From an optimization exercise on the open Yosys and OpenROAD flow, aimed at small area; shortcuts taken in it are not production practice.
RTL that was checked went through simulation tests only; none was proved equivalent to the original.
Not every run is shown, and edits may drop behaviour that the tests do not exercise.
Function not checked in runs 2 to 4 and 6 to 10: the RTL went through the layout flow alone.
No activity file was given, so power comes from the tool's default toggle rates. The clock port is modelled as an ideal driver; clocking choices that lean on that would not hold on a real chip.

**flow/design.v**
```verilog
`timescale 1ns / 1ps
module Comparator #(parameter WORD_WIDTH = 8)
						 (input [2*WORD_WIDTH-1: 0] A, B,
						  output reg equal);
	integer i;
	always @(*) begin
			equal = 1'b1;
			for (i = 0; i < WORD_WIDTH; i=i+1)
				equal = equal & (!A[WORD_WIDTH + i] || !B[WORD_WIDTH + i] || A[i] == B[i]);
	end
endmodule
`timescale 1ns / 1ps
module TCAM #(parameter WORD_WIDTH = 16, parameter MEMORY_SIZE = 32)
				 (input [WORD_WIDTH-1: 0] A, K,
				  input [$clog2(MEMORY_SIZE)-1: 0] write_addr,
				  input read, write, reset, clk,
				  output reg [MEMORY_SIZE-1: 0] matched);
	reg [2*WORD_WIDTH-1: 0] memory [MEMORY_SIZE-1: 0];
	wire [MEMORY_SIZE-1: 0] equal;
	genvar i;
	integer j;
	generate
		for (i = 0 ; i < MEMORY_SIZE; i=i+1)
			Comparator #(.WORD_WIDTH(WORD_WIDTH)) comparator (memory[i], {K, A}, equal[i]);
	endgenerate
	always @(posedge clk or negedge reset) begin
		if (!reset) begin
			for (j = 0; j < MEMORY_SIZE; j=j+1)
				memory[j] <= {{WORD_WIDTH{1'b1}}, {WORD_WIDTH{1'b0}}};
		end else if (read)	;
			 else if (write)	begin
				memory[write_addr] <= {K, A};
			 end
	end
	always @(posedge clk) begin
		if (reset && read) matched <= equal;
	end
endmodule
```
**flow/run.sh**
```bash
#!/bin/bash
# synth_recipe.tcl (not shown) runs the flow's synth.tcl, then flattens the netlist and writes it again
# the make line also repeats each setting of config.mk as NAME=value (left out here)
make -C /OpenROAD-flow-scripts/flow DESIGN_CONFIG=/design/flow/config.mk WORK_HOME=/design/flow/orfs CLKGATE_MAP_FILE= SYNTH_SCRIPT=/design/flow/synth_recipe.tcl finish
```
**flow/config.mk**
```make
export PLATFORM = sky130hd
export DESIGN_NAME = TCAM
export DESIGN_NICKNAME = TCAM
export VERILOG_FILES = /design/flow/design.v
export SDC_FILE = /design/flow/constraint.sdc
export NUM_CORES = 4
export LEC_CHECK = 0
export CAP_MARGIN = 20
export CORE_MARGIN = 2
export CORE_UTILIZATION = 45
export SLEW_MARGIN = 20
```
**flow/constraint.sdc**
```tcl
create_clock -name core_clock -period 5.0 [get_ports {clk}]
set_input_delay 1.0000 -clock core_clock [delete_from_list [all_inputs] [get_ports {clk}]]
set_output_delay 1.0000 -clock core_clock [all_outputs]
set_load 0.01 [all_outputs]
```
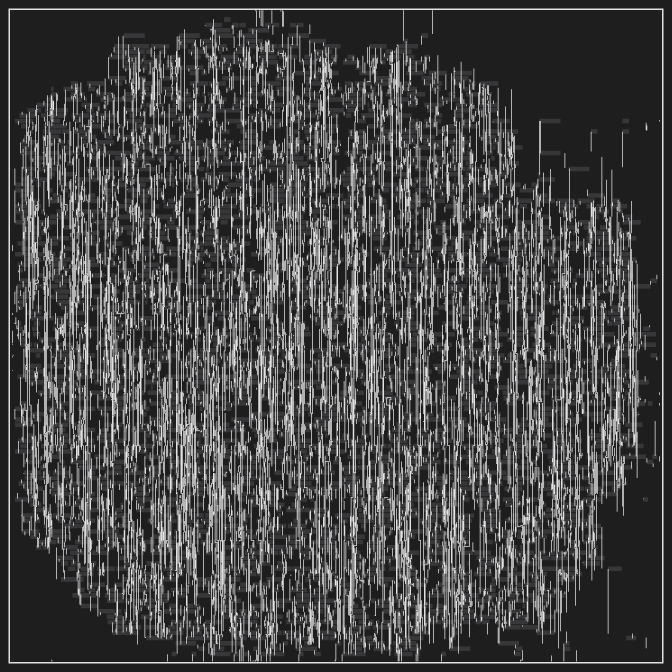
Run 1: the metal 2 layer
share of all routed wire: 48%
longest straight run: 120 um
wire length on this layer: 53.4 mm
nets with wire on the layer: 3235
main direction: vertical

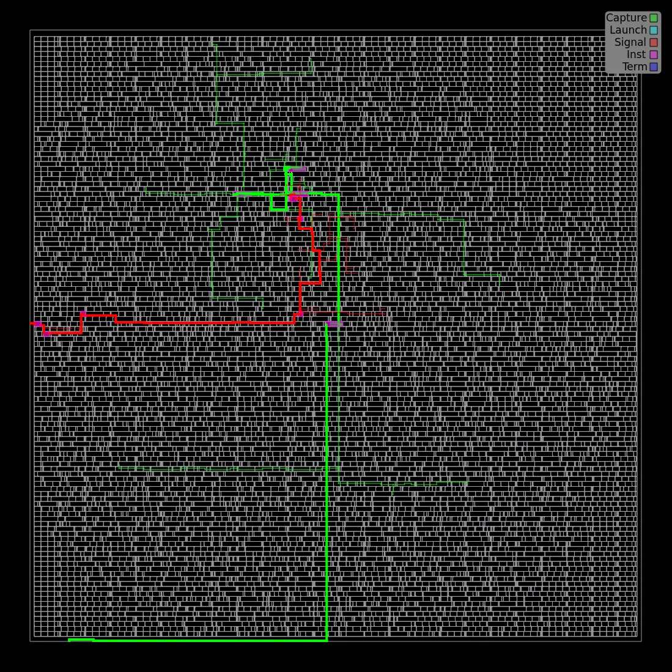
Run 1: path with the least slack
Final Worst Setup Slack: 1.828 ns
fin cells: 5096
fin util: 0.5052

==> results.py, run 1 <==
metrics = {
    "grt": {
        "grt_pass1_vias": 28110,
        "grt_start_max_net_pins": 177,
        "antenna_found_initial": 2,
        "grt_pass1_wl_um": 173200,
    },
    "clock_tree": {
        "numCtsBuffers": 113,
        "cts_setup_buffers": 0,
        "clockBufferDepth": 3,
        "cts.htree.levels": 3,
        "ctsHoldBuffers": 0,
        "ctsResizeCount": 0,
        "cts.sinks": 1056,
    },
    "layout": {
        "final_area_um2": 54090,
        "finalNetCount": 3635,
        "diodes": 0,
        "final_common_cell": "mux2_2",
    },
    "worst_setup_path": {
        "critPathKind": "in2reg",
        "end_kind": "register",
    },
    "sta": {
        "rsz0062_at_grt": "false",
        "hold_viol": 0,
        "whs_ns": 0.2344,
        "maxSlewViolCount": 0,
        "max_freq_mhz": 315.2,
        "fin_crit_sh": 0.6345,
        "slew_headroom": 0.3115,
        "tightest_slew_ns": 1.033,
    },
    "drt": {
        "wire_per_inst_um": 21.96,
        "num_vias": 27680,
        "dr.pass1.iters": 5,
        "detail_route.iter0.violations": 1606,
        "via_per_inst": 5.432,
    },
    "floorplanning": {
        "die_height_um": 332.7,
        "initial_core_util": 0.4541,
        "boundaryPins": 73,
        "fp.dieArea_um2": 110700,
    },
    "logic_synthesis": {
        "synth_compound_area_frac": 0,
        "yosys.area_share.adder": 0,
        "synth_top_family_by_area": "multiplexers",
        "synth-xor-area-share": 0.09225,
        "synth-seq-cells": 1056,
        "synthArstFlopShare": 0.9697,
        "synthesis.nets": 3679,
        "synth_edf_count": 32,
        "ys_top_cells_by_area": "dfstp_2 (28%), dfrtp_1 (26%), mux2_2 (23%)",
    },
    "status": {
        "outcome": "complete, no violations",
    },
    "run": {
        "maxCapViolCount": 0,
    },
    "place": {
        "dp_hpwl_um": 65490,
    },
    "power_and_ir_drop": {
        "ir_drop_v": 0.0003097,
    },
}
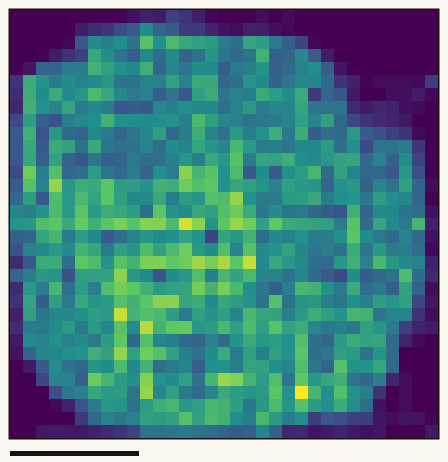
Run 1: signal metal coverage by tile
Scale bar: 100 um. The die is cut into 33 by 33 equal tiles; dark purple is low, yellow is high, scaled to the fullest tile. Values are wire area over tile area, all layers added.
tiles over half the peak: 38%
densest ninth of the die: centre
mean over tiles: 0.15

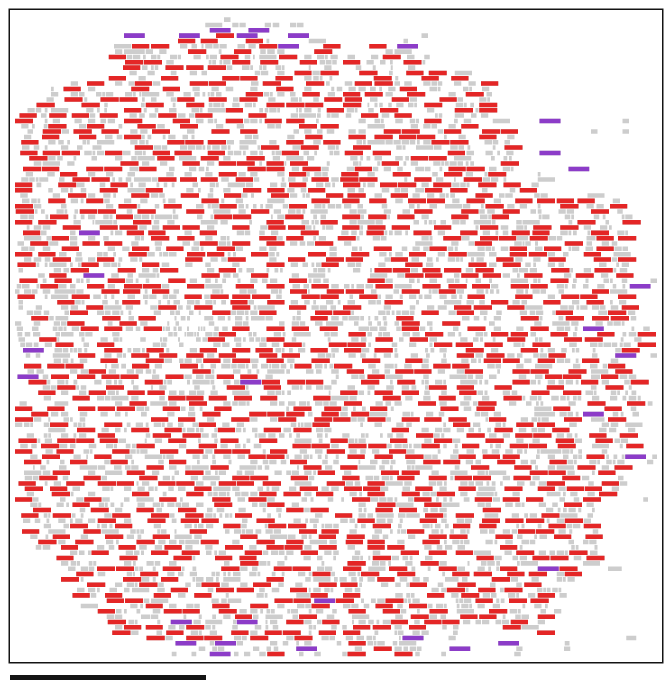
Run 1: sequential cells coloured by netlist name
Scale bar: 100 um. Other cells in grey.
legend:
  `matched`:
    colour: purple
    sequential_cells: 32
    where: spread over the die
  `memory`:
    colour: red
    sequential_cells: 1024
    where: spread over the die

-- run 1: synth_stat cells, types with 2 or more instances --
library cell  number
mux2_1            23
buf_1             27
nor4_1            32
nand4_1          128
nor3_2             2
edfxtp_1          32
buf_6             12
nand3b_1           2
clkbuf_1         152
xor2_1           512
or3_1              2
buf_2            124
nor2_1            10
nand2b_1           2
nor3b_4            2
nand3_1          515
nand3_2            2
nor2_2             3
nand2_1           14
dfrtp_1          512
mux2_2          1001
dfstp_2          512
nor2b_1            2
buf_4              9
-- run 1: layer usage --
metal,share of wire,vias to the layer above,global-route usage
met1,0.48,14520,0.2893
met5,0,-,0
met4,0.021,0,0.04884
met3,0.026,148,0.02624
li1,-,12740,-
met2,0.48,281,0.3339
-- run 1: logic make-up after synthesis --
logic type	after synthesis
DFF	1056
buffers and inverters	324
muxes	1024
and+or+nand+nor	722
xor gates and xnor gates	512
-- run 1: metrics by stage --
stage,std cells,utilization
floorplan,3638,-
global placement,4882,0.4708
detailed placement,4882,0.4708
CTS,5096,0.5052
global route,5096,0.5052
finish,5096,0.5052
-- run 1: state kept, by name, indices dropped and copies added (netlist names) --
signal   cells
matched     32
memory    1024
-- run 1: where the power goes --
part | switching [mW] | total (mW) | internal [mW] | leakage (nW)
clock | 3.43 | 8.26 | 4.82 | 1.83
combinational | 1.36 | 2.74 | 1.38 | 9.87
sequential | 0.621 | 10.8 | 10.2 | 12.4
-- run 1: area by class of cell --
cell class / count / area, um^2
sequential: 1056 / 27230
clock buffer: 174 / 3371
clock inverter: 40 / 312.8
multi-input combinational: 2258 / 19940
tap: 1403 / 1755
fill: 9349 / 52960
timing repair buffer: 165 / 1481
-- run 1: worst max-delay path, cell delays in order --
cell             delay (ns)
clkdlybuf4s50_1        0.45
and3b_1                0.31
nand3b_1               0.42
or3_1                  0.91
buf_4                  0.37
mux2_2                 0.27
-- run 1: worst paths after layout --
kind | from | endpoint | cells after the start
max in group asynchronous | reset | memory[1][0]$_DFFE_PN0P_ | 3
min in group core_clock | memory[20][6]$_DFFE_PN0P_ | memory[20][6]$_DFFE_PN0P_ | 1
worst min register to register | memory[20][6]$_DFFE_PN0P_ | memory[20][6]$_DFFE_PN0P_ | 1
worst min-delay path | reset | memory[28][4]$_DFFE_PN0P_ | 1
worst max-delay path | read | memory[12][11]$_DFFE_PN0P_ | 6
worst max register to register | memory[0][3]$_DFFE_PN0P_ | matched[0]$_DFFE_PP_ | 4
Run 1, signal wires on met1:
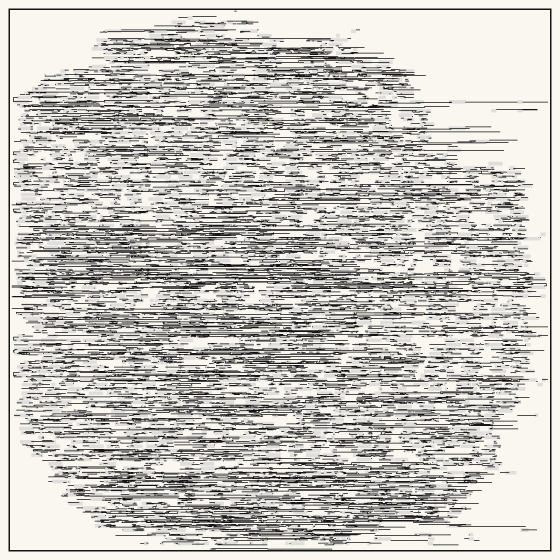

--- run 2 (diff from run 1) ---
==> flow/design.v (replaced) <==
`timescale 1ns / 1ps
module Comparator #(parameter WORD_WIDTH = 16)
						 (input [WORD_WIDTH-1: 0] mx, my, ka1, ka0,
						  output equal);
	localparam NP = 2 * WORD_WIDTH;
	localparam N3 = NP / 3;
	localparam NR = NP - 3 * N3;
	wire [NP-1: 0] f = {my, mx};
	wire [NP-1: 0] k = {ka0, ka1};
	wire [N3: 0] hit;
	genvar g;
	generate
		for (g = 0; g < N3; g = g + 1) begin : grp
			NoHit #(.N(3)) nh (.f(f[3*g +: 3]), .k(k[3*g +: 3]), .y(hit[g]));
		end
		if (NR > 0) begin : rest
			NoHit #(.N(NR)) nh (.f(f[NP-1: 3*N3]), .k(k[NP-1: 3*N3]), .y(hit[N3]));
		end else begin : none
			assign hit[N3] = 1'b1;
		end
	endgenerate
	assign equal = &hit;
endmodule
module NoHit #(parameter N = 3) (input [N-1: 0] f, k, output y);
	assign y = ~|(f & k);
endmodule
`timescale 1ns / 1ps
module TCAM #(parameter WORD_WIDTH = 16, parameter MEMORY_SIZE = 32)
				 (input [WORD_WIDTH-1: 0] A, K,
				  input [$clog2(MEMORY_SIZE)-1: 0] write_addr,
				  input read, write, reset, clk,
				  output reg [MEMORY_SIZE-1: 0] matched);
	wire wr = write & ~read;
	wire [WORD_WIDTH-1: 0] dx = K & ~A;
	wire [WORD_WIDTH-1: 0] dy = K & A;
	wire [WORD_WIDTH-1: 0] ka1 = K & A;
	wire [WORD_WIDTH-1: 0] ka0 = K & ~A;
	wire [MEMORY_SIZE-1: 0] equal;
	genvar i, b;
	generate
		for (i = 0; i < MEMORY_SIZE; i = i + 1) begin : entry
			reg [WORD_WIDTH-1: 0] mx, my;
			wire [WORD_WIDTH-1: 0] mx_d, my_d;
			wire sel  = wr & (write_addr == i);
			wire ldx = sel | ~reset;
			wire kpx = ~sel | ~reset;
			wire ldy = sel & reset;
			wire kpy = ~sel & reset;
			for (b = 0; b < WORD_WIDTH; b = b + 1) begin : col
				FlagHold hold (.ldx(ldx), .kpx(kpx), .ldy(ldy), .kpy(kpy),
				               .dx(dx[b]), .dy(dy[b]), .qx(mx[b]), .qy(my[b]),
				               .nx(mx_d[b]), .ny(my_d[b]));
			end
			always @(posedge clk) begin
				mx <= mx_d;
				my <= my_d;
			end
			Comparator #(.WORD_WIDTH(WORD_WIDTH)) comparator (.mx(mx), .my(my), .ka1(ka1), .ka0(ka0), .equal(equal[i]));
		end
	endgenerate
	always @(posedge clk) begin
		if (reset && read) matched <= equal;
	end
endmodule
module FlagHold (input ldx, kpx, ldy, kpy, dx, dy, qx, qy,
                 output nx, ny);
	assign nx = (ldx | qx) & (kpx | dx);
	assign ny = (ldy & dy) | (kpy & qy);
endmodule
--- a/flow/config.mk
+++ b/flow/config.mk
@@ -9,3 +9,5 @@
 export CORE_MARGIN = 2
 export CORE_UTILIZATION = 45
 export SLEW_MARGIN = 20
+export SYNTH_HIERARCHICAL = 1
+export SYNTH_MINIMUM_KEEP_SIZE = 0
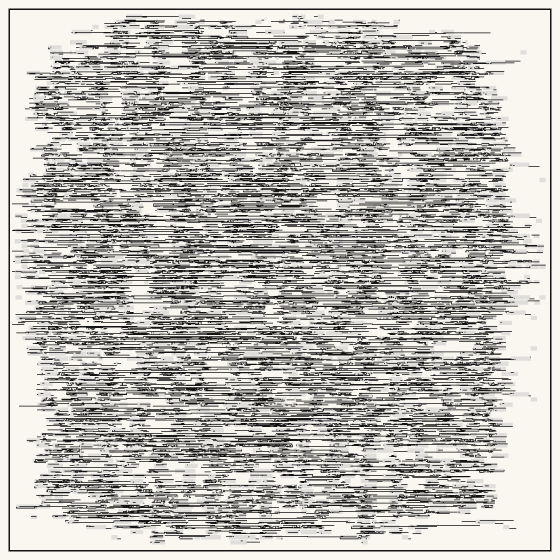
Run 2: signal wires on met1
nets with wire on the layer: 3033
share of all routed wire: 42%
wire length on this layer: 54.3 mm
longest straight run: 77.5 um
main direction: horizontal

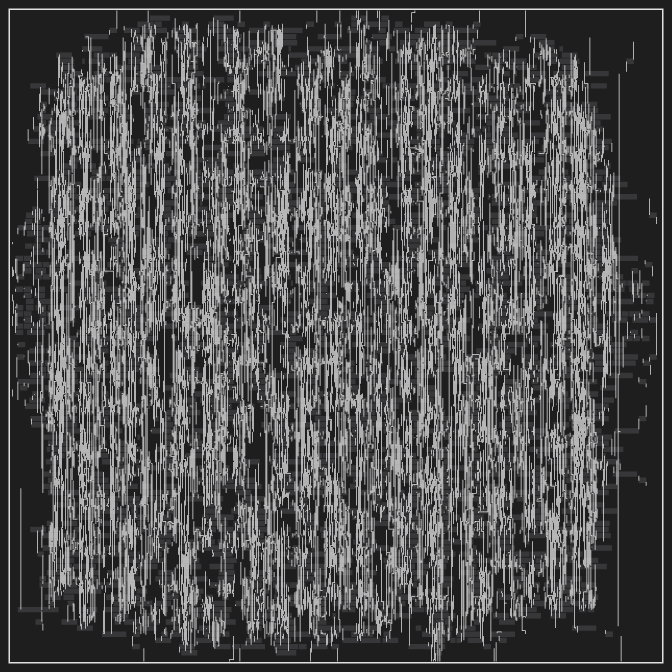
Run 2: the metal 2 layer
share of all routed wire: 45%
main direction: vertical
nets with wire on the layer: 2848
wire length on this layer: 58.7 mm
longest straight run: 133 um

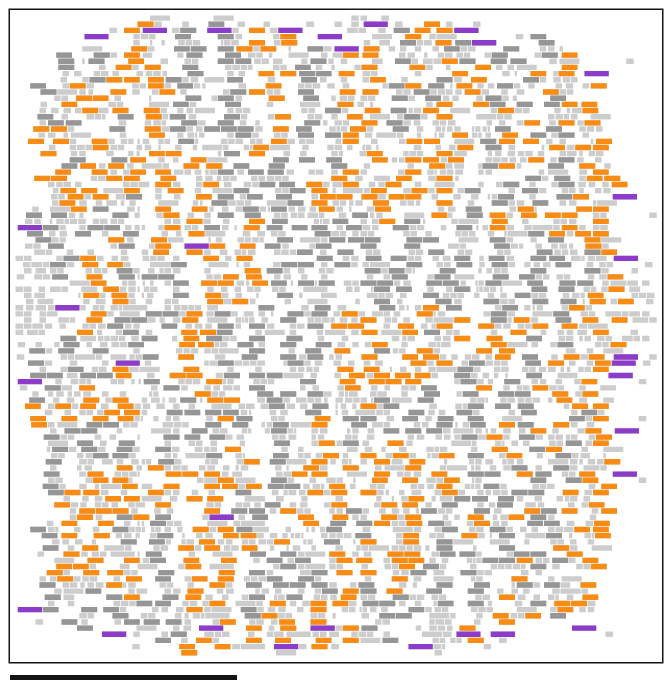
Run 2: sequential cells coloured by netlist name
Scale bar: 100 um. Other sequential cells in the stronger grey, the rest of the logic in the fainter grey.
legend:
  `entry.my`:
    colour: orange
    sequential_cells: 512
    where: spread over the die
  `matched`:
    colour: purple
    sequential_cells: 32
    where: spread over the die

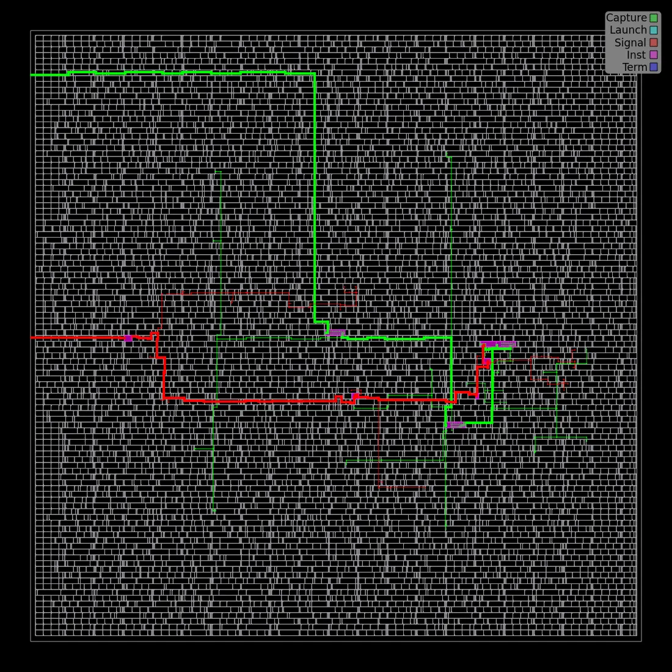
Run 2: path with the least slack
fin crit period: 3.575 ns
fin cells: 4206
fin util: 0.5367
Final Worst Setup Slack: 1.425 ns

==> run 2 against run 1 <==
- worst setup slack worse by 0.40 ns
- sequential cell count stayed put
- area after synthesis shrank 25%
- global-route usage up 9.9 points
- cell count decreased by 17%
- register-to-register slack improved by 0.24 ns
- clock power fell by 2%
- critical endpoint is now entry[14].my[6]$_DFF_P_
==> results.py, run 2 <==
metrics = {
    "sta": {
        "fin_crit_sh": 0.7149,
        "max_freq_mhz": 279.7,
        "slew_headroom": 0.1990,
        "maxSlewViolCount": 0,
    },
    "grt": {
        "grt_pass1_vias": 29500,
        "grt_start_max_net_pins": 69,
        "grt_pass1_wl_um": 191000,
        "antenna_found_initial": 0,
    },
    "worst_hold_path": {
        "min_from": "entry[12].my[0]$_DFF_P_",
    },
    "worst_setup_path": {
        "reg2reg_to": "matched[22]$_DFFE_PP_",
        "end_kind": "register",
        "critPathKind": "in2reg",
        "reg2reg_depth": 3,
    },
    "logic_synthesis": {
        "synthArstFlopShare": 0,
        "synthesis.nets": 2829,
        "synth_compound_area_frac": 0.3579,
        "synthTopCellsByCount": "dfxtp_1 (1024), a22o_1 (512), o22a_1 (512), a222oi_1 (320), nand4_1 (65)",
        "synth_edf_count": 32,
    },
    "power_and_ir_drop": {
        "comb_power_share": 0.065,
        "power_frac_seq": 0.479,
        "switchingPower_mw": 4.208,
        "ir_drop_v": 0.0002625,
        "swShare": 0.2365,
    },
    "drt": {
        "dr.pass1.iters": 9,
        "num_vias": 30040,
        "wire_per_inst_um": 30.77,
        "via_per_inst": 7.143,
    },
    "clock_tree": {
        "ctsResizeCount": 0,
        "cts_setup_buffers": 0,
        "cts.htree.levels": 3,
        "cts.sinks": 1056,
    },
    "run": {
        "maxCapViolCount": 0,
    },
    "layout": {
        "reg.largest.list": "entry.mx: 512 flops, entry.my: 512 flops, matched: 32 flops",
        "fillers": 6793,
    },
    "floorplanning": {
        "initial_core_util": 0.4522,
        "die_height_um": 287.8,
        "boundaryPins": 73,
    },
    "status": {
        "outcome": "complete, no violations",
    },
}
## run 2: cell count changes after synthesis, sizes merged, moves of 512 or more
cell	previous run	this run
mux2	1024	0
o22a	0	512
a22o	0	512
dfxtp	0	1024
dfrtp	512	0
dfstp	512	0
xor2	512	0
## run 2: how the worst max path moves through the flow
stage | end | start | cells past startpoint
after floorplan | matched[0]$_DFFE_PP_ | A[14] | 4
after global placement | entry[18].mx[15]$_DFF_P_ | write_addr[2] | 4
after detailed placement | entry[14].mx[12]$_DFF_P_ | write_addr[2] | 4
after CTS | entry[14].mx[3]$_DFF_P_ | write_addr[2] | 4
after global routing | entry[14].my[6]$_DFF_P_ | write_addr[2] | 4
final | entry[14].my[6]$_DFF_P_ | write_addr[2] | 4
## run 2: modules after synthesis (local to each module, per instance), a selection
module / flip-flops and latches / cells inside / copies in the design / cell area, um^2
FlagHold: 0 / 2 / 512 / 17.52
TCAM: 1056 / 1284 / 1 / 22800
## run 2: stage by stage
stage	cells	power, mW	hold WS [ns]	cell area [um^2]	setup slack, ns
4_1_cts	4205	17.85	0.4729	42980	1.623
6_report	4206	17.80	0.4717	43020	1.425
3_5_place_dp	4008	9.828	0.4524	39400	0.9104
5_1_grt	4206	18.26	0.4797	43020	1.302
2_1_floorplan	2788	9.233	0.4391	36250	0.3235
3_3_place_gp	4008	9.815	0.4510	39400	1.063
## run 2: final cells by class
class                      instances  area, um^2  area share
multi-input combinational       1698       14840      0.3451
clock buffer                     166        3192     0.07420
clock inverter                    31       394.1    0.009162
timing repair buffer             195        1802     0.04188
sequential                      1056       21460      0.4989
tap                             1060        1326     0.03083
## run 2: power groups by stage
stage               Sequential [mW]  Clock, mW  Combinational (mW)
floorplan                      8.70          0               0.529
global placement               8.70          0                1.11
detailed placement             8.70          0                1.12
CTS                            8.52       8.21                1.13
global route                   8.52       8.56                1.19
finish                         8.52       8.12                1.16
## run 2: cell families after synthesis
| family | Yosys count |
|---|---|
| AOI/OAI and AO/OA | 1440 |
| buffers and inverters | 34 |
| DFF | 1056 |
| and+or+nand+nor | 258 |
## run 2: critical path: stages
cell	delay, ns
clkdlybuf4s50_1	1.23
nand4b_1	0.64
nor2_1	1.01
a22o_1	0.28
## run 2: routing by layer
metal / up-vias / part of all wire / GRT usage
li1: 12820 / - / -
met1: 15400 / 0.42 / 0.4167
met2: 1554 / 0.45 / 0.4809
met3: 265 / 0.096 / 0.05135
met4: 0 / 0.031 / 0.1069
met5: - / 0 / 0
Run 2, signal metal coverage by tile:
Scale bar: 100 um. The die is cut into 29 by 29 equal tiles; dark purple is low, yellow is high, scaled to the fullest tile. Values are wire area over tile area, all layers added.
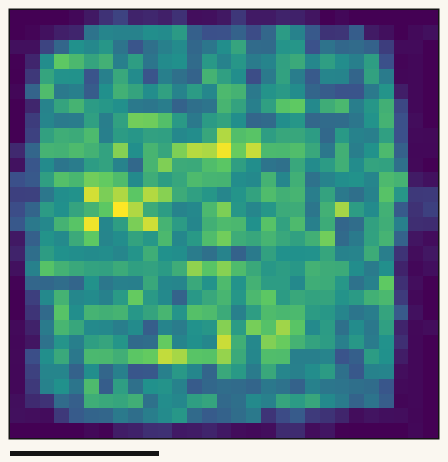

--- run 3 (diff from run 2) ---
--- a/flow/config.mk
+++ b/flow/config.mk
@@ -7,7 +7,9 @@
 export LEC_CHECK = 0
 export CAP_MARGIN = 20
 export CORE_MARGIN = 2
-export CORE_UTILIZATION = 45
+export CORE_UTILIZATION = 60
+export CTS_CLUSTER_DIAMETER = 150
+export CTS_CLUSTER_SIZE = 30
 export SLEW_MARGIN = 20
 export SYNTH_HIERARCHICAL = 1
 export SYNTH_MINIMUM_KEEP_SIZE = 0
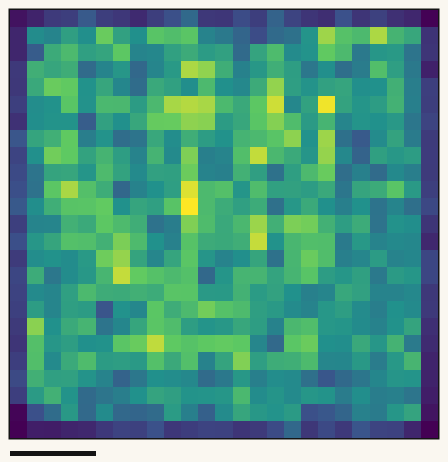
Run 3: signal metal coverage by tile
Scale bar: 50 um. The die is cut into 25 by 25 equal tiles; dark purple is low, yellow is high, scaled to the fullest tile. Values are wire area over tile area, all layers added.
nearly empty tiles: 0.60%
tiles over half the peak: 55%
mean over tiles: 0.33
fullest tile: 0.66

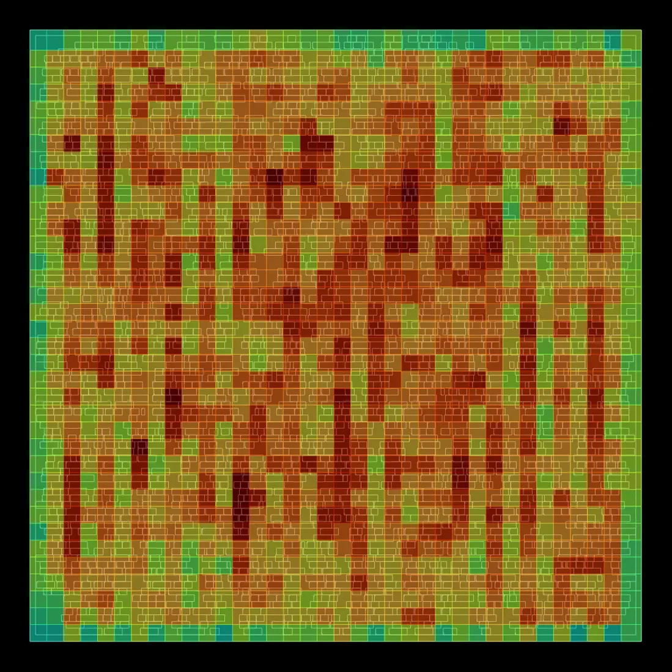
Run 3: routing congestion
DR WL/cell: 32.26 um
met1 GRT Util: 0.4966
met2 Usage GRT: 0.6171
global route hottest layer: met2

==> run 3 against run 2 <==
- first-iteration DRC count up 3.4%
- critical path depth unchanged
- area after synthesis unchanged
- register-to-register slack better by 0.16 ns
- clock skew up 0.012 ns
- non-clock buffer count down 21
- total power down 22%
- count of clock-buffer cells in the layout down 100
- via count down 0.99%
- wire length down 5.9%
- sequential power about the same
- die area down 25%
- largest power group unchanged
- highest routed layer unchanged
==> results.py, run 3 <==
metrics = {
    "status": {
        "outcome": "complete, no violations",
    },
    "place": {
        "dp_cells": 3708,
    },
    "logic_synthesis": {
        "yosysMostFrequentCell": "dfxtp_1",
        "synth_top_family_by_area": "compound AO/OA/AOI/OAI gates",
        "synthArstFlopShare": 0,
        "synth_compound_area_frac": 0.3579,
        "synthesis.nets": 2829,
        "yosys.area_share.adder": 0,
    },
    "sta": {
        "max_freq_mhz": 286.9,
        "whs_ns": 0.4854,
        "rsz0062_at_grt": "false",
        "slew_headroom": 0.2611,
        "hold_viol": 0,
    },
    "clock_tree": {
        "cts_setup_buffers": 0,
        "clockBufferDepth": 3,
        "ctsResizeCount": 0,
    },
    "worst_setup_path": {
        "crit_family": "simple AND/OR/NAND/NOR gates",
        "reg2reg_depth": 3,
        "reg2reg_to": "matched[16]$_DFFE_PP_",
        "slowest_delay_ns": 0.94,
        "cp-startpoint": "write_addr[2]",
        "end_kind": "register",
    },
    "layout": {
        "fillers": 4399,
        "finalNetCount": 3012,
        "diodes": 0,
        "reg.largest.list": "entry.mx: 512 flops, entry.my: 512 flops, matched: 32 flops",
    },
    "drt": {
        "detail_route.iter0.violations": 4689,
    },
    "power_and_ir_drop": {
        "clock_power_share": 0.301,
        "ir_drop_v": 0.0003121,
        "swShare": 0.2482,
        "intPower_mw": 10.39,
    },
    "run": {
        "maxCapViolCount": 0,
    },
    "floorplanning": {
        "fp.dieArea_um2": 62400,
        "initial_core_util": 0.6040,
    },
}
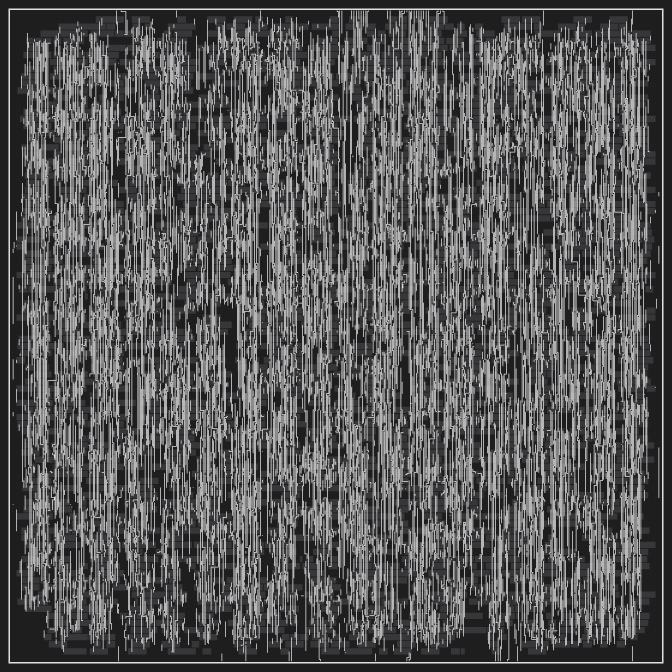
Run 3: the metal 2 layer
wire length on this layer: 57.7 mm
main direction: vertical
nets with wire on the layer: 2794
longest straight run: 142 um

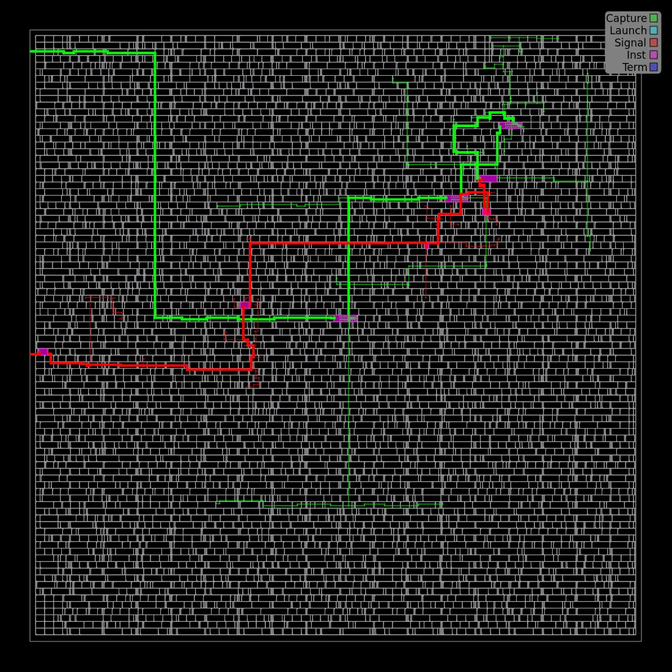
Run 3: path with the least slack
Final Worst Setup Slack: 1.515 ns
TNS Setup: 0 ns

==> run 3: changes by cell type in the layout (fill, tap and decap cells not counted), sizes merged <==
| cell | delta |
|---|---|
| inv | -2 |
| clkinvlp | -1 |
| clkinv | -19 |
| bufinv | -8 |
| clkbuf | -100 |
| buf | -21 |
==> run 3: cell type report <==
cell class	instances	share of cell area
Tap cell	782	0.02426
Multi-Input combinational cell	1698	0.3685
Clock inverter	1	0.0007445
Sequential cell	1056	0.5321
Timing Repair Buffer	174	0.04666
Clock buffer	66	0.02776
==> run 3: worst reg2reg max path: cells and delay by family (launching register included) <==
family	cells	cell delay [ns]
compound gates	1	0.40
simple gates	2	0.51
flops	1	0.34
==> run 3: how the worst max path moves through the flow <==
stage,slack (ns),endpoint,cells past startpoint
2_1_floorplan,0.32,matched[0]$_DFFE_PP_,4
3_3_place_gp,1.09,entry[2].mx[14]$_DFF_P_,5
3_5_place_dp,0.87,entry[11].mx[6]$_DFF_P_,4
4_1_cts,1.52,entry[11].mx[6]$_DFF_P_,4
5_1_grt,1.41,entry[17].my[14]$_DFF_P_,4
6_report,1.51,entry[1].my[9]$_DFF_P_,4
==> run 3: metal layers <==
| layer | vias up | wire [um] | global-route usage |
|---|---|---|---|
| li1 | 12600 | - | - |
| met1 | 15010 | 47010 | 0.4966 |
| met2 | 1794 | 57680 | 0.6171 |
| met3 | 342 | 12550 | 0.05663 |
| met4 | 0 | 4590 | 0.1494 |
| met5 | - | 0 | 0 |
==> run 3: power groups by stage <==
| stage | clock [mW] | sequential, mW | combinational, mW |
|---|---|---|---|
| 6_report | 4.15 | 8.51 | 1.15 |
| 5_1_grt | 4.46 | 8.52 | 1.16 |
| 4_1_cts | 4.17 | 8.51 | 1.11 |
| 3_5_place_dp | 0 | 8.70 | 1.10 |
| 3_3_place_gp | 0 | 8.70 | 1.09 |
| 2_1_floorplan | 0 | 8.70 | 0.529 |
==> run 3: kinds of logic after synthesis <==
group                  count (synthesis)
AO/OA/AOI/OAI                       1440
AND/OR/NAND/NOR                      258
buffers and inverters                 34
flip-flops                          1056
==> run 3: modules after synthesis, one instance, submodules excluded, a selection <==
module / flip-flops and latches / cells inside / cell area, um^2 / copies in the design
FlagHold: 0 / 2 / 17.52 / 512
TCAM: 1056 / 1284 / 22800 / 1
==> run 3: per-stage QoR <==
step                        util  power [mW]  worst slack [ns]
after floorplan                -       9.233            0.3235
after global placement    0.6518       9.790             1.094
after detailed placement  0.6519       9.807            0.8747
after CTS                 0.6710       13.79             1.523
after global routing      0.6720       14.15             1.405
final                     0.6720       13.82             1.515
Run 3, sequential cells coloured by netlist name:
Scale bar: 50 um. Other sequential cells in the stronger grey, the rest of the logic in the fainter grey.
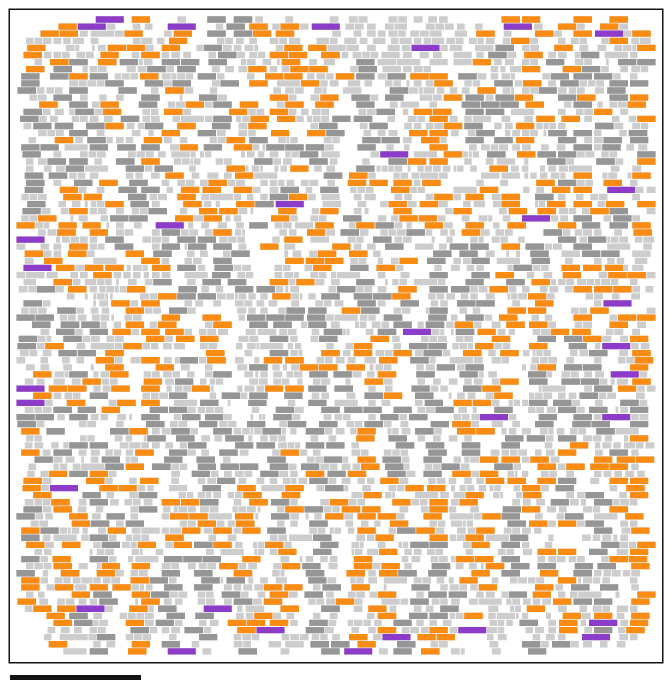

--- run 4 (diff from run 3) ---
==> flow/flow/run.sh (new file) <==
#!/bin/bash
# Standard ORFS layout with a few of its own settings changed:
#  - port buffers are buf_1 cells
#  - CTS clusters sinks into larger groups and inserts no dummy loads
#  - after global routing, cells on paths with slack are downsized
bash standard.sh \
  BUFFER_PORTS_ARGS="-buffer_cell sky130_fd_sc_hd__buf_1" \
  RECOVER_POWER=100 \
  CTS_ARGS="-sink_clustering_enable -repair_clock_nets -sink_clustering_size 30 -sink_clustering_max_diameter 150 -dont_use_dummy_load" \
  finish > standard.log 2>&1
==> flow/standard.sh (new file) <==
#!/bin/bash
# synth_recipe.tcl (not shown) runs the flow's synth.tcl, then flattens the netlist and writes it again
# the make line also repeats each setting of config.mk as NAME=value (left out here)
make -C /OpenROAD-flow-scripts/flow DESIGN_CONFIG=/design/flow/config.mk WORK_HOME=/design/flow/orfs CLKGATE_MAP_FILE= SYNTH_SCRIPT=/design/flow/synth_recipe.tcl "${@:-finish}"
removed: flow/run.sh
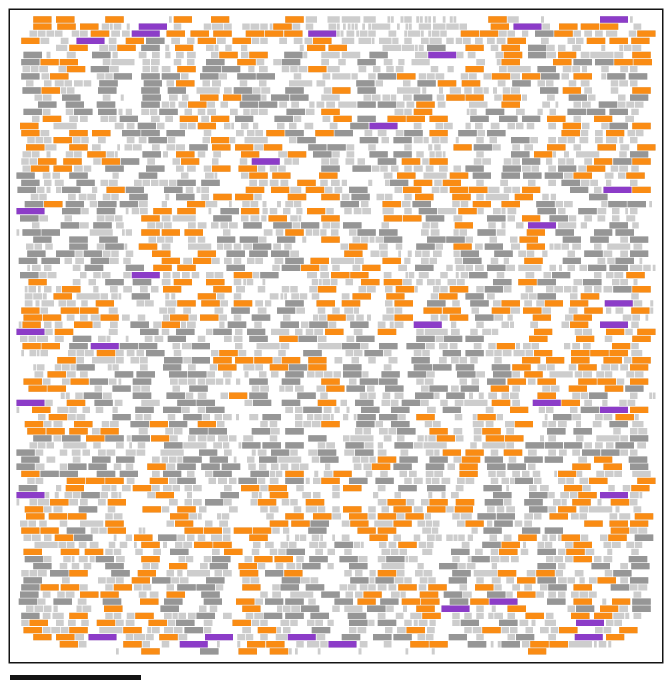
Run 4: sequential cells coloured by netlist name
Scale bar: 50 um. Other sequential cells in the stronger grey, the rest of the logic in the fainter grey.
legend:
  `matched`:
    colour: purple
    sequential_cells: 32
    where: spread over the die
  `entry.my`:
    colour: orange
    sequential_cells: 512
    where: spread over the die

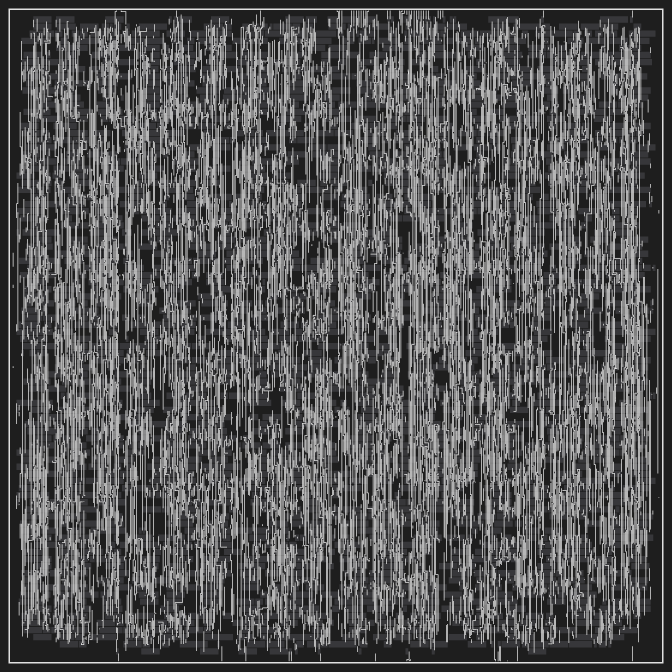
Run 4: the metal 2 layer
wire length on this layer: 57.2 mm
share of all routed wire: 46%
nets with wire on the layer: 2799
main direction: vertical
longest straight run: 117 um

==> run 4 against run 3 <==
- now fails the layout checks on capacitance limit, slew limit
- total power is 1.4% lower
- area after synthesis unchanged
- wire length rose by 1.3%
- fmax is 13% lower
- non-clock buffer count fell by 13
- sequential share of layout area grew 1.3 points
- first-iteration DRC count rose by 6.8%
- register-to-register slack worse by 0.42 ns
- critical path depth rose by 2
- combinational power down 4%
- clock power is 3% lower
- worst setup slack lost 0.54 ns
==> results.py, run 4 <==
metrics = {
    "grt": {
        "grt_pass1_wl_um": 181900,
        "grt_start_max_net_pins": 65,
    },
    "worst_setup_path": {
        "slowest_stage": "and2_1",
        "cp-startpoint": "A[2]",
        "slowest_delay_ns": 2.28,
        "reg2reg_from": "entry[0].my[5]$_DFF_P_",
    },
    "sta": {
        "fin_crit_sh": 0.8049,
        "slew_headroom": -1.076,
        "maxSlewViolCount": 92,
        "tns_ns": 0,
        "rsz0062_at_grt": "false",
        "hold_viol": 0,
        "tightest_slew_ns": 3.114,
    },
    "clock_tree": {
        "ctsResizeCount": 0,
        "cts.htree.levels": 2,
        "clockBufferDepth": 3,
        "ctsHoldBuffers": 0,
    },
    "power_and_ir_drop": {
        "comb_power_share": 0.081,
        "clock_power_share": 0.294,
        "power_mw": 13.63,
        "ir_drop_v": 0.0002633,
    },
    "floorplanning": {
        "die_height_um": 249.8,
        "boundaryPins": 73,
        "fp.dieArea_um2": 62400,
        "initial_core_util": 0.6040,
    },
    "status": {
        "outcome": "finished with violations",
        "so_faults": "capacitance limit, slew limit",
    },
    "drt": {
        "wire_per_inst_um": 33.02,
        "dr.pass1.iters": 10,
        "detail_route.iter0.violations": 5007,
    },
    "layout": {
        "finalNetCount": 2999,
        "reg.largest.list": "entry.mx: 512 flops, entry.my: 512 flops, matched: 32 flops",
        "final_common_cell": "dfxtp_1",
    },
    "place": {
        "dp_hpwl_um": 65770,
        "placed_cell_area_um2": 38360,
    },
    "logic_synthesis": {
        "synthesis.nets": 2829,
        "synth-seq-cells": 1056,
        "yosysMostFrequentCell": "dfxtp_1",
        "synthArstFlopShare": 0,
        "synthTopCellsByCount": "dfxtp_1 (1024), a22o_1 (512), o22a_1 (512), a222oi_1 (320), nand4_1 (65)",
        "ys_top_cells_by_area": "dfxtp_1 (57%), a22o_1 (12%), o22a_1 (12%)",
    },
    "run": {
        "maxCapViolCount": 3,
    },
    "worst_hold_path": {
        "min_from": "entry[26].mx[7]$_DFF_P_",
    },
}
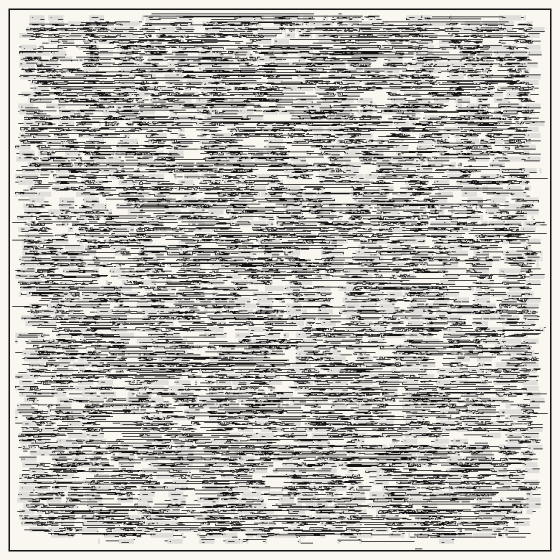
Run 4: signal wires on met1
share of all routed wire: 39%
main direction: horizontal
wire length on this layer: 47.6 mm
nets with wire on the layer: 2946
longest straight run: 98.9 um

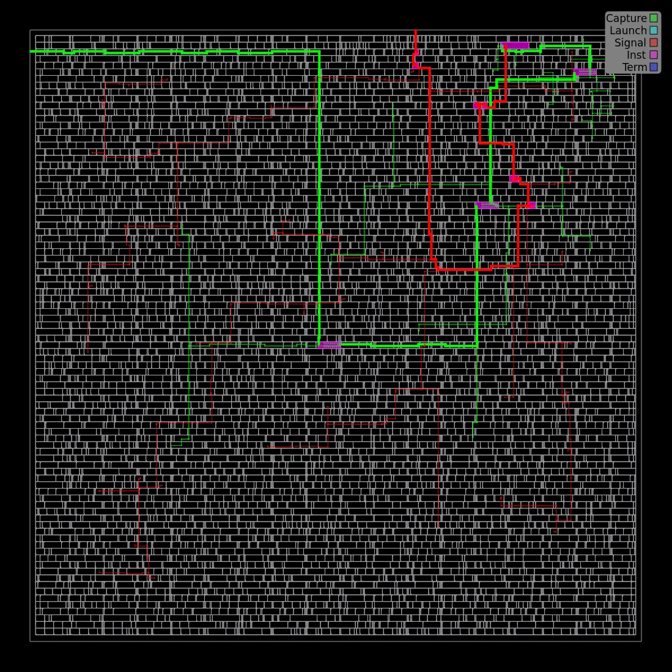
Run 4: path with the least slack
Final Worst Setup Slack: 0.9754 ns
fin cells: 3739
fin crit period: 4.025 ns
fin util: 0.6559

run 4: cell counts after synthesis:
Identical to the previous run, type by type.
run 4: area by class of cell:
| class | instances | area (um^2) |
|---|---|---|
| Multi-Input combinational cell | 1698 | 14760 |
| Tap cell | 782 | 978.4 |
| Fill cell | 4603 | 20650 |
| Sequential cell | 1056 | 21460 |
| Clock buffer | 41 | 1026 |
| Timing Repair Buffer | 161 | 1139 |
| Antenna cell | 1 | 2.502 |
run 4: per-layer routing:
layer	share of wire	track usage	wire, um
met4	0.047	0.1854	5761
met1	0.39	0.5041	47570
met5	0.00022	0	27
met2	0.46	0.6116	57160
met3	0.10	0.05496	12920
run 4: kinds of logic after synthesis:
kind of cell / share of synthesized area
and+or+nand+nor: 0.04598
DFF: 0.5920
buffers and inverters: 0.004142
AOI/OAI and AO/OA: 0.3579
run 4: per-stage QoR:
step,setup WS (ns),instances
5_1_grt,1.042,3738
3_5_place_dp,1.567,3690
2_1_floorplan,0.3235,2788
6_report,0.9754,3739
3_3_place_gp,0.9863,3690
4_1_cts,2.212,3731
run 4: path summary, 6_finish.rpt:
path / to / slack (ns) / cells after the start
setup / recovery: matched[11]$_DFFE_PP_ / 0.98 / 6
setup reg to reg: matched[0]$_DFFE_PP_ / 3.15 / 3
hold reg to reg: entry[26].mx[7]$_DFF_P_ / 0.48 / 1
hold / removal: entry[26].mx[7]$_DFF_P_ / 0.48 / 1
run 4: worst max-delay path, delay by kind of cell:
kind	cells	cell delay, ns
compound gates	1	0.17
simple gates	3	2.53
buf+inv	2	0.67
run 4: power by group through the flow:
stage               sequential, mW  clock, mW  combinational (mW)
global placement              8.70          0                1.05
global route                  8.52       4.30                1.12
finish                        8.51       4.01                1.10
CTS                           8.51       4.03                1.07
detailed placement            8.70          0                1.06
floorplan                     8.70          0               0.529
run 4: modules after synthesis (local to each module, per instance), excerpt:
module | copies in the design | area, um^2 | cells inside
FlagHold | 512 | 17.52 | 2
TCAM | 1 | 22800 | 1284
Run 4, signal metal coverage by tile:
Scale bar: 50 um. The die is cut into 25 by 25 equal tiles; dark purple is low, yellow is high, scaled to the fullest tile. Values are wire area over tile area, all layers added.
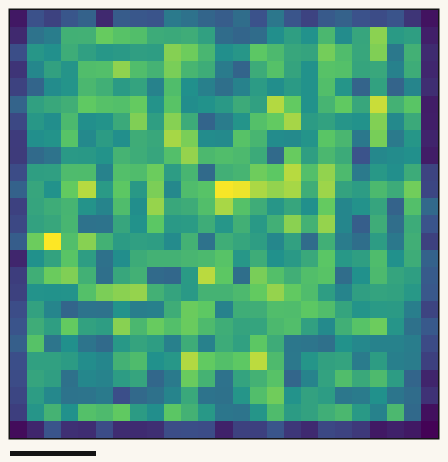

--- run 5 (diff from run 4) ---
==> flow/design.v (replaced) <==
`timescale 1ns / 1ps
module Comparator #(parameter WORD_WIDTH = 16)
						 (input [WORD_WIDTH-1: 0] hit,
						  output equal);
	assign equal = &hit;
endmodule
`timescale 1ns / 1ps
module TCAM #(parameter WORD_WIDTH = 16, parameter MEMORY_SIZE = 32)
				 (input [WORD_WIDTH-1: 0] A, K,
				  input [$clog2(MEMORY_SIZE)-1: 0] write_addr,
				  input read, write, reset, clk,
				  output reg [MEMORY_SIZE-1: 0] matched);
	wire wr = write & ~read;
	wire [WORD_WIDTH-1: 0] dx = K & ~A;
	wire [WORD_WIDTH-1: 0] dy = K & A;
	wire [WORD_WIDTH-1: 0] ka1 = K & A;
	wire [WORD_WIDTH-1: 0] ka0 = K & ~A;
	wire [MEMORY_SIZE-1: 0] equal;
	genvar i, b;
	generate
		for (i = 0; i < MEMORY_SIZE; i = i + 1) begin : entry
			reg [WORD_WIDTH-1: 0] mx, my;
			wire [WORD_WIDTH-1: 0] mx_d, my_d, hit;
			wire sel  = wr & (write_addr == i);
			wire ldx = sel | ~reset;
			wire kpx = ~sel | ~reset;
			wire ldy = sel & reset;
			wire kpy = ~sel & reset;
			for (b = 0; b < WORD_WIDTH; b = b + 1) begin : col
				BitCell bitcell (.ldx(ldx), .kpx(kpx), .ldy(ldy), .kpy(kpy),
				              .dx(dx[b]), .dy(dy[b]), .qx(mx[b]), .qy(my[b]),
				              .ka1(ka1[b]), .ka0(ka0[b]),
				              .nx(mx_d[b]), .ny(my_d[b]), .hit(hit[b]));
			end
			always @(posedge clk) begin
				mx <= mx_d;
				my <= my_d;
			end
			Comparator #(.WORD_WIDTH(WORD_WIDTH)) comparator (.hit(hit), .equal(equal[i]));
		end
	endgenerate
	always @(posedge clk) begin
		if (reset && read) matched <= equal;
	end
endmodule
module BitCell (input ldx, kpx, ldy, kpy, dx, dy, qx, qy, ka1, ka0,
                output nx, ny, hit);
	assign nx = (ldx | qx) & (kpx | dx);
	assign ny = (ldy & dy) | (kpy & qy);
	assign hit = ~((qx & ka1) | (qy & ka0));
endmodule
==> flow/run.sh (new file) <==
#!/bin/bash
# synth_recipe.tcl (not shown) runs the flow's synth.tcl, then flattens the netlist and writes it again
# the make line also repeats each setting of config.mk as NAME=value (left out here)
make -C /OpenROAD-flow-scripts/flow DESIGN_CONFIG=/design/flow/config.mk WORK_HOME=/design/flow/orfs CLKGATE_MAP_FILE= SYNTH_SCRIPT=/design/flow/synth_recipe.tcl finish
--- a/flow/config.mk
+++ b/flow/config.mk
@@ -7,9 +7,7 @@
 export LEC_CHECK = 0
 export CAP_MARGIN = 20
 export CORE_MARGIN = 2
-export CORE_UTILIZATION = 60
-export CTS_CLUSTER_DIAMETER = 150
-export CTS_CLUSTER_SIZE = 30
+export CORE_UTILIZATION = 45
 export SLEW_MARGIN = 20
 export SYNTH_HIERARCHICAL = 1
 export SYNTH_MINIMUM_KEEP_SIZE = 0
removed: flow/flow/run.sh
removed: flow/standard.sh
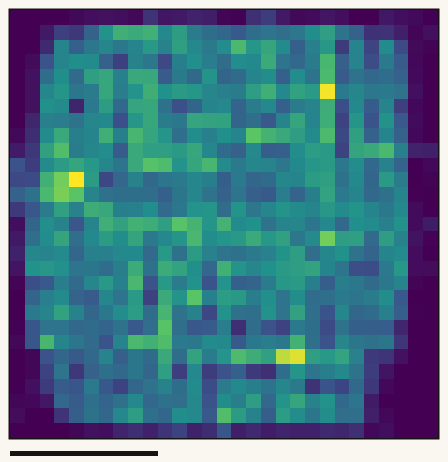
Run 5: signal metal coverage by tile
Scale bar: 100 um. The die is cut into 29 by 29 equal tiles; dark purple is low, yellow is high, scaled to the fullest tile. Values are wire area over tile area, all layers added.
mean over tiles: 0.24
emptiest ninth of the die: south-east
tiles over half the peak: 22%

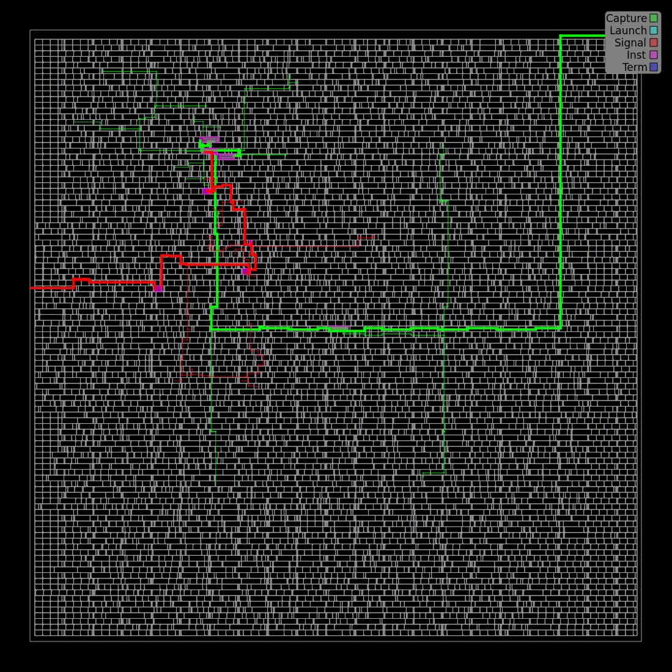
Run 5: path with the least slack
fin util: 0.5380
fin crit period: 3.396 ns

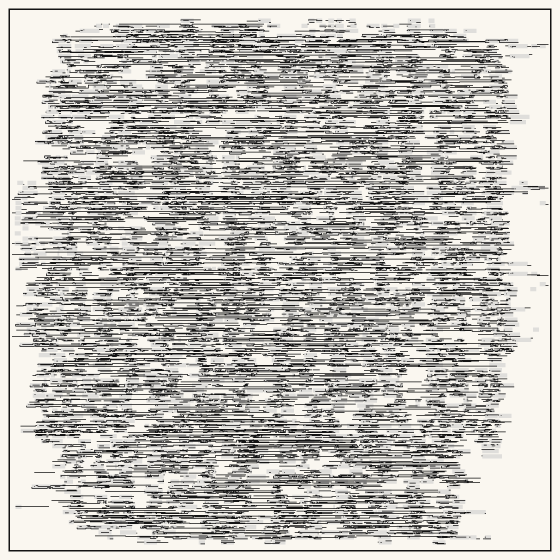
Run 5: signal wires on met1
wire length on this layer: 53.6 mm
share of all routed wire: 43%
longest straight run: 92.5 um

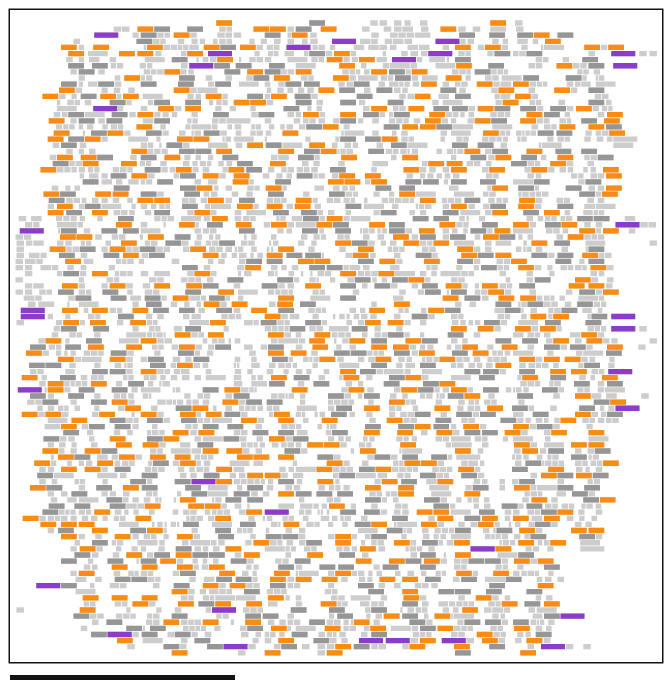
Run 5: sequential cells coloured by netlist name
Scale bar: 100 um. Other sequential cells in the stronger grey, the rest of the logic in the fainter grey.
legend:
  `entry.my`:
    colour: orange
    sequential_cells: 512
    where: spread over the die
  `matched`:
    colour: purple
    sequential_cells: 32
    where: spread over the die
not coloured: 512

==> run 5 against run 4 <==
- now clean on timing, DRC and antenna
- cell area increased by 10%
- sequential share of layout area decreased by 5.1 points
- global-route usage decreased by 9.7 points
- wire length about the same
- core utilization decreased by 12 points
- count of clock-buffer cells in the layout increased by 133
- non-clock buffer count increased by 25
- area after synthesis increased by 1.5%
- highest routed layer unchanged
==> results.py, run 5 <==
metrics = {
    "logic_synthesis": {
        "synthesis.nets": 3021,
        "synth_top_family_by_area": "compound AO/OA/AOI/OAI gates",
        "synth_compound_area_frac": 0.3589,
        "synth-seq-cells": 1056,
        "synthArstFlopShare": 0,
        "synthTopCellsByCount": "dfxtp_1 (1024), a22o_1 (512), a22oi_1 (512), o22a_1 (512), nand4_1 (129)",
        "synth-xor-area-share": 0,
    },
    "grt": {
        "antenna_found_initial": 4,
        "grt_pass1_vias": 29640,
        "grt_pass1_wl_um": 184900,
    },
    "drt": {
        "dr.pass1.iters": 6,
        "wire_per_inst_um": 28.09,
    },
    "power_and_ir_drop": {
        "ir_drop_v": 0.0003254,
        "comb_power_share": 0.067,
    },
    "clock_tree": {
        "ctsResizeCount": 0,
        "cts.sinks": 1056,
        "clockBufferDepth": 3,
    },
    "worst_setup_path": {
        "slowest_delay_ns": 0.90,
        "slowest_stage": "nor2_1",
    },
    "layout": {
        "diodes": 0,
    },
    "place": {
        "placed_cell_area_um2": 39880,
        "dp_hpwl_um": 68610,
    },
    "floorplanning": {
        "die_height_um": 290.0,
    },
    "sta": {
        "max_freq_mhz": 294.5,
    },
    "status": {
        "outcome": "complete, no violations",
    },
    "run": {
        "maxCapViolCount": 0,
    },
}
==> run 5: layout make-up <==
class / instances / area [um^2] / share of cell area
sequential: 1056 / 21460 / 0.4937
multi-input combinational: 1890 / 15430 / 0.3550
clock buffer: 174 / 3304 / 0.07601
timing repair buffer: 186 / 1713 / 0.03940
tap: 1060 / 1326 / 0.03051
clock inverter: 26 / 236.5 / 0.005440
==> run 5: Yosys stat by module, one instance, submodules excluded, a selection <==
module | cells | copies in the design
TCAM | 1284 | 1
BitCell | 3 | 512
==> run 5: per-stage QoR <==
stage	setup slack, ns	instances	hold WS (ns)	total power, mW	util
after detailed placement	0.8098	4192	0.4550	9.859	0.4936
final	1.604	4392	0.4712	17.66	0.5380
after CTS	1.521	4392	0.4745	17.74	0.5374
after global routing	1.515	4392	0.4814	18.16	0.5380
after floorplan	1.182	2980	0.4433	9.317	-
after global placement	0.9758	4189	0.4531	9.837	0.4930
==> run 5: power groups by stage <==
stage                     sequential (mW)  clock, mW  combinational, mW
final                                8.52       7.96               1.18
after global routing                 8.52       8.41               1.23
after CTS                            8.52       8.07               1.16
after detailed placement             8.70          0               1.16
after global placement               8.70          0               1.14
after floorplan                      8.70          0              0.613
==> run 5: critical path: cells and delay by family <==
family          cells  cell delay, ns
compound gates      1            0.30
buf+inv             1            0.89
simple gates        2            1.78
==> run 5: per-layer routing <==
layer  GRT usage  part of all wire
met5           0           0.00037
met4      0.1047             0.031
met3     0.03776             0.075
met2      0.4526              0.46
met1      0.3900              0.43
==> run 5: final timing paths <==
path	startpoint	end	slack, ns
setup / recovery	write_addr[1]	entry[20].my[13]$_DFF_P_	1.60
hold / removal	entry[13].mx[4]$_DFF_P_	entry[13].mx[4]$_DFF_P_	0.47
setup reg to reg	entry[25].mx[14]$_DFF_P_	matched[25]$_DFFE_PP_	3.47
hold reg to reg	entry[13].mx[4]$_DFF_P_	entry[13].mx[4]$_DFF_P_	0.47
==> run 5: logic make-up (layout without fill, tap and decap cells) <==
group / after synthesis / in the layout
compound gates: 1600 / 1600
flops: 1056 / 1056
simple gates: 290 / 290
buf+inv: 34 / 386
Run 5, the metal 2 layer:
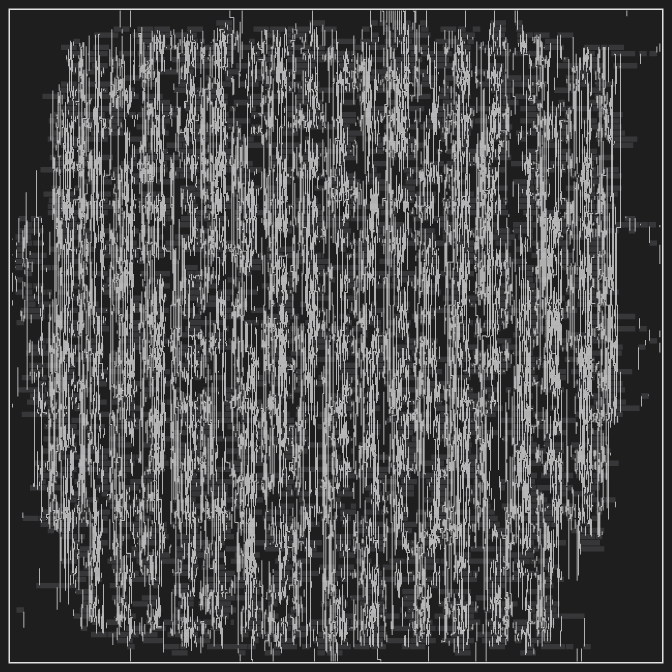

--- run 6 (diff from run 5) ---
==> flow/design.v (replaced) <==
`timescale 1ns / 1ps
module Comparator #(parameter WORD_WIDTH = 16)
						 (input [WORD_WIDTH-1: 0] miss,
						  input rd, nrd, q,
						  output d);
	assign d = (rd & ~|miss) | (nrd & q);
endmodule
`timescale 1ns / 1ps
module TCAM #(parameter WORD_WIDTH = 16, parameter MEMORY_SIZE = 32)
				 (input [WORD_WIDTH-1: 0] A, K,
				  input [$clog2(MEMORY_SIZE)-1: 0] write_addr,
				  input read, write, reset, clk,
				  output [MEMORY_SIZE-1: 0] matched);
	wire wr = write & ~read;
	wire [WORD_WIDTH-1: 0] nk1 = ~(K & A);
	wire [WORD_WIDTH-1: 0] nk0 = ~(K & ~A);
	wire [WORD_WIDTH-1: 0] wx = nk0 & {WORD_WIDTH{reset}};
	wire [WORD_WIDTH-1: 0] wy = nk1 | {WORD_WIDTH{~reset}};
	wire rd = reset & read;
	genvar i, b;
	generate
		for (i = 0; i < MEMORY_SIZE; i = i + 1) begin : entry
			reg [WORD_WIDTH-1: 0] nx, ny;
			wire [WORD_WIDTH-1: 0] nx_d, ny_d, miss;
			wire ld = ~reset | (wr & (write_addr == i));
			wire kp = ~ld;
			for (b = 0; b < WORD_WIDTH; b = b + 1) begin : col
				BitCell bitcell (.ld(ld), .kp(kp), .wx(wx[b]), .wy(wy[b]),
				                 .qx(nx[b]), .qy(ny[b]), .nk1(nk1[b]), .nk0(nk0[b]),
				                 .nx(nx_d[b]), .ny(ny_d[b]), .miss(miss[b]));
			end
			always @(posedge clk) begin
				nx <= nx_d;
				ny <= ny_d;
			end
			Comparator #(.WORD_WIDTH(WORD_WIDTH)) comparator (.miss(miss), .rd(rd), .nrd(~rd),
			                                                  .q(matched[i]), .d(match_d[i]));
		end
	endgenerate
	wire [MEMORY_SIZE-1: 0] match_d;
	reg [MEMORY_SIZE-1: 0] match_q;
	assign matched = match_q;
	always @(posedge clk)
		match_q <= match_d;
endmodule
module BitCell (input ld, kp, wx, wy, qx, qy, nk1, nk0,
                output nx, ny, miss);
	assign nx = (ld & wx) | (kp & qx);
	assign ny = (ld & wy) | (kp & qy);
	assign miss = ~((qx | nk1) & (qy | nk0));
endmodule
==> flow/flow/run.sh (new file) <==
#!/bin/bash
# Standard ORFS layout with a few of its own settings changed:
#  - port buffers are buf_1 cells
#  - CTS clusters sinks into larger groups and inserts no dummy loads
#  - after global routing, cells on paths with slack are downsized
bash standard.sh \
  BUFFER_PORTS_ARGS="-buffer_cell sky130_fd_sc_hd__buf_1" \
  RECOVER_POWER=100 \
  CTS_ARGS="-sink_clustering_enable -repair_clock_nets -sink_clustering_size 30 -sink_clustering_max_diameter 150 -dont_use_dummy_load" \
  finish > standard.log 2>&1
==> flow/standard.sh (new file) <==
#!/bin/bash
# synth_recipe.tcl (not shown) runs the flow's synth.tcl, then flattens the netlist and writes it again
# the make line also repeats each setting of config.mk as NAME=value (left out here)
make -C /OpenROAD-flow-scripts/flow DESIGN_CONFIG=/design/flow/config.mk WORK_HOME=/design/flow/orfs CLKGATE_MAP_FILE= SYNTH_SCRIPT=/design/flow/synth_recipe.tcl "${@:-finish}"
--- a/flow/config.mk
+++ b/flow/config.mk
@@ -7,7 +7,7 @@
 export LEC_CHECK = 0
 export CAP_MARGIN = 20
 export CORE_MARGIN = 2
-export CORE_UTILIZATION = 45
+export CORE_UTILIZATION = 50
 export SLEW_MARGIN = 20
 export SYNTH_HIERARCHICAL = 1
 export SYNTH_MINIMUM_KEEP_SIZE = 0
removed: flow/run.sh
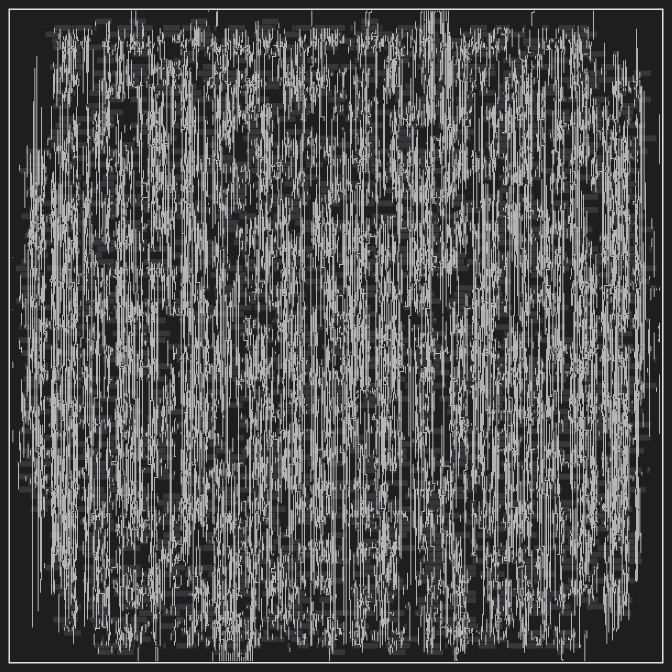
Run 6: the metal 2 layer
longest straight run: 118 um
share of all routed wire: 44%
nets with wire on the layer: 2903
main direction: vertical
wire length on this layer: 61.3 mm

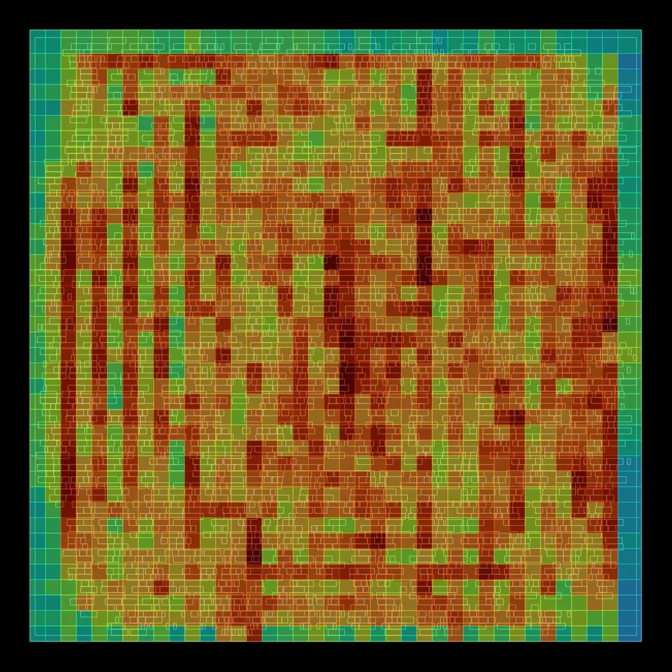
Run 6: routing congestion
fin util: 0.5600
GRT Overall Usage: 0.3581
DR WL/cell: 32.98 um
met3 layer usage reported by global route: 0.08022
met2 Usage GRT: 0.5521

==> run 6 against run 5 <==
- now fails the layout checks on capacitance limit, slew limit
- cell area decreased by 7.9%
- die area shrank 12%
- clock skew up 0.041 ns
- worst setup slack got worse by 0.64 ns
- clock power down 49%
- critical path depth is 2 higher
- wire length is 12% higher
- cell count fell by 4.3%
- register-to-register slack got worse by 0.19 ns
- critical endpoint is now entry[20].nx[9]$_DFF_P_
==> results.py, run 6 <==
metrics = {
    "status": {
        "outcome": "finished with violations",
        "so_faults": "capacitance limit, slew limit",
    },
    "clock_tree": {
        "ctsResizeCount": 0,
        "ctsHoldBuffers": 0,
    },
    "place": {
        "dp_cells": 4150,
    },
    "layout": {
        "final_area_um2": 40030,
        "final_common_cell": "dfxtp_1",
        "diodes": 0,
    },
    "power_and_ir_drop": {
        "ir_drop_v": 0.0002844,
        "intPower_mw": 11.66,
    },
    "floorplanning": {
        "fp.dieArea_um2": 74340,
        "boundaryPins": 73,
    },
    "worst_setup_path": {
        "slowest_delay_ns": 1.10,
        "path_cells": "buf_1 -> nand2b_1 -> clkbuf_1 -> and2_0 -> buf_4 -> a22o_1",
        "end_kind": "register",
        "crit_family": "simple AND/OR/NAND/NOR gates",
    },
    "run": {
        "maxCapViolCount": 15,
    },
    "grt": {
        "grt_pass1_vias": 29240,
    },
    "sta": {
        "maxSlewViolCount": 344,
        "hold_viol": 0,
        "max_freq_mhz": 247.8,
        "fin_crit_sh": 0.8070,
        "tightest_slew_ns": 2.563,
        "slew_headroom": -0.7089,
    },
    "logic_synthesis": {
        "yosysMostFrequentCell": "dfxtp_1",
        "synthesis.nets": 3061,
    },
    "drt": {
        "dr.pass1.iters": 7,
        "detail_route.iter0.violations": 4046,
    },
}
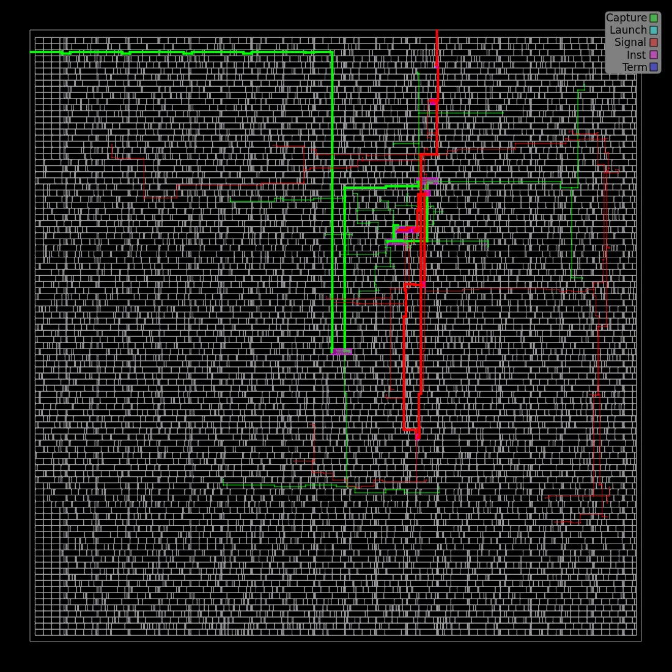
Run 6: path with the least slack
fin crit period: 4.035 ns
fin cells: 4202

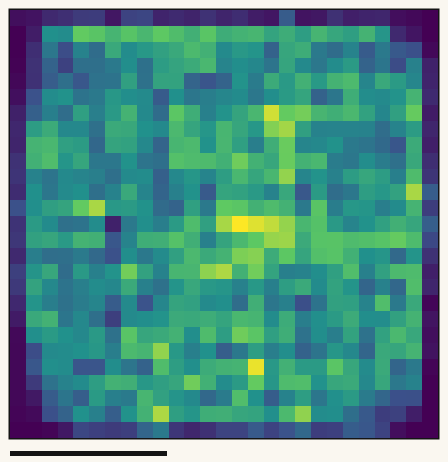
Run 6: signal metal coverage by tile
Scale bar: 100 um. The die is cut into 27 by 27 equal tiles; dark purple is low, yellow is high, scaled to the fullest tile. Values are wire area over tile area, all layers added.
densest ninth of the die: centre
tiles over half the peak: 47%
nearly empty tiles: 2.2%
fullest tile: 0.69
mean over tiles: 0.32

run 6: area by class of cell:
| type | count | area [um^2] |
|---|---|---|
| fill | 6148 | 31450 |
| sequential | 1056 | 21140 |
| multi-input combinational | 1899 | 15070 |
| timing repair buffer | 223 | 1488 |
| tap | 950 | 1189 |
| clock buffer | 41 | 1026 |
| inverter | 33 | 123.9 |
run 6: layer usage:
metal	vias up	share of wire	track usage	wire length (um)
li1	13170	-	-	-
met1	15670	0.40	0.4818	56000
met2	1980	0.44	0.5521	61280
met3	389	0.10	0.08022	14400
met4	4	0.050	0.1591	6888
met5	-	0.00022	0	30
run 6: path summary, 6_finish.rpt:
path	start	endpoint	cells past startpoint
setup / recovery	A[9]	entry[20].nx[9]$_DFF_P_	6
hold / removal	match_q[2]$_DFF_P_	match_q[2]$_DFF_P_	2
setup reg to reg	entry[12].ny[1]$_DFF_P_	match_q[12]$_DFF_P_	4
hold reg to reg	match_q[2]$_DFF_P_	match_q[2]$_DFF_P_	2
run 6: cells by family (layout without fill, tap and decap cells):
family | count (synthesis) | count (layout) | synth area share
AO/OA/AOI/OAI | 1632 | 1632 | 0.3662
buffers and inverters | 65 | 297 | 0.007871
AND/OR/NAND/NOR | 267 | 267 | 0.04008
flip-flops | 1056 | 1056 | 0.5858
run 6: metrics by stage:
stage,worst slack (ns),utilization
final,0.9649,0.5600
after global routing,1.090,0.5600
after CTS,2.064,0.5625
after detailed placement,1.384,0.5481
after global placement,1.490,0.5464
after floorplan,1.090,-
run 6: power groups by stage:
stage / Clock (mW) / Sequential (mW) / Combinational (mW)
after floorplan: 0 / 9.72 / 1.43
after global placement: 0 / 9.80 / 2.17
after detailed placement: 0 / 9.83 / 2.24
after CTS: 4.10 / 9.65 / 2.25
after global routing: 4.38 / 9.75 / 2.41
final: 4.08 / 9.67 / 2.31
run 6: modules after synthesis, one instance, submodules excluded, a selection:
module | cell area [um^2] | flip-flops and latches
BitCell | 23.77 | 0
TCAM | 22230 | 1056
run 6: worst min-delay path, delay by kind of cell, from the launching register on:
kind / cells / cell delay (ns)
AND/OR/NAND/NOR: 1 / 0.05
AO/OA/AOI/OAI: 1 / 0.05
flip-flops: 1 / 0.33
Run 6, sequential cells coloured by netlist name:
Scale bar: 100 um. Other sequential cells in the stronger grey, the rest of the logic in the fainter grey.
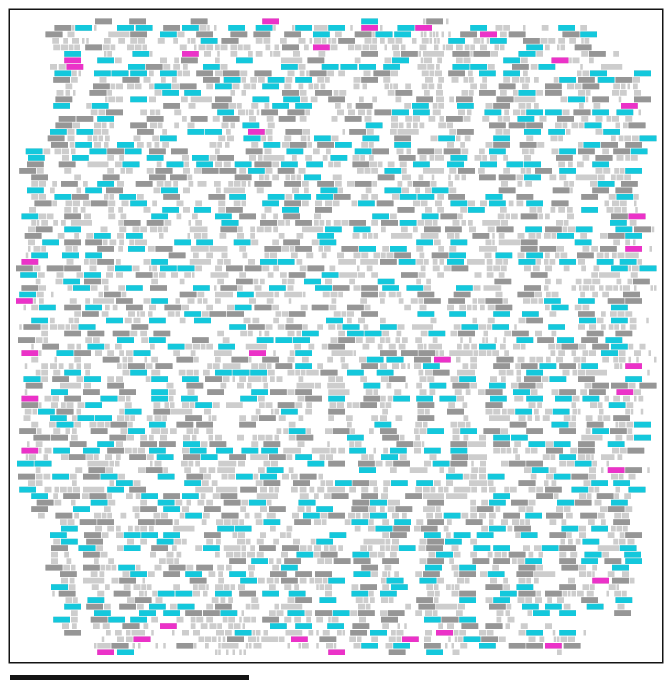

--- run 7 (diff from run 6) ---
==> flow/flow/run.sh (replaced) <==
#!/bin/bash
# Standard ORFS layout with a few of its own settings changed:
#  - port buffers are buf_1 cells
#  - CTS clusters sinks into larger groups and inserts no dummy loads
bash standard.sh \
  BUFFER_PORTS_ARGS="-buffer_cell sky130_fd_sc_hd__buf_1" \
  CTS_ARGS="-sink_clustering_enable -repair_clock_nets -sink_clustering_size 30 -sink_clustering_max_diameter 150 -dont_use_dummy_load" \
  finish > standard.log 2>&1
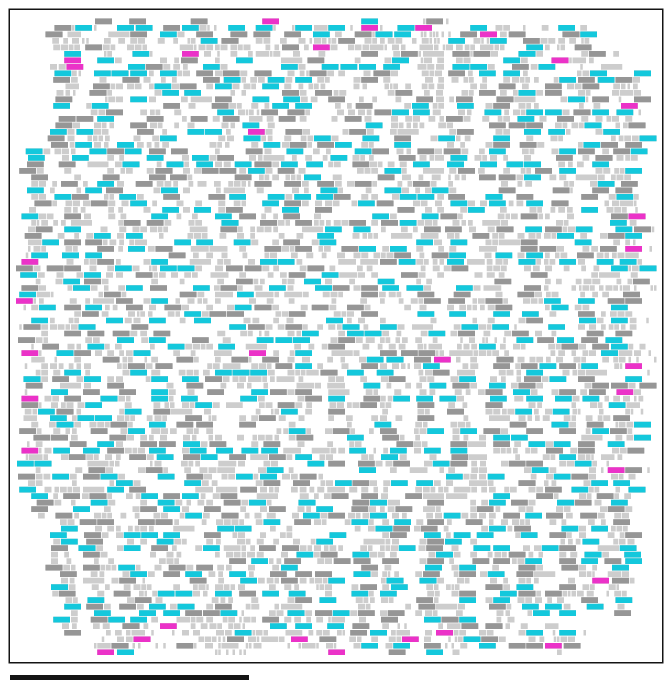
Run 7: sequential cells coloured by netlist name
Scale bar: 100 um. Other sequential cells in the stronger grey, the rest of the logic in the fainter grey.
legend:
  `match_q`:
    colour: magenta
    sequential_cells: 32
    where: spread over the die
  `entry.nx`:
    colour: cyan
    sequential_cells: 512
    where: spread over the die
not coloured: 512

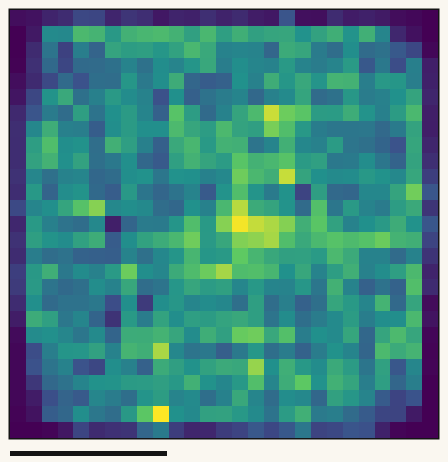
Run 7: signal metal coverage by tile
Scale bar: 100 um. The die is cut into 27 by 27 equal tiles; dark purple is low, yellow is high, scaled to the fullest tile. Values are wire area over tile area, all layers added.
nearly empty tiles: 3.2%
fullest tile: 0.73
mean over tiles: 0.32
tiles over half the peak: 41%

==> run 7 against run 6 <==
- now clean on timing, DRC and antenna
- synthesized cell count did not move
- register-to-register slack gained 0.05 ns
- area after synthesis did not move
- sequential share of layout area down 0.44 points
- sequential cell count unchanged
- total power is essentially flat
- critical endpoint is now entry[29].ny[3]$_DFF_P_
- largest cell class unchanged
==> results.py, run 7 <==
metrics = {
    "status": {
        "outcome": "complete, no violations",
    },
    "clock_tree": {
        "ctsResizeCount": 0,
        "numCtsBuffers": 41,
        "clockBufferDepth": 3,
        "cts.htree.levels": 2,
        "ctsHoldBuffers": 0,
        "cts.sinks": 1056,
    },
    "sta": {
        "tns_ns": 0,
        "hold_viol": 0,
        "fin_crit_ns": 2.916,
        "fin_crit_sh": 0.5833,
        "rsz0062_at_grt": "false",
        "slew_headroom": 0.2706,
        "setup_ws_ns": 2.084,
        "tightest_slew_ns": 1.094,
        "max_freq_mhz": 342.9,
    },
    "grt": {
        "grt_start_max_net_pins": 33,
        "antenna_found_initial": 3,
        "grt_usage": 0.3581,
    },
    "floorplanning": {
        "fp.dieArea_um2": 74340,
        "initial_core_util": 0.5048,
        "boundaryPins": 73,
        "die_height_um": 272.6,
    },
    "layout": {
        "diodes": 0,
        "final_area_um2": 40370,
        "finalNetCount": 3295,
        "reg.largest.list": "entry.nx: 512 flops, entry.ny: 512 flops, match_q: 32 flops",
    },
    "logic_synthesis": {
        "synth_edf_count": 0,
        "synth-seq-cells": 1056,
        "yosysMostFrequentCell": "dfxtp_1",
        "ys_top_cells_by_area": "dfxtp_1 (59%), a22o_1 (25%), o22ai_1 (8.9%)",
        "synthTopCellsByCount": "dfxtp_1 (1056), a22o_1 (1024), o22ai_1 (512), nor4_1 (96), nand2_1 (51)",
        "synthesis.nets": 3061,
    },
    "place": {
        "place_ws_ns": 1.384,
        "dp_hpwl_um": 79660,
        "placed_cell_area_um2": 39180,
    },
    "worst_hold_path": {
        "min_from": "match_q[2]$_DFF_P_",
        "whs_path_depth": 2,
    },
    "drt": {
        "num_vias": 31180,
        "via_per_inst": 7.420,
    },
    "power_and_ir_drop": {
        "ir_drop_v": 0.0002876,
    },
    "run": {
        "maxCapViolCount": 0,
    },
    "worst_setup_path": {
        "end_kind": "register",
        "reg2reg_depth": 4,
        "reg2reg_from": "entry[12].nx[1]$_DFF_P_",
    },
}
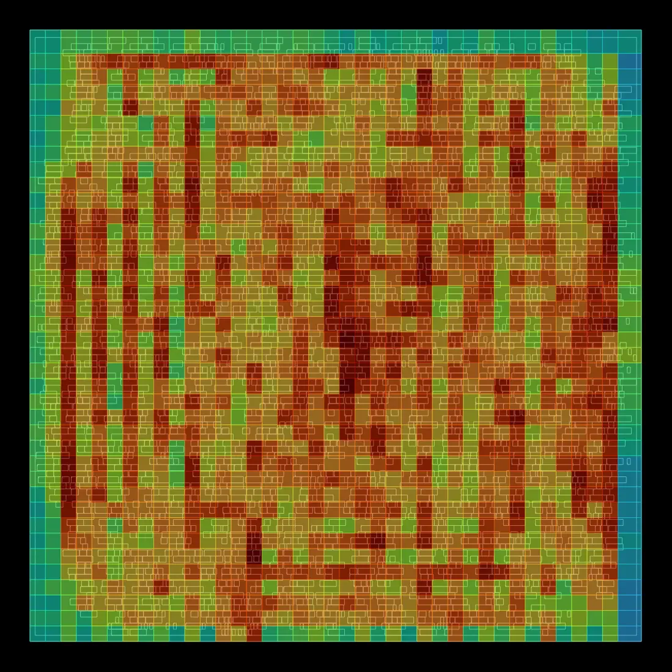
Run 7: routing congestion
met1 GRT Util: 0.4818
DR WL/cell: 32.94 um

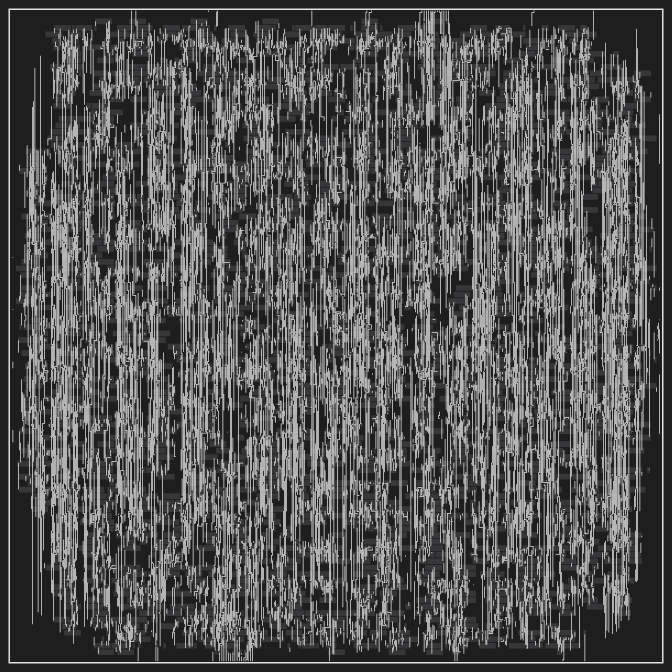
Run 7: the metal 2 layer
longest straight run: 118 um
nets with wire on the layer: 2889
main direction: vertical
share of all routed wire: 44%

[run 7: changes by cell type in the layout (fill, tap and decap cells not counted), sizes merged]
cell	change
buf	+22
clkbuf	-22
[run 7: worst max-delay path, cell delays in order]
cell      delay, ns
clkbuf_4       0.60
nand3_2        0.90
buf_4          0.57
a22o_1         0.28
[run 7: stage by stage]
step	hold WS (ns)	instances
after floorplan	0.4405	3020
after global placement	0.4346	4143
after detailed placement	0.4370	4150
after CTS	0.4716	4191
after global routing	0.4837	4202
final	0.4684	4202
[run 7: metal layers]
metal	up-vias	track usage	share of wire
li1	13160	-	-
met1	15680	0.4818	0.40
met2	1933	0.5521	0.44
met3	408	0.08022	0.10
met4	4	0.1591	0.052
met5	-	0	0.00022
[run 7: area by class of cell]
cell class,instances,area [um^2]
fillers,6076,31120
flip-flops and latches,1056,21140
multi-input cells,1899,15320
repair buffers,223,1574
well taps,950,1189
clock buffers,41,1026
inverters,33,123.9
[run 7: final timing paths]
path,to,slack [ns]
worst max-delay path,entry[29].ny[3]$_DFF_P_,2.08
worst max register to register,match_q[12]$_DFF_P_,3.33
worst min-delay path,match_q[2]$_DFF_P_,0.47
worst min register to register,match_q[2]$_DFF_P_,0.47
[run 7: cell families after synthesis]
family | count (synthesis) | share of synthesized area
compound gates | 1632 | 0.3662
buf+inv | 65 | 0.007871
flops | 1056 | 0.5858
simple gates | 267 | 0.04008
[run 7: power breakdown]
group,internal (mW),switching [mW]
sequential,9.22,0.449
clock,1.49,2.58
combinational,0.950,1.38
total,11.7,4.40
[run 7: per-module statistics from Yosys, one instance, submodules excluded, a selection]
module | flip-flops and latches | area (um^2)
BitCell | 0 | 23.77
TCAM | 1056 | 22230
Run 7, signal wires on met1:
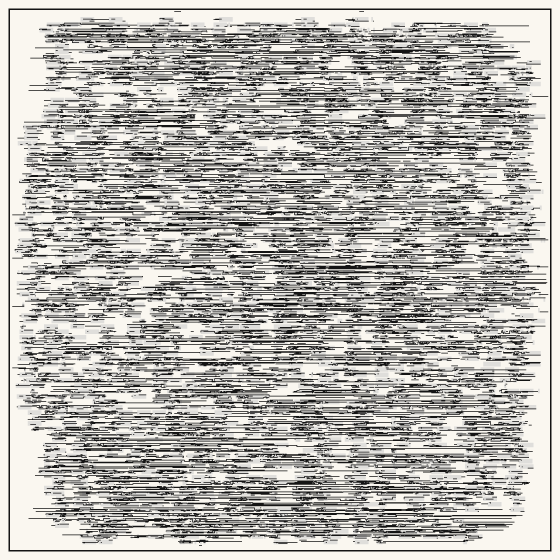

--- run 8 (diff from run 7) ---
--- a/flow/design.v
+++ b/flow/design.v
@@ -3,7 +3,22 @@
 						 (input [WORD_WIDTH-1: 0] miss,
 						  input rd, nrd, q,
 						  output d);
-	assign d = (rd & ~|miss) | (nrd & q);
+	localparam NG = (WORD_WIDTH + 3) / 4;
+	wire [4*NG-1: 0] m = {{(4*NG-WORD_WIDTH){1'b0}}, miss};
+	wire [NG-1: 0] none;
+	genvar g;
+	generate
+		for (g = 0; g < NG; g = g + 1) begin : grp
+			NoMiss nm (.miss(m[4*g +: 4]), .none(none[g]));
+		end
+	endgenerate
+	ResultHold hold (.none(none), .rd(rd), .nrd(nrd), .q(q), .d(d));
+endmodule
+module NoMiss (input [3: 0] miss, output none);
+	assign none = ~|miss;
+endmodule
+module ResultHold #(parameter N = 4) (input [N-1: 0] none, input rd, nrd, q, output d);
+	assign d = (rd & &none) | (nrd & q);
 endmodule
 `timescale 1ns / 1ps
 module TCAM #(parameter WORD_WIDTH = 16, parameter MEMORY_SIZE = 32)
==> flow/flow/run.sh (replaced) <==
#!/bin/bash
# The standard ORFS layout with a few changes:
#  - after the standard synthesis, combinational cells are reset to drive
#    strength 1 (flow/downsize.py); the placer's repair sizes up what needs it
#  - port buffers are buf_1 cells
#  - CTS clusters sinks into larger groups and inserts no dummy loads
# Each step's output goes to a log of its own here; ORFS keeps its own logs
# under orfs/logs.
set -euo pipefail
R=orfs/results/$FLOW_PLATFORM/TCAM/base
LIB=$FLOW_HOME/platforms/$FLOW_PLATFORM/lib/sky130_fd_sc_hd__tt_025C_1v80.lib

bash standard.sh synth > synth.log 2>&1
python3 flow/downsize.py "$LIB" "$R/1_2_yosys.v" > downsize.log 2>&1
rm -f "$R/1_synth.odb" "$R/1_synth.sdc"
bash standard.sh \
  BUFFER_PORTS_ARGS="-buffer_cell sky130_fd_sc_hd__buf_1" \
  CTS_ARGS="-sink_clustering_enable -repair_clock_nets -sink_clustering_size 30 -sink_clustering_max_diameter 80 -dont_use_dummy_load" \
  finish > standard.log 2>&1
==> flow/flow/downsize.py (new file) <==
#!/usr/bin/env python3
"""Replace each combinational cell of a mapped netlist by the drive-strength-1
variant of the same cell, where the library has one. Flip-flops are left
alone. The placer's repair steps size cells up again where slew, load or
timing need it.

usage: downsize.py LIBERTY NETLIST  (the netlist is rewritten in place)
"""
import re
import sys

lib, path = sys.argv[1], sys.argv[2]
cells = set(re.findall(r'cell\s*\(\s*"?(\w+)"?\s*\)', open(lib).read()))
keep = re.compile(r'sky130_fd_sc_hd__(s?e?df|dl|clk|conb|tap|fill|decap|diode)')
count = {}


def sub(m):
    name, base = m.group(0), m.group(1)
    if keep.match(name):
        return name
    small = base + '_1'
    if small == name or small not in cells:
        return name
    count[name] = count.get(name, 0) + 1
    return small


text = open(path).read()
text = re.sub(r'\b(sky130_fd_sc_hd__\w+?)_\d+\b(?=\s)', sub, text)
open(path, 'w').write(text)
for k in sorted(count):
    print(f'{k}: {count[k]} replaced')
--- a/flow/config.mk
+++ b/flow/config.mk
@@ -7,7 +7,7 @@
 export LEC_CHECK = 0
 export CAP_MARGIN = 20
 export CORE_MARGIN = 2
-export CORE_UTILIZATION = 50
+export CORE_UTILIZATION = 55
 export SLEW_MARGIN = 20
 export SYNTH_HIERARCHICAL = 1
 export SYNTH_MINIMUM_KEEP_SIZE = 0
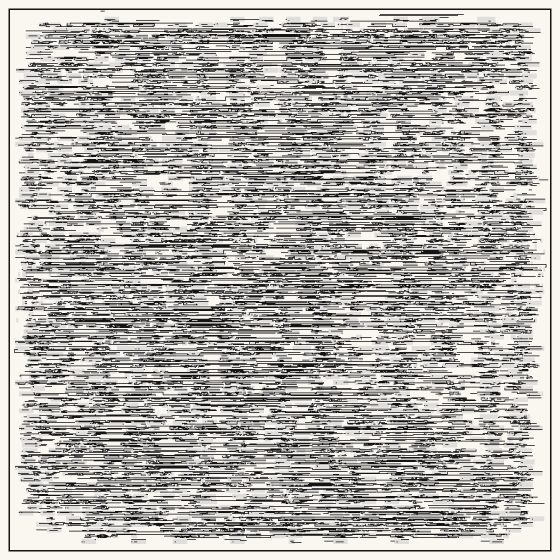
Run 8: signal wires on met1
wire length on this layer: 55.6 mm
nets with wire on the layer: 3127
longest straight run: 115 um
share of all routed wire: 41%

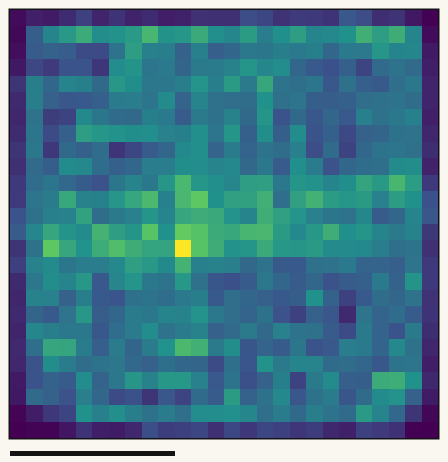
Run 8: signal metal coverage by tile
Scale bar: 100 um. The die is cut into 26 by 26 equal tiles; dark purple is low, yellow is high, scaled to the fullest tile. Values are wire area over tile area, all layers added.
nearly empty tiles: 1.2%
densest ninth of the die: centre
mean over tiles: 0.35
tiles over half the peak: 18%

==> run 8 against run 7 <==
- largest power group unchanged
- synthesized cell count down 2.1%
- still clean
- global-route usage up 2.5 points
- area after synthesis down 1.1%
==> results.py, run 8 <==
metrics = {
    "layout": {
        "final_area_um2": 39700,
        "areaGrowthSynthToFinish_pct": 11.22,
        "final_common_cell": "dfxtp_1",
        "finalNetCount": 3205,
    },
    "sta": {
        "fin_crit_sh": 0.6240,
        "fin_crit_ns": 3.120,
        "tns_ns": 0,
        "max_freq_mhz": 320.5,
        "maxSlewViolCount": 0,
        "rsz0062_at_grt": "false",
        "slew_headroom": 0.1844,
        "hold_viol": 0,
        "setup_ws_ns": 1.880,
        "tightest_slew_ns": 1.219,
    },
    "grt": {
        "grt_pass1_wl_um": 191600,
        "antenna_found_initial": 1,
        "grt_pass1_vias": 28550,
        "grt_usage": 0.3830,
        "grt_start_max_net_pins": 63,
    },
    "drt": {
        "dr.pass1.iters": 5,
        "detail_route.iter0.violations": 4615,
        "num_vias": 31180,
        "wire_per_inst_um": 33.37,
        "via_per_inst": 7.759,
    },
    "status": {
        "outcome": "complete, no violations",
    },
    "worst_hold_path": {
        "min_from": "entry[22].ny[15]$_DFF_P_",
    },
    "power_and_ir_drop": {
        "ir_drop_v": 0.0002941,
    },
    "floorplanning": {
        "boundaryPins": 73,
        "die_height_um": 258.7,
        "initial_core_util": 0.5547,
        "fp.dieArea_um2": 66950,
    },
    "clock_tree": {
        "cts.htree.levels": 2,
        "cts_setup_buffers": 0,
        "cts.sinks": 1056,
        "numCtsBuffers": 43,
        "clockBufferDepth": 3,
        "ctsHoldBuffers": 0,
        "ctsResizeCount": 0,
    },
    "worst_setup_path": {
        "cp-startpoint": "reset",
        "critPathKind": "in2reg",
        "reg2reg_from": "entry[22].nx[1]$_DFF_P_",
    },
    "place": {
        "placed_cell_area_um2": 38390,
        "place_ws_ns": 1.257,
        "dp_hpwl_um": 71270,
    },
    "logic_synthesis": {
        "synthesis.nets": 2997,
    },
    "run": {
        "maxCapViolCount": 0,
    },
}
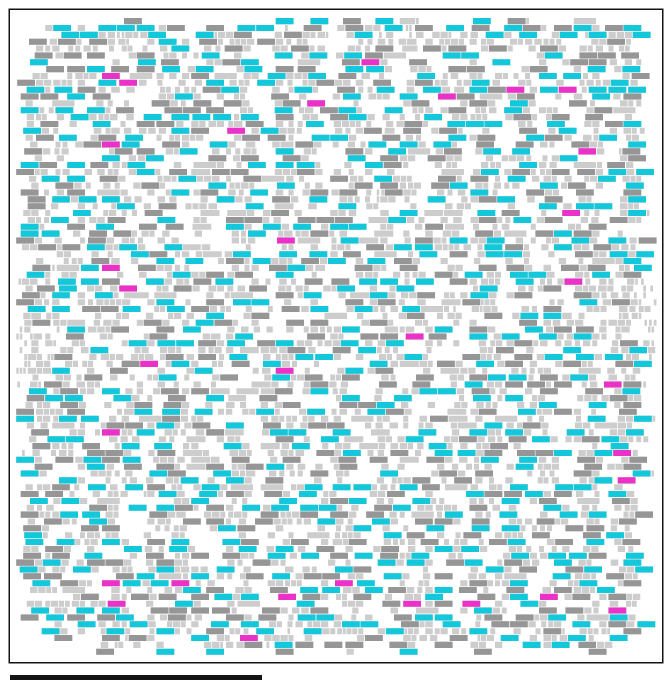
Run 8: sequential cells coloured by netlist name
Scale bar: 100 um. Other sequential cells in the stronger grey, the rest of the logic in the fainter grey.
legend:
  `match_q`:
    colour: magenta
    sequential_cells: 32
    where: spread over the die
  `entry.nx`:
    colour: cyan
    sequential_cells: 512
    where: spread over the die
not coloured: 512

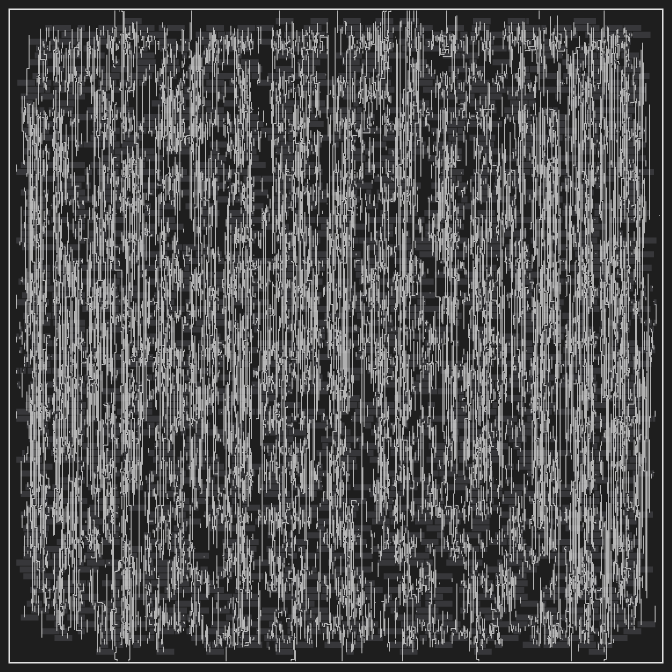
Run 8: the metal 2 layer
main direction: vertical
wire length on this layer: 54.1 mm

==> run 8: per-stage QoR <==
| step | total power, mW | cells |
|---|---|---|
| floorplan | 11.13 | 2956 |
| global placement | 11.91 | 3959 |
| detailed placement | 12.00 | 3959 |
| CTS | 15.96 | 4002 |
| global route | 16.52 | 4017 |
| finish | 16.07 | 4018 |
==> run 8: final timing paths <==
kind | endpoint | slack (ns) | depth (start not counted)
worst max-delay path | match_q[22]$_DFF_P_ | 1.88 | 7
worst min-delay path | entry[22].ny[15]$_DFF_P_ | 0.48 | 1
worst max register to register | match_q[22]$_DFF_P_ | 3.57 | 4
worst min register to register | entry[22].ny[15]$_DFF_P_ | 0.48 | 1
==> run 8: critical path: stages <==
cell and delay (ns):
clkbuf_4 0.27, nand2_2 0.13, buf_4 0.63, inv_1 0.56
buf_4 0.43, and3_1 0.26, a32o_1 0.25
==> run 8: layout make-up <==
class / instances / area, um^2
clock buffer: 43 / 1076
antenna: 1 / 2.502
inverter: 1 / 3.754
sequential: 1056 / 21140
tap: 855 / 1070
timing repair buffer: 195 / 1315
fill: 5138 / 24650
multi-input combinational: 1867 / 15090
==> run 8: layer usage <==
layer / routed length, um / up-vias / GRT usage
met5: 0 / - / 0
met4: 5752 / 0 / 0.1447
met3: 18670 / 356 / 0.1107
met2: 54090 / 2273 / 0.5317
met1: 55580 / 15560 / 0.5603
li1: - / 12990 / -
==> run 8: power breakdown <==
| part | total [mW] | switching [mW] | internal, mW |
|---|---|---|---|
| logic | 2.28 | 1.34 | 0.938 |
| clock network | 4.12 | 2.57 | 1.56 |
| registers | 9.67 | 0.449 | 9.22 |
Run 8, path with the least slack:
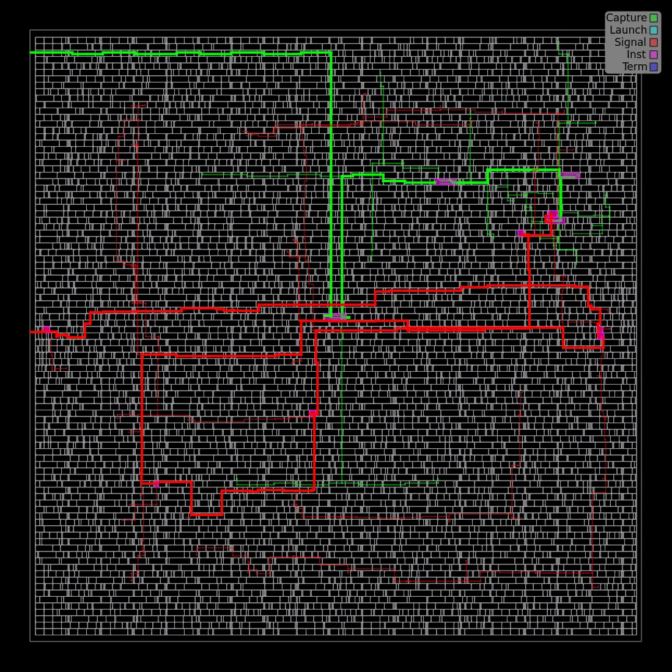

--- run 9 (diff from run 8) ---
--- a/flow/config.mk
+++ b/flow/config.mk
@@ -5,9 +5,9 @@
 export SDC_FILE = /design/flow/constraint.sdc
 export NUM_CORES = 4
 export LEC_CHECK = 0
-export CAP_MARGIN = 20
+export CAP_MARGIN = 5
 export CORE_MARGIN = 2
 export CORE_UTILIZATION = 55
-export SLEW_MARGIN = 20
+export SLEW_MARGIN = 5
 export SYNTH_HIERARCHICAL = 1
 export SYNTH_MINIMUM_KEEP_SIZE = 0
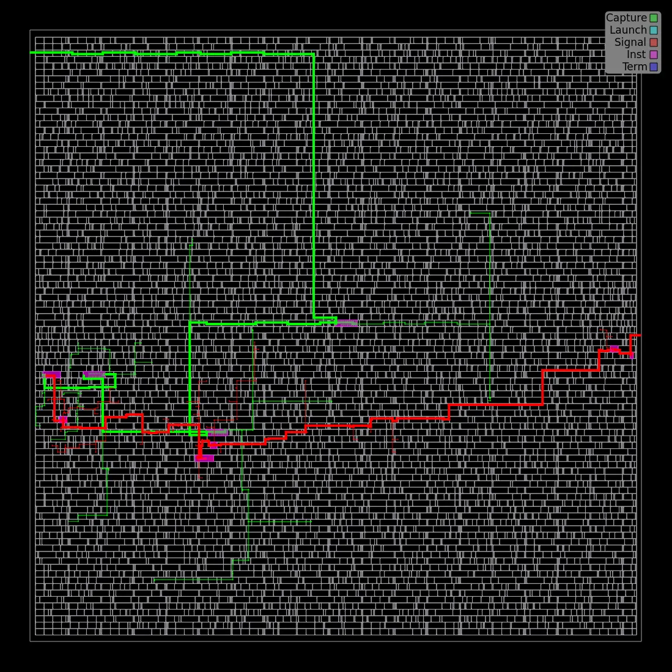
Run 9: path with the least slack
fin cells: 4003
Final Worst Setup Slack: 1.806 ns
fin crit period: 3.194 ns
fin util: 0.6132

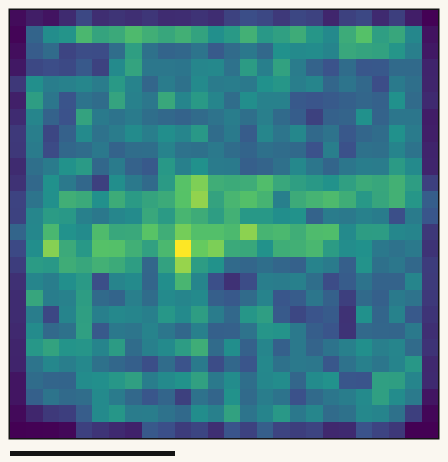
Run 9: signal metal coverage by tile
Scale bar: 100 um. The die is cut into 26 by 26 equal tiles; dark purple is low, yellow is high, scaled to the fullest tile. Values are wire area over tile area, all layers added.
mean over tiles: 0.35
tiles over half the peak: 26%
densest ninth of the die: centre
nearly empty tiles: 1.2%

==> run 9 against run 8 <==
- via count is 0.40% lower
- highest routed layer unchanged
- total power is 0.18% lower
- area after synthesis stayed put
- sequential share of layout area is 0.32 points higher
- sequential power hardly changed
- non-clock buffer count is 15 lower
- first-iteration DRC count is 7.8% lower
==> results.py, run 9 <==
metrics = {
    "status": {
        "outcome": "complete, no violations",
    },
    "sta": {
        "maxSlewViolCount": 0,
        "fin_crit_sh": 0.6389,
        "tightest_slew_ns": 1.393,
        "tns_ns": 0,
        "hold_viol": 0,
        "max_freq_mhz": 313.0,
        "rsz0062_at_grt": "false",
        "slew_headroom": 0.06796,
    },
    "layout": {
        "final_common_cell": "dfxtp_1",
        "mostFrequentLayoutCells": "dfxtp_1 (1056), a22o_1 (1024), o22ai_1 (512), nor4_1 (128), buf_4 (106)",
        "drive_above_1_share": 0.07944,
        "reg.largest.list": "entry.nx: 512 flops, entry.ny: 512 flops, match_q: 32 flops",
        "areaGrowthSynthToFinish_pct": 10.55,
        "finalNetCount": 3190,
    },
    "clock_tree": {
        "cts_setup_buffers": 0,
        "ctsResizeCount": 0,
        "clockBufferDepth": 3,
        "cts.htree.levels": 2,
        "numCtsBuffers": 43,
        "ctsHoldBuffers": 0,
        "cts.sinks": 1056,
    },
    "worst_setup_path": {
        "worstPathArrival_ns": 3.76,
        "cp-startpoint": "read",
        "critPathKind": "in2reg",
        "crit_required_ns": 5.56,
        "end_kind": "register",
        "start_kind": "input port",
        "reg2reg_from": "entry[19].nx[1]$_DFF_P_",
    },
    "drt": {
        "dr.pass1.iters": 5,
        "wire_per_inst_um": 33.43,
        "via_per_inst": 7.756,
        "totalWireLength_um": 133800,
        "detail_route.iter0.violations": 4253,
        "num_vias": 31050,
    },
    "run": {
        "maxCapViolCount": 0,
    },
    "floorplanning": {
        "boundaryPins": 73,
        "initial_core_util": 0.5547,
        "rows": 93,
        "die_height_um": 258.7,
        "fp.dieArea_um2": 66950,
        "core-area_um2": 64350,
    },
    "grt": {
        "grt_pass1_vias": 28510,
        "antenna_found_initial": 0,
        "grt_usage": 0.3831,
        "grt_start_max_net_pins": 63,
        "grt_pass1_wl_um": 191800,
    },
    "logic_synthesis": {
        "synthCells": 2956,
        "synthesis.nets": 2997,
    },
    "worst_hold_path": {
        "hp-class": "reg2reg",
        "min_from": "entry[26].ny[13]$_DFF_P_",
    },
    "place": {
        "dp_hpwl_um": 71130,
    },
    "power_and_ir_drop": {
        "power_mw": 16.05,
        "ir_drop_v": 0.0002786,
    },
}
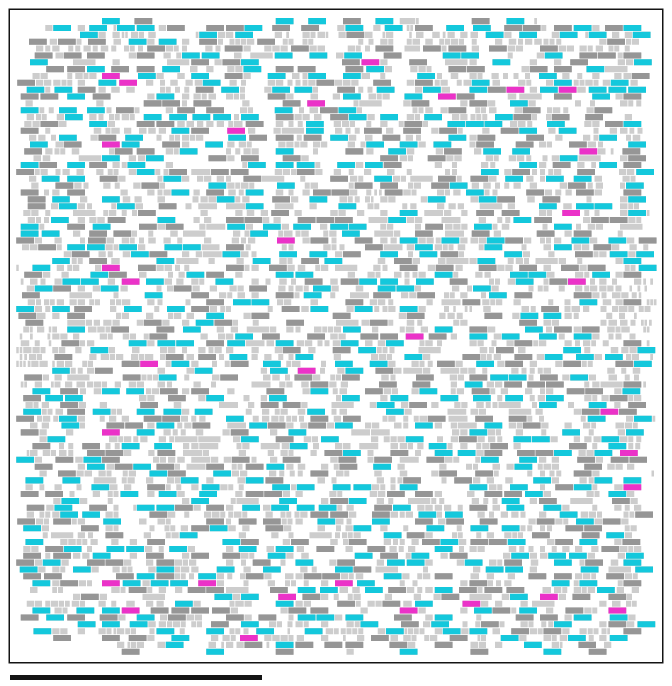
Run 9: sequential cells coloured by netlist name
Scale bar: 100 um. Other sequential cells in the stronger grey, the rest of the logic in the fainter grey.
legend:
  `match_q`:
    colour: magenta
    sequential_cells: 32
    where: spread over the die
  `entry.nx`:
    colour: cyan
    sequential_cells: 512
    where: spread over the die
not coloured: 512

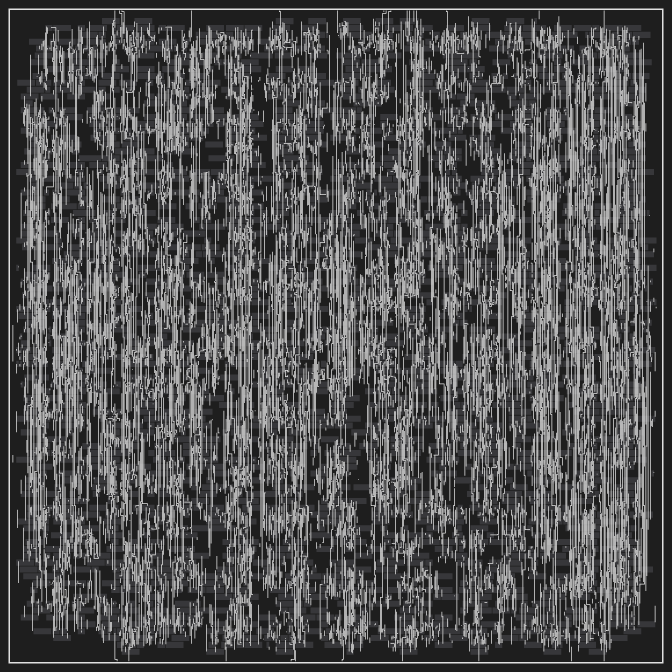
Run 9: the metal 2 layer
share of all routed wire: 40%
main direction: vertical
nets with wire on the layer: 2775

==> run 9: changes by cell type in the layout (fill, tap and decap cells not counted) <==
cell	previous run	this run
buf_16	1	0
nand2_2	14	17
or2_1	1	2
o31a_2	16	0
buf_8	3	0
buf_12	3	2
buf_6	10	0
or2_2	1	0
o31a_1	16	32
nand2_4	3	0
==> run 9: layout make-up <==
class / count / area [um^2]
diodes: 1 / 2.502
well taps: 855 / 1070
flip-flops and latches: 1056 / 21140
multi-input cells: 1867 / 15060
inverters: 1 / 3.754
fillers: 5148 / 24890
clock buffers: 43 / 1076
repair buffers: 180 / 1110
==> run 9: worst max-delay path, stage by stage <==
cell and delay (ns):
buf_1 0.11, or3b_2 0.85, buf_4 0.35, o31ai_4 1.08, a22o_1 0.31
==> run 9: per-layer routing <==
metal  track usage  wire length (um)  up-vias
met5             0                 0        -
li1              -                 -    12950
met4        0.1455              6057        0
met2        0.5261             52980     2188
met3        0.1094             19260      376
met1        0.5658             55530    15530
==> run 9: power by group <==
group          leakage (nW)  switching, mW  total, mW  internal, mW
Combinational          6.01           1.34       2.27         0.924
Sequential             8.86          0.447       9.67          9.22
Clock                 0.530           2.55       4.11          1.56
==> run 9: final timing paths <==
| path | depth (start not counted) | endpoint | slack (ns) |
|---|---|---|---|
| min | 1 | entry[26].ny[13]$_DFF_P_ | 0.48 |
| max | 5 | entry[0].ny[5]$_DFF_P_ | 1.81 |
| min reg2reg | 1 | entry[26].ny[13]$_DFF_P_ | 0.48 |
| max reg2reg | 4 | match_q[19]$_DFF_P_ | 3.51 |
==> run 9: stage by stage <==
step | hold WS [ns] | utilization | cells | worst slack, ns | instance area (um^2)
floorplan | 0.4405 | - | 2956 | 1.036 | 35690
global placement | 0.4526 | 0.5965 | 3959 | 1.377 | 38380
detailed placement | 0.4539 | 0.5965 | 3959 | 1.246 | 38380
CTS | 0.4779 | 0.6132 | 4002 | 1.877 | 39460
global route | 0.4853 | 0.6132 | 4002 | 1.699 | 39460
finish | 0.4770 | 0.6132 | 4003 | 1.806 | 39460
Run 9, signal wires on met1:
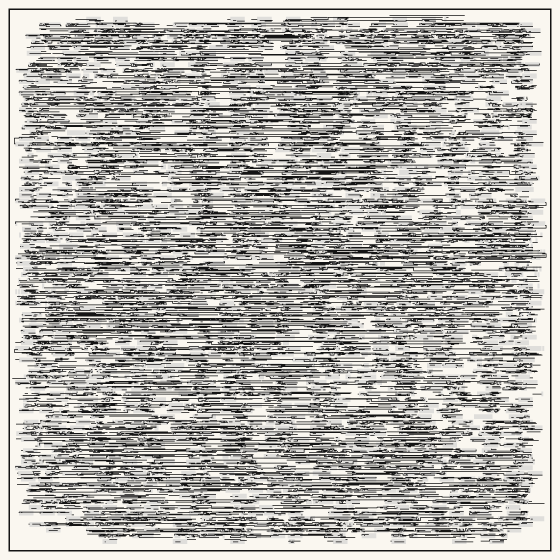

--- run 10 (diff from run 9) ---
==> flow/design.v (replaced) <==
`timescale 1ns / 1ps
module Comparator #(parameter WORD_WIDTH = 16)
						 (input [WORD_WIDTH-1: 0] mx, my, ka1, ka0,
						  output equal);
	localparam NP = 2 * WORD_WIDTH;
	localparam N3 = NP / 3;
	localparam NR = NP - 3 * N3;
	wire [NP-1: 0] f = {my, mx};
	wire [NP-1: 0] k = {ka0, ka1};
	wire [N3: 0] hit;
	genvar g;
	generate
		for (g = 0; g < N3; g = g + 1) begin : grp
			NoHit #(.N(3)) nh (.f(f[3*g +: 3]), .k(k[3*g +: 3]), .y(hit[g]));
		end
		if (NR > 0) begin : rest
			NoHit #(.N(NR)) nh (.f(f[NP-1: 3*N3]), .k(k[NP-1: 3*N3]), .y(hit[N3]));
		end else begin : none
			assign hit[N3] = 1'b1;
		end
	endgenerate
	assign equal = &hit;
endmodule
module NoHit #(parameter N = 3) (input [N-1: 0] f, k, output y);
	assign y = ~|(f & k);
endmodule
`timescale 1ns / 1ps
module TCAM #(parameter WORD_WIDTH = 16, parameter MEMORY_SIZE = 32)
				 (input [WORD_WIDTH-1: 0] A, K,
				  input [$clog2(MEMORY_SIZE)-1: 0] write_addr,
				  input read, write, reset, clk,
				  output reg [MEMORY_SIZE-1: 0] matched);
	wire wr = write & ~read;
	wire [WORD_WIDTH-1: 0] dx = K & ~A;
	wire [WORD_WIDTH-1: 0] dy = K & A;
	wire [WORD_WIDTH-1: 0] ka1 = K & A;
	wire [WORD_WIDTH-1: 0] ka0 = K & ~A;
	wire [MEMORY_SIZE-1: 0] equal;
	genvar i, b;
	generate
		for (i = 0; i < MEMORY_SIZE; i = i + 1) begin : entry
			reg [WORD_WIDTH-1: 0] mx, my;
			wire [WORD_WIDTH-1: 0] mx_d, my_d;
			wire sel  = wr & (write_addr == i);
			wire ldx = sel | ~reset;
			wire kpx = ~sel | ~reset;
			wire ldy = sel & reset;
			wire kpy = ~sel & reset;
			for (b = 0; b < WORD_WIDTH; b = b + 1) begin : col
				FlagHold hold (.ldx(ldx), .kpx(kpx), .ldy(ldy), .kpy(kpy),
				               .dx(dx[b]), .dy(dy[b]), .qx(mx[b]), .qy(my[b]),
				               .nx(mx_d[b]), .ny(my_d[b]));
			end
			always @(posedge clk) begin
				mx <= mx_d;
				my <= my_d;
			end
			Comparator #(.WORD_WIDTH(WORD_WIDTH)) comparator (.mx(mx), .my(my), .ka1(ka1), .ka0(ka0), .equal(equal[i]));
		end
	endgenerate
	always @(posedge clk) begin
		if (reset && read) matched <= equal;
	end
endmodule
module FlagHold (input ldx, kpx, ldy, kpy, dx, dy, qx, qy,
                 output nx, ny);
	assign nx = (ldx | qx) & (kpx | dx);
	assign ny = (ldy & dy) | (kpy & qy);
endmodule
--- a/flow/config.mk
+++ b/flow/config.mk
@@ -5,9 +5,9 @@
 export SDC_FILE = /design/flow/constraint.sdc
 export NUM_CORES = 4
 export LEC_CHECK = 0
-export CAP_MARGIN = 5
+export CAP_MARGIN = 20
 export CORE_MARGIN = 2
 export CORE_UTILIZATION = 55
-export SLEW_MARGIN = 5
+export SLEW_MARGIN = 20
 export SYNTH_HIERARCHICAL = 1
 export SYNTH_MINIMUM_KEEP_SIZE = 0
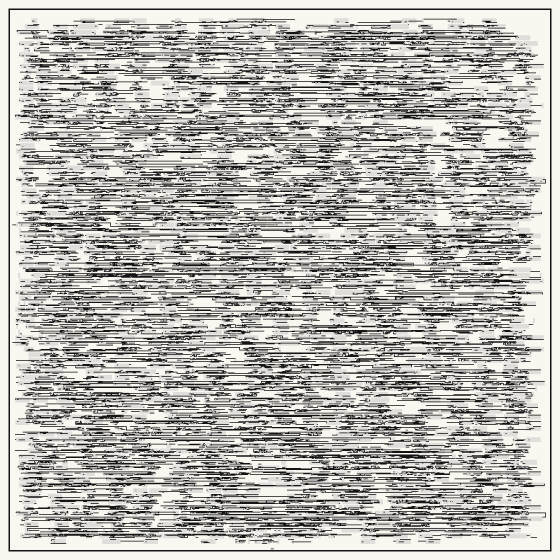
Run 10: signal wires on met1
share of all routed wire: 40%
wire length on this layer: 50.1 mm
main direction: horizontal
longest straight run: 98.0 um

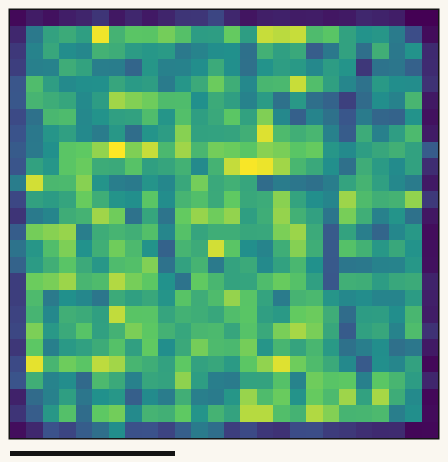
Run 10: signal metal coverage by tile
Scale bar: 100 um. The die is cut into 26 by 26 equal tiles; dark purple is low, yellow is high, scaled to the fullest tile. Values are wire area over tile area, all layers added.
tiles over half the peak: 61%
fullest tile: 0.60
emptiest ninth of the die: north-east
mean over tiles: 0.32
nearly empty tiles: 0.40%

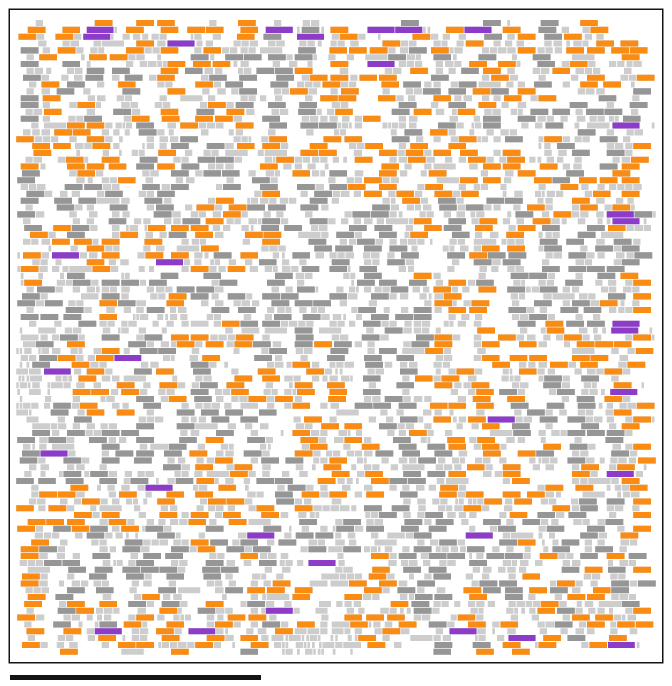
Run 10: sequential cells coloured by netlist name
Scale bar: 100 um. Other sequential cells in the stronger grey, the rest of the logic in the fainter grey.
legend:
  `entry.my`:
    colour: orange
    sequential_cells: 512
    where: spread over the die
  `matched`:
    colour: purple
    sequential_cells: 32
    where: spread over the die
not coloured: 512

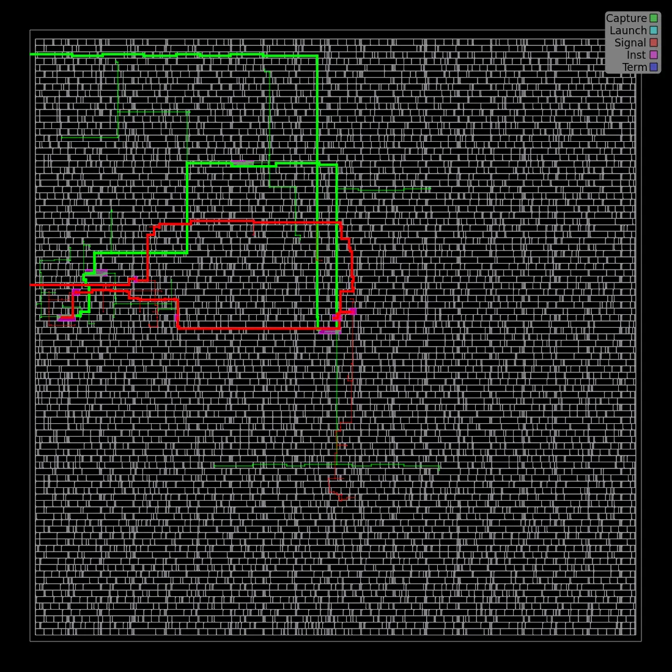
Run 10: path with the least slack
fin util: 0.6101
fin crit period: 3.271 ns
Final Worst Setup Slack: 1.729 ns

==> run 10 against run 9 <==
- still clean on timing, DRC and antenna
- clock power about the same
- core utilization shrank 0.32 points
- hold slack improved by 0.0020 ns
- fmax decreased by 2.3%
- cell count decreased by 4.7%
- combinational power fell by 52%
==> results.py, run 10 <==
metrics = {
    "status": {
        "outcome": "complete, no violations",
    },
    "layout": {
        "final_common_cell": "dfxtp_1",
        "reg.largest.list": "entry.mx: 512 flops, entry.my: 512 flops, matched: 32 flops",
    },
    "place": {
        "place_ws_ns": 1.335,
    },
    "sta": {
        "hold_viol": 0,
        "max_freq_mhz": 305.7,
        "rsz0062_at_grt": "false",
        "tightest_slew_ns": 1.222,
    },
    "drt": {
        "totalWireLength_um": 125800,
        "num_vias": 29730,
        "via_per_inst": 7.794,
        "detail_route.iter0.violations": 4530,
    },
    "floorplanning": {
        "fp.dieArea_um2": 67350,
    },
    "power_and_ir_drop": {
        "switchingPower_mw": 3.415,
        "intPower_mw": 10.34,
        "ir_drop_v": 0.0003113,
        "power_mw": 13.75,
    },
    "clock_tree": {
        "clockBufferDepth": 3,
    },
    "worst_setup_path": {
        "worstPathArrival_ns": 3.78,
        "start_kind": "input port",
        "critPathKind": "in2reg",
    },
    "logic_synthesis": {
        "ys_top_cells_by_area": "dfxtp_1 (57%), a22o_1 (12%), o22a_1 (12%)",
        "synthCells": 2788,
    },
    "grt": {
        "grtUsageMet2": 0.5735,
    },
    "worst_hold_path": {
        "hp-class": "reg2reg",
    },
}
==> run 10: area by class of cell <==
cell class              count  area, um^2  share of cell area
diodes                      1       2.502          0.00006363
clock buffers              44        1101             0.02800
multi-input cells        1698       14590              0.3709
flip-flops and latches   1056       21460              0.5457
well taps                 855        1070             0.02720
repair buffers            160        1107             0.02816
==> run 10: worst max-delay path, stage by stage <==
cell	delay, ns
buf_1	0.65
buf_4	0.32
nor4bb_1	0.84
nand2_1	0.61
o22a_1	0.34
==> run 10: logic make-up after synthesis <==
| group | share of synthesized area |
|---|---|
| buffers and inverters | 0.004142 |
| AOI/OAI and AO/OA | 0.3579 |
| and+or+nand+nor | 0.04598 |
| DFF | 0.5920 |
==> run 10: power by group through the flow <==
stage / Sequential [mW] / Combinational (mW) / Clock (mW)
global route: 8.52 / 1.12 / 4.44
CTS: 8.51 / 1.05 / 4.17
detailed placement: 8.70 / 1.05 / 0
finish: 8.51 / 1.10 / 4.14
floorplan: 8.70 / 0.510 / 0
global placement: 8.70 / 1.04 / 0
==> run 10: per-layer routing <==
| metal | up-vias | wire, um |
|---|---|---|
| met5 | - | 0 |
| li1 | 12530 | - |
| met4 | 0 | 4605 |
| met2 | 1798 | 57560 |
| met1 | 15100 | 50100 |
| met3 | 302 | 13540 |
==> run 10: per-module statistics from Yosys, one instance, submodules excluded, a selection <==
| module | copies in the design | flops+latches |
|---|---|---|
| TCAM | 1 | 1056 |
| FlagHold | 512 | 0 |
==> run 10: worst paths after layout <==
check | startpoint | slack (ns) | cells after the start | end
hold / removal | entry[26].my[5]$_DFF_P_ | 0.48 | 1 | entry[26].my[5]$_DFF_P_
hold reg to reg | entry[26].my[5]$_DFF_P_ | 0.48 | 1 | entry[26].my[5]$_DFF_P_
setup reg to reg | entry[16].mx[0]$_DFF_P_ | 3.30 | 3 | matched[16]$_DFFE_PP_
setup / recovery | write_addr[0] | 1.73 | 5 | entry[19].mx[12]$_DFF_P_
==> run 10: metrics by stage <==
stage,util,hold slack (ns)
final,0.6101,0.4790
after global routing,0.6100,0.4927
after CTS,0.6084,0.4806
after detailed placement,0.5913,0.4532
after global placement,0.5913,0.4513
after floorplan,-,0.4391
Run 10, the metal 2 layer:
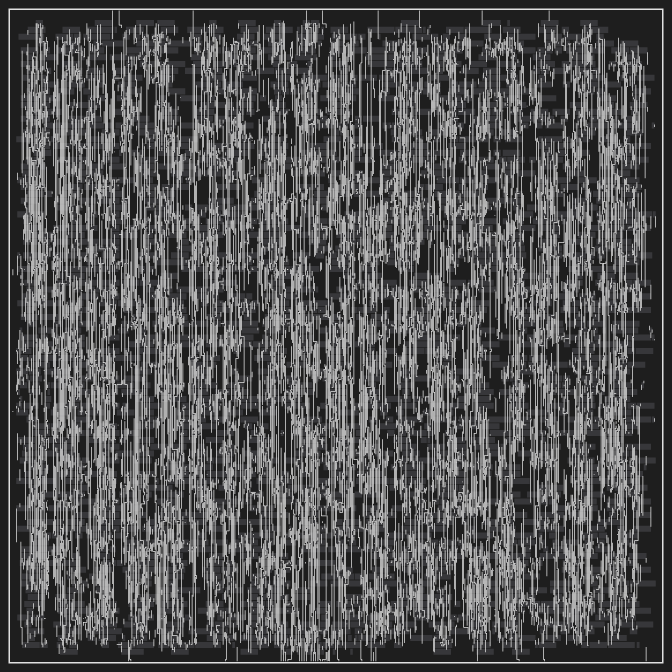

--- run 11 (diff from run 10) ---
--- a/flow/design.v
+++ b/flow/design.v
@@ -1,13 +1,17 @@
 `timescale 1ns / 1ps
 module Comparator #(parameter WORD_WIDTH = 16)
 						 (input [WORD_WIDTH-1: 0] mx, my, ka1, ka0,
-						  output equal);
+						  input rd, nrd, q,
+						  output d);
 	localparam NP = 2 * WORD_WIDTH;
 	localparam N3 = NP / 3;
 	localparam NR = NP - 3 * N3;
+	localparam NH = N3 + (NR > 0);
+	localparam NA = (NH + 3) / 4;
 	wire [NP-1: 0] f = {my, mx};
 	wire [NP-1: 0] k = {ka0, ka1};
-	wire [N3: 0] hit;
+	wire [4*NA-1: 0] hit;
+	wire [NA-1: 0] any;
 	genvar g;
 	generate
 		for (g = 0; g < N3; g = g + 1) begin : grp
@@ -15,27 +19,44 @@
 		end
 		if (NR > 0) begin : rest
 			NoHit #(.N(NR)) nh (.f(f[NP-1: 3*N3]), .k(k[NP-1: 3*N3]), .y(hit[N3]));
-		end else begin : none
-			assign hit[N3] = 1'b1;
+		end
+		if (4*NA > NH) begin : pad
+			assign hit[4*NA-1: NH] = {(4*NA-NH){1'b1}};
+		end
+		for (g = 0; g < NA; g = g + 1) begin : tree
+			if (g < NA - 1 || NH % 4 == 0) begin : full
+				AnyHit #(.N(4)) ah (.nohit(hit[4*g +: 4]), .any(any[g]));
+			end else begin : part
+				AnyHit #(.N(NH % 4)) ah (.nohit(hit[4*g +: (NH % 4)]), .any(any[g]));
+			end
 		end
 	endgenerate
-	assign equal = &hit;
+	ResultHold #(.N(NA)) hold (.any(any), .rd(rd), .nrd(nrd), .q(q), .d(d));
 endmodule
 module NoHit #(parameter N = 3) (input [N-1: 0] f, k, output y);
 	assign y = ~|(f & k);
+endmodule
+module AnyHit #(parameter N = 4) (input [N-1: 0] nohit, output any);
+	assign any = ~&nohit;
+endmodule
+module ResultHold #(parameter N = 3) (input [N-1: 0] any, input rd, nrd, q, output d);
+	assign d = (rd & ~|any) | (nrd & q);
 endmodule
 `timescale 1ns / 1ps
 module TCAM #(parameter WORD_WIDTH = 16, parameter MEMORY_SIZE = 32)
 				 (input [WORD_WIDTH-1: 0] A, K,
 				  input [$clog2(MEMORY_SIZE)-1: 0] write_addr,
 				  input read, write, reset, clk,
-				  output reg [MEMORY_SIZE-1: 0] matched);
+				  output [MEMORY_SIZE-1: 0] matched);
 	wire wr = write & ~read;
 	wire [WORD_WIDTH-1: 0] dx = K & ~A;
 	wire [WORD_WIDTH-1: 0] dy = K & A;
 	wire [WORD_WIDTH-1: 0] ka1 = K & A;
 	wire [WORD_WIDTH-1: 0] ka0 = K & ~A;
-	wire [MEMORY_SIZE-1: 0] equal;
+	wire rd = reset & read;
+	wire [MEMORY_SIZE-1: 0] match_d;
+	reg [MEMORY_SIZE-1: 0] match_q;
+	assign matched = match_q;
 	genvar i, b;
 	generate
 		for (i = 0; i < MEMORY_SIZE; i = i + 1) begin : entry
@@ -55,12 +76,12 @@
 				mx <= mx_d;
 				my <= my_d;
 			end
-			Comparator #(.WORD_WIDTH(WORD_WIDTH)) comparator (.mx(mx), .my(my), .ka1(ka1), .ka0(ka0), .equal(equal[i]));
+			Comparator #(.WORD_WIDTH(WORD_WIDTH)) comparator (.mx(mx), .my(my), .ka1(ka1), .ka0(ka0),
+			                                                  .rd(rd), .nrd(~rd), .q(matched[i]), .d(match_d[i]));
 		end
 	endgenerate
-	always @(posedge clk) begin
-		if (reset && read) matched <= equal;
-	end
+	always @(posedge clk)
+		match_q <= match_d;
 endmodule
 module FlagHold (input ldx, kpx, ldy, kpy, dx, dy, qx, qy,
                  output nx, ny);
--- a/flow/config.mk
+++ b/flow/config.mk
@@ -5,9 +5,9 @@
 export SDC_FILE = /design/flow/constraint.sdc
 export NUM_CORES = 4
 export LEC_CHECK = 0
-export CAP_MARGIN = 20
+export CAP_MARGIN = 0
 export CORE_MARGIN = 2
 export CORE_UTILIZATION = 55
-export SLEW_MARGIN = 20
+export SLEW_MARGIN = 0
 export SYNTH_HIERARCHICAL = 1
 export SYNTH_MINIMUM_KEEP_SIZE = 0
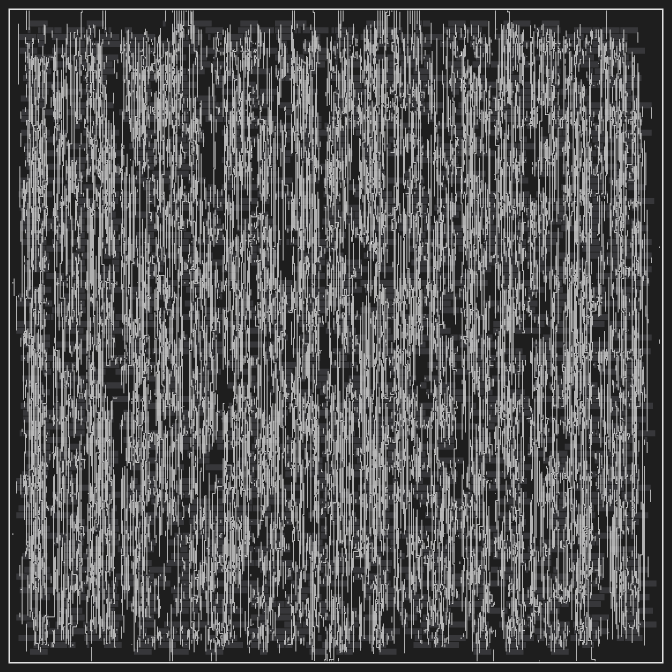
Run 11: the metal 2 layer
share of all routed wire: 47%
main direction: vertical

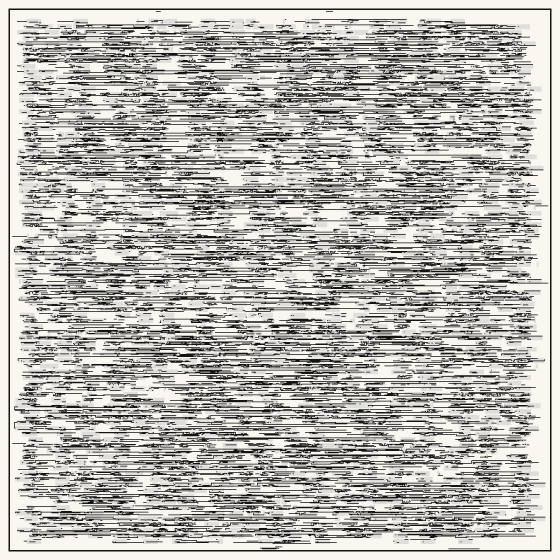
Run 11: signal wires on met1
share of all routed wire: 39%
longest straight run: 111 um
nets with wire on the layer: 2996
main direction: horizontal
wire length on this layer: 49.7 mm

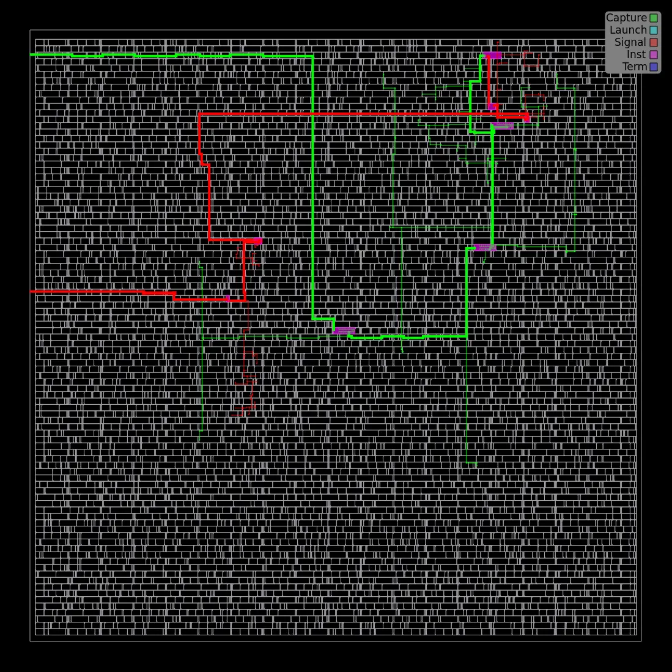
Run 11: path with the least slack
fin util: 0.6056
Final Worst Setup Slack: 1.584 ns
fin crit period: 3.416 ns

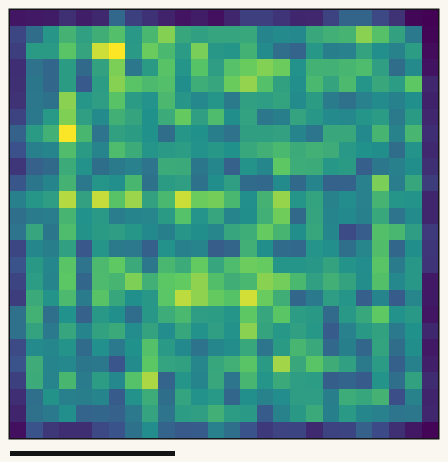
Run 11: signal metal coverage by tile
Scale bar: 100 um. The die is cut into 26 by 26 equal tiles; dark purple is low, yellow is high, scaled to the fullest tile. Values are wire area over tile area, all layers added.
densest ninth of the die: centre
tiles over half the peak: 52%
fullest tile: 0.67
mean over tiles: 0.32
nearly empty tiles: 0.60%

==> run 11 against run 10 <==
- sequential power is 0.5% lower
- count of clock-buffer cells in the layout is 1 higher
- worst setup slack worse by 0.15 ns
- first-iteration DRC count is 6.6% higher
==> results.py, run 11 <==
metrics = {
    "clock_tree": {
        "clockBufferDepth": 3,
        "cts.htree.levels": 2,
        "numCtsBuffers": 45,
    },
    "floorplanning": {
        "die_height_um": 259.7,
    },
    "power_and_ir_drop": {
        "comb_power_share": 0.078,
        "swShare": 0.2481,
    },
    "status": {
        "outcome": "complete, no violations",
    },
    "sta": {
        "maxSlewViolCount": 0,
        "hold_viol": 0,
    },
    "layout": {
        "fillers": 5180,
        "layout.non_clock_inverters": 33,
        "seq_cell_count": 1056,
    },
    "grt": {
        "grt_pass1_vias": 29000,
    },
    "drt": {
        "detail_route.iter0.violations": 4829,
    },
}
[run 11: per-layer routing]
layer | GRT usage | part of all wire | vias up
met4 | 0.1638 | 0.046 | 6
met1 | 0.4812 | 0.39 | 15240
met5 | 0 | 0.00027 | -
met2 | 0.6061 | 0.47 | 1792
met3 | 0.05331 | 0.10 | 363
li1 | - | - | 12670
[run 11: path summary, 6_finish.rpt]
check                            end  depth (start not counted)  slack, ns              startpoint
max          entry[11].mx[9]$_DFF_P_                          4       1.58           write_addr[3]
min              match_q[10]$_DFF_P_                          2       0.47     match_q[10]$_DFF_P_
max reg2reg       match_q[5]$_DFF_P_                          3       3.50  entry[5].mx[0]$_DFF_P_
min reg2reg      match_q[10]$_DFF_P_                          2       0.47     match_q[10]$_DFF_P_

Setup slack of run 11, layout unchanged: 1.584 ns with ideal ports, 1.535 ns with driving cells assumed (clock clkbuf_16, inputs buf_2), 0.854 ns with port delays also shifted by the 0.681 ns mid clock arrival.
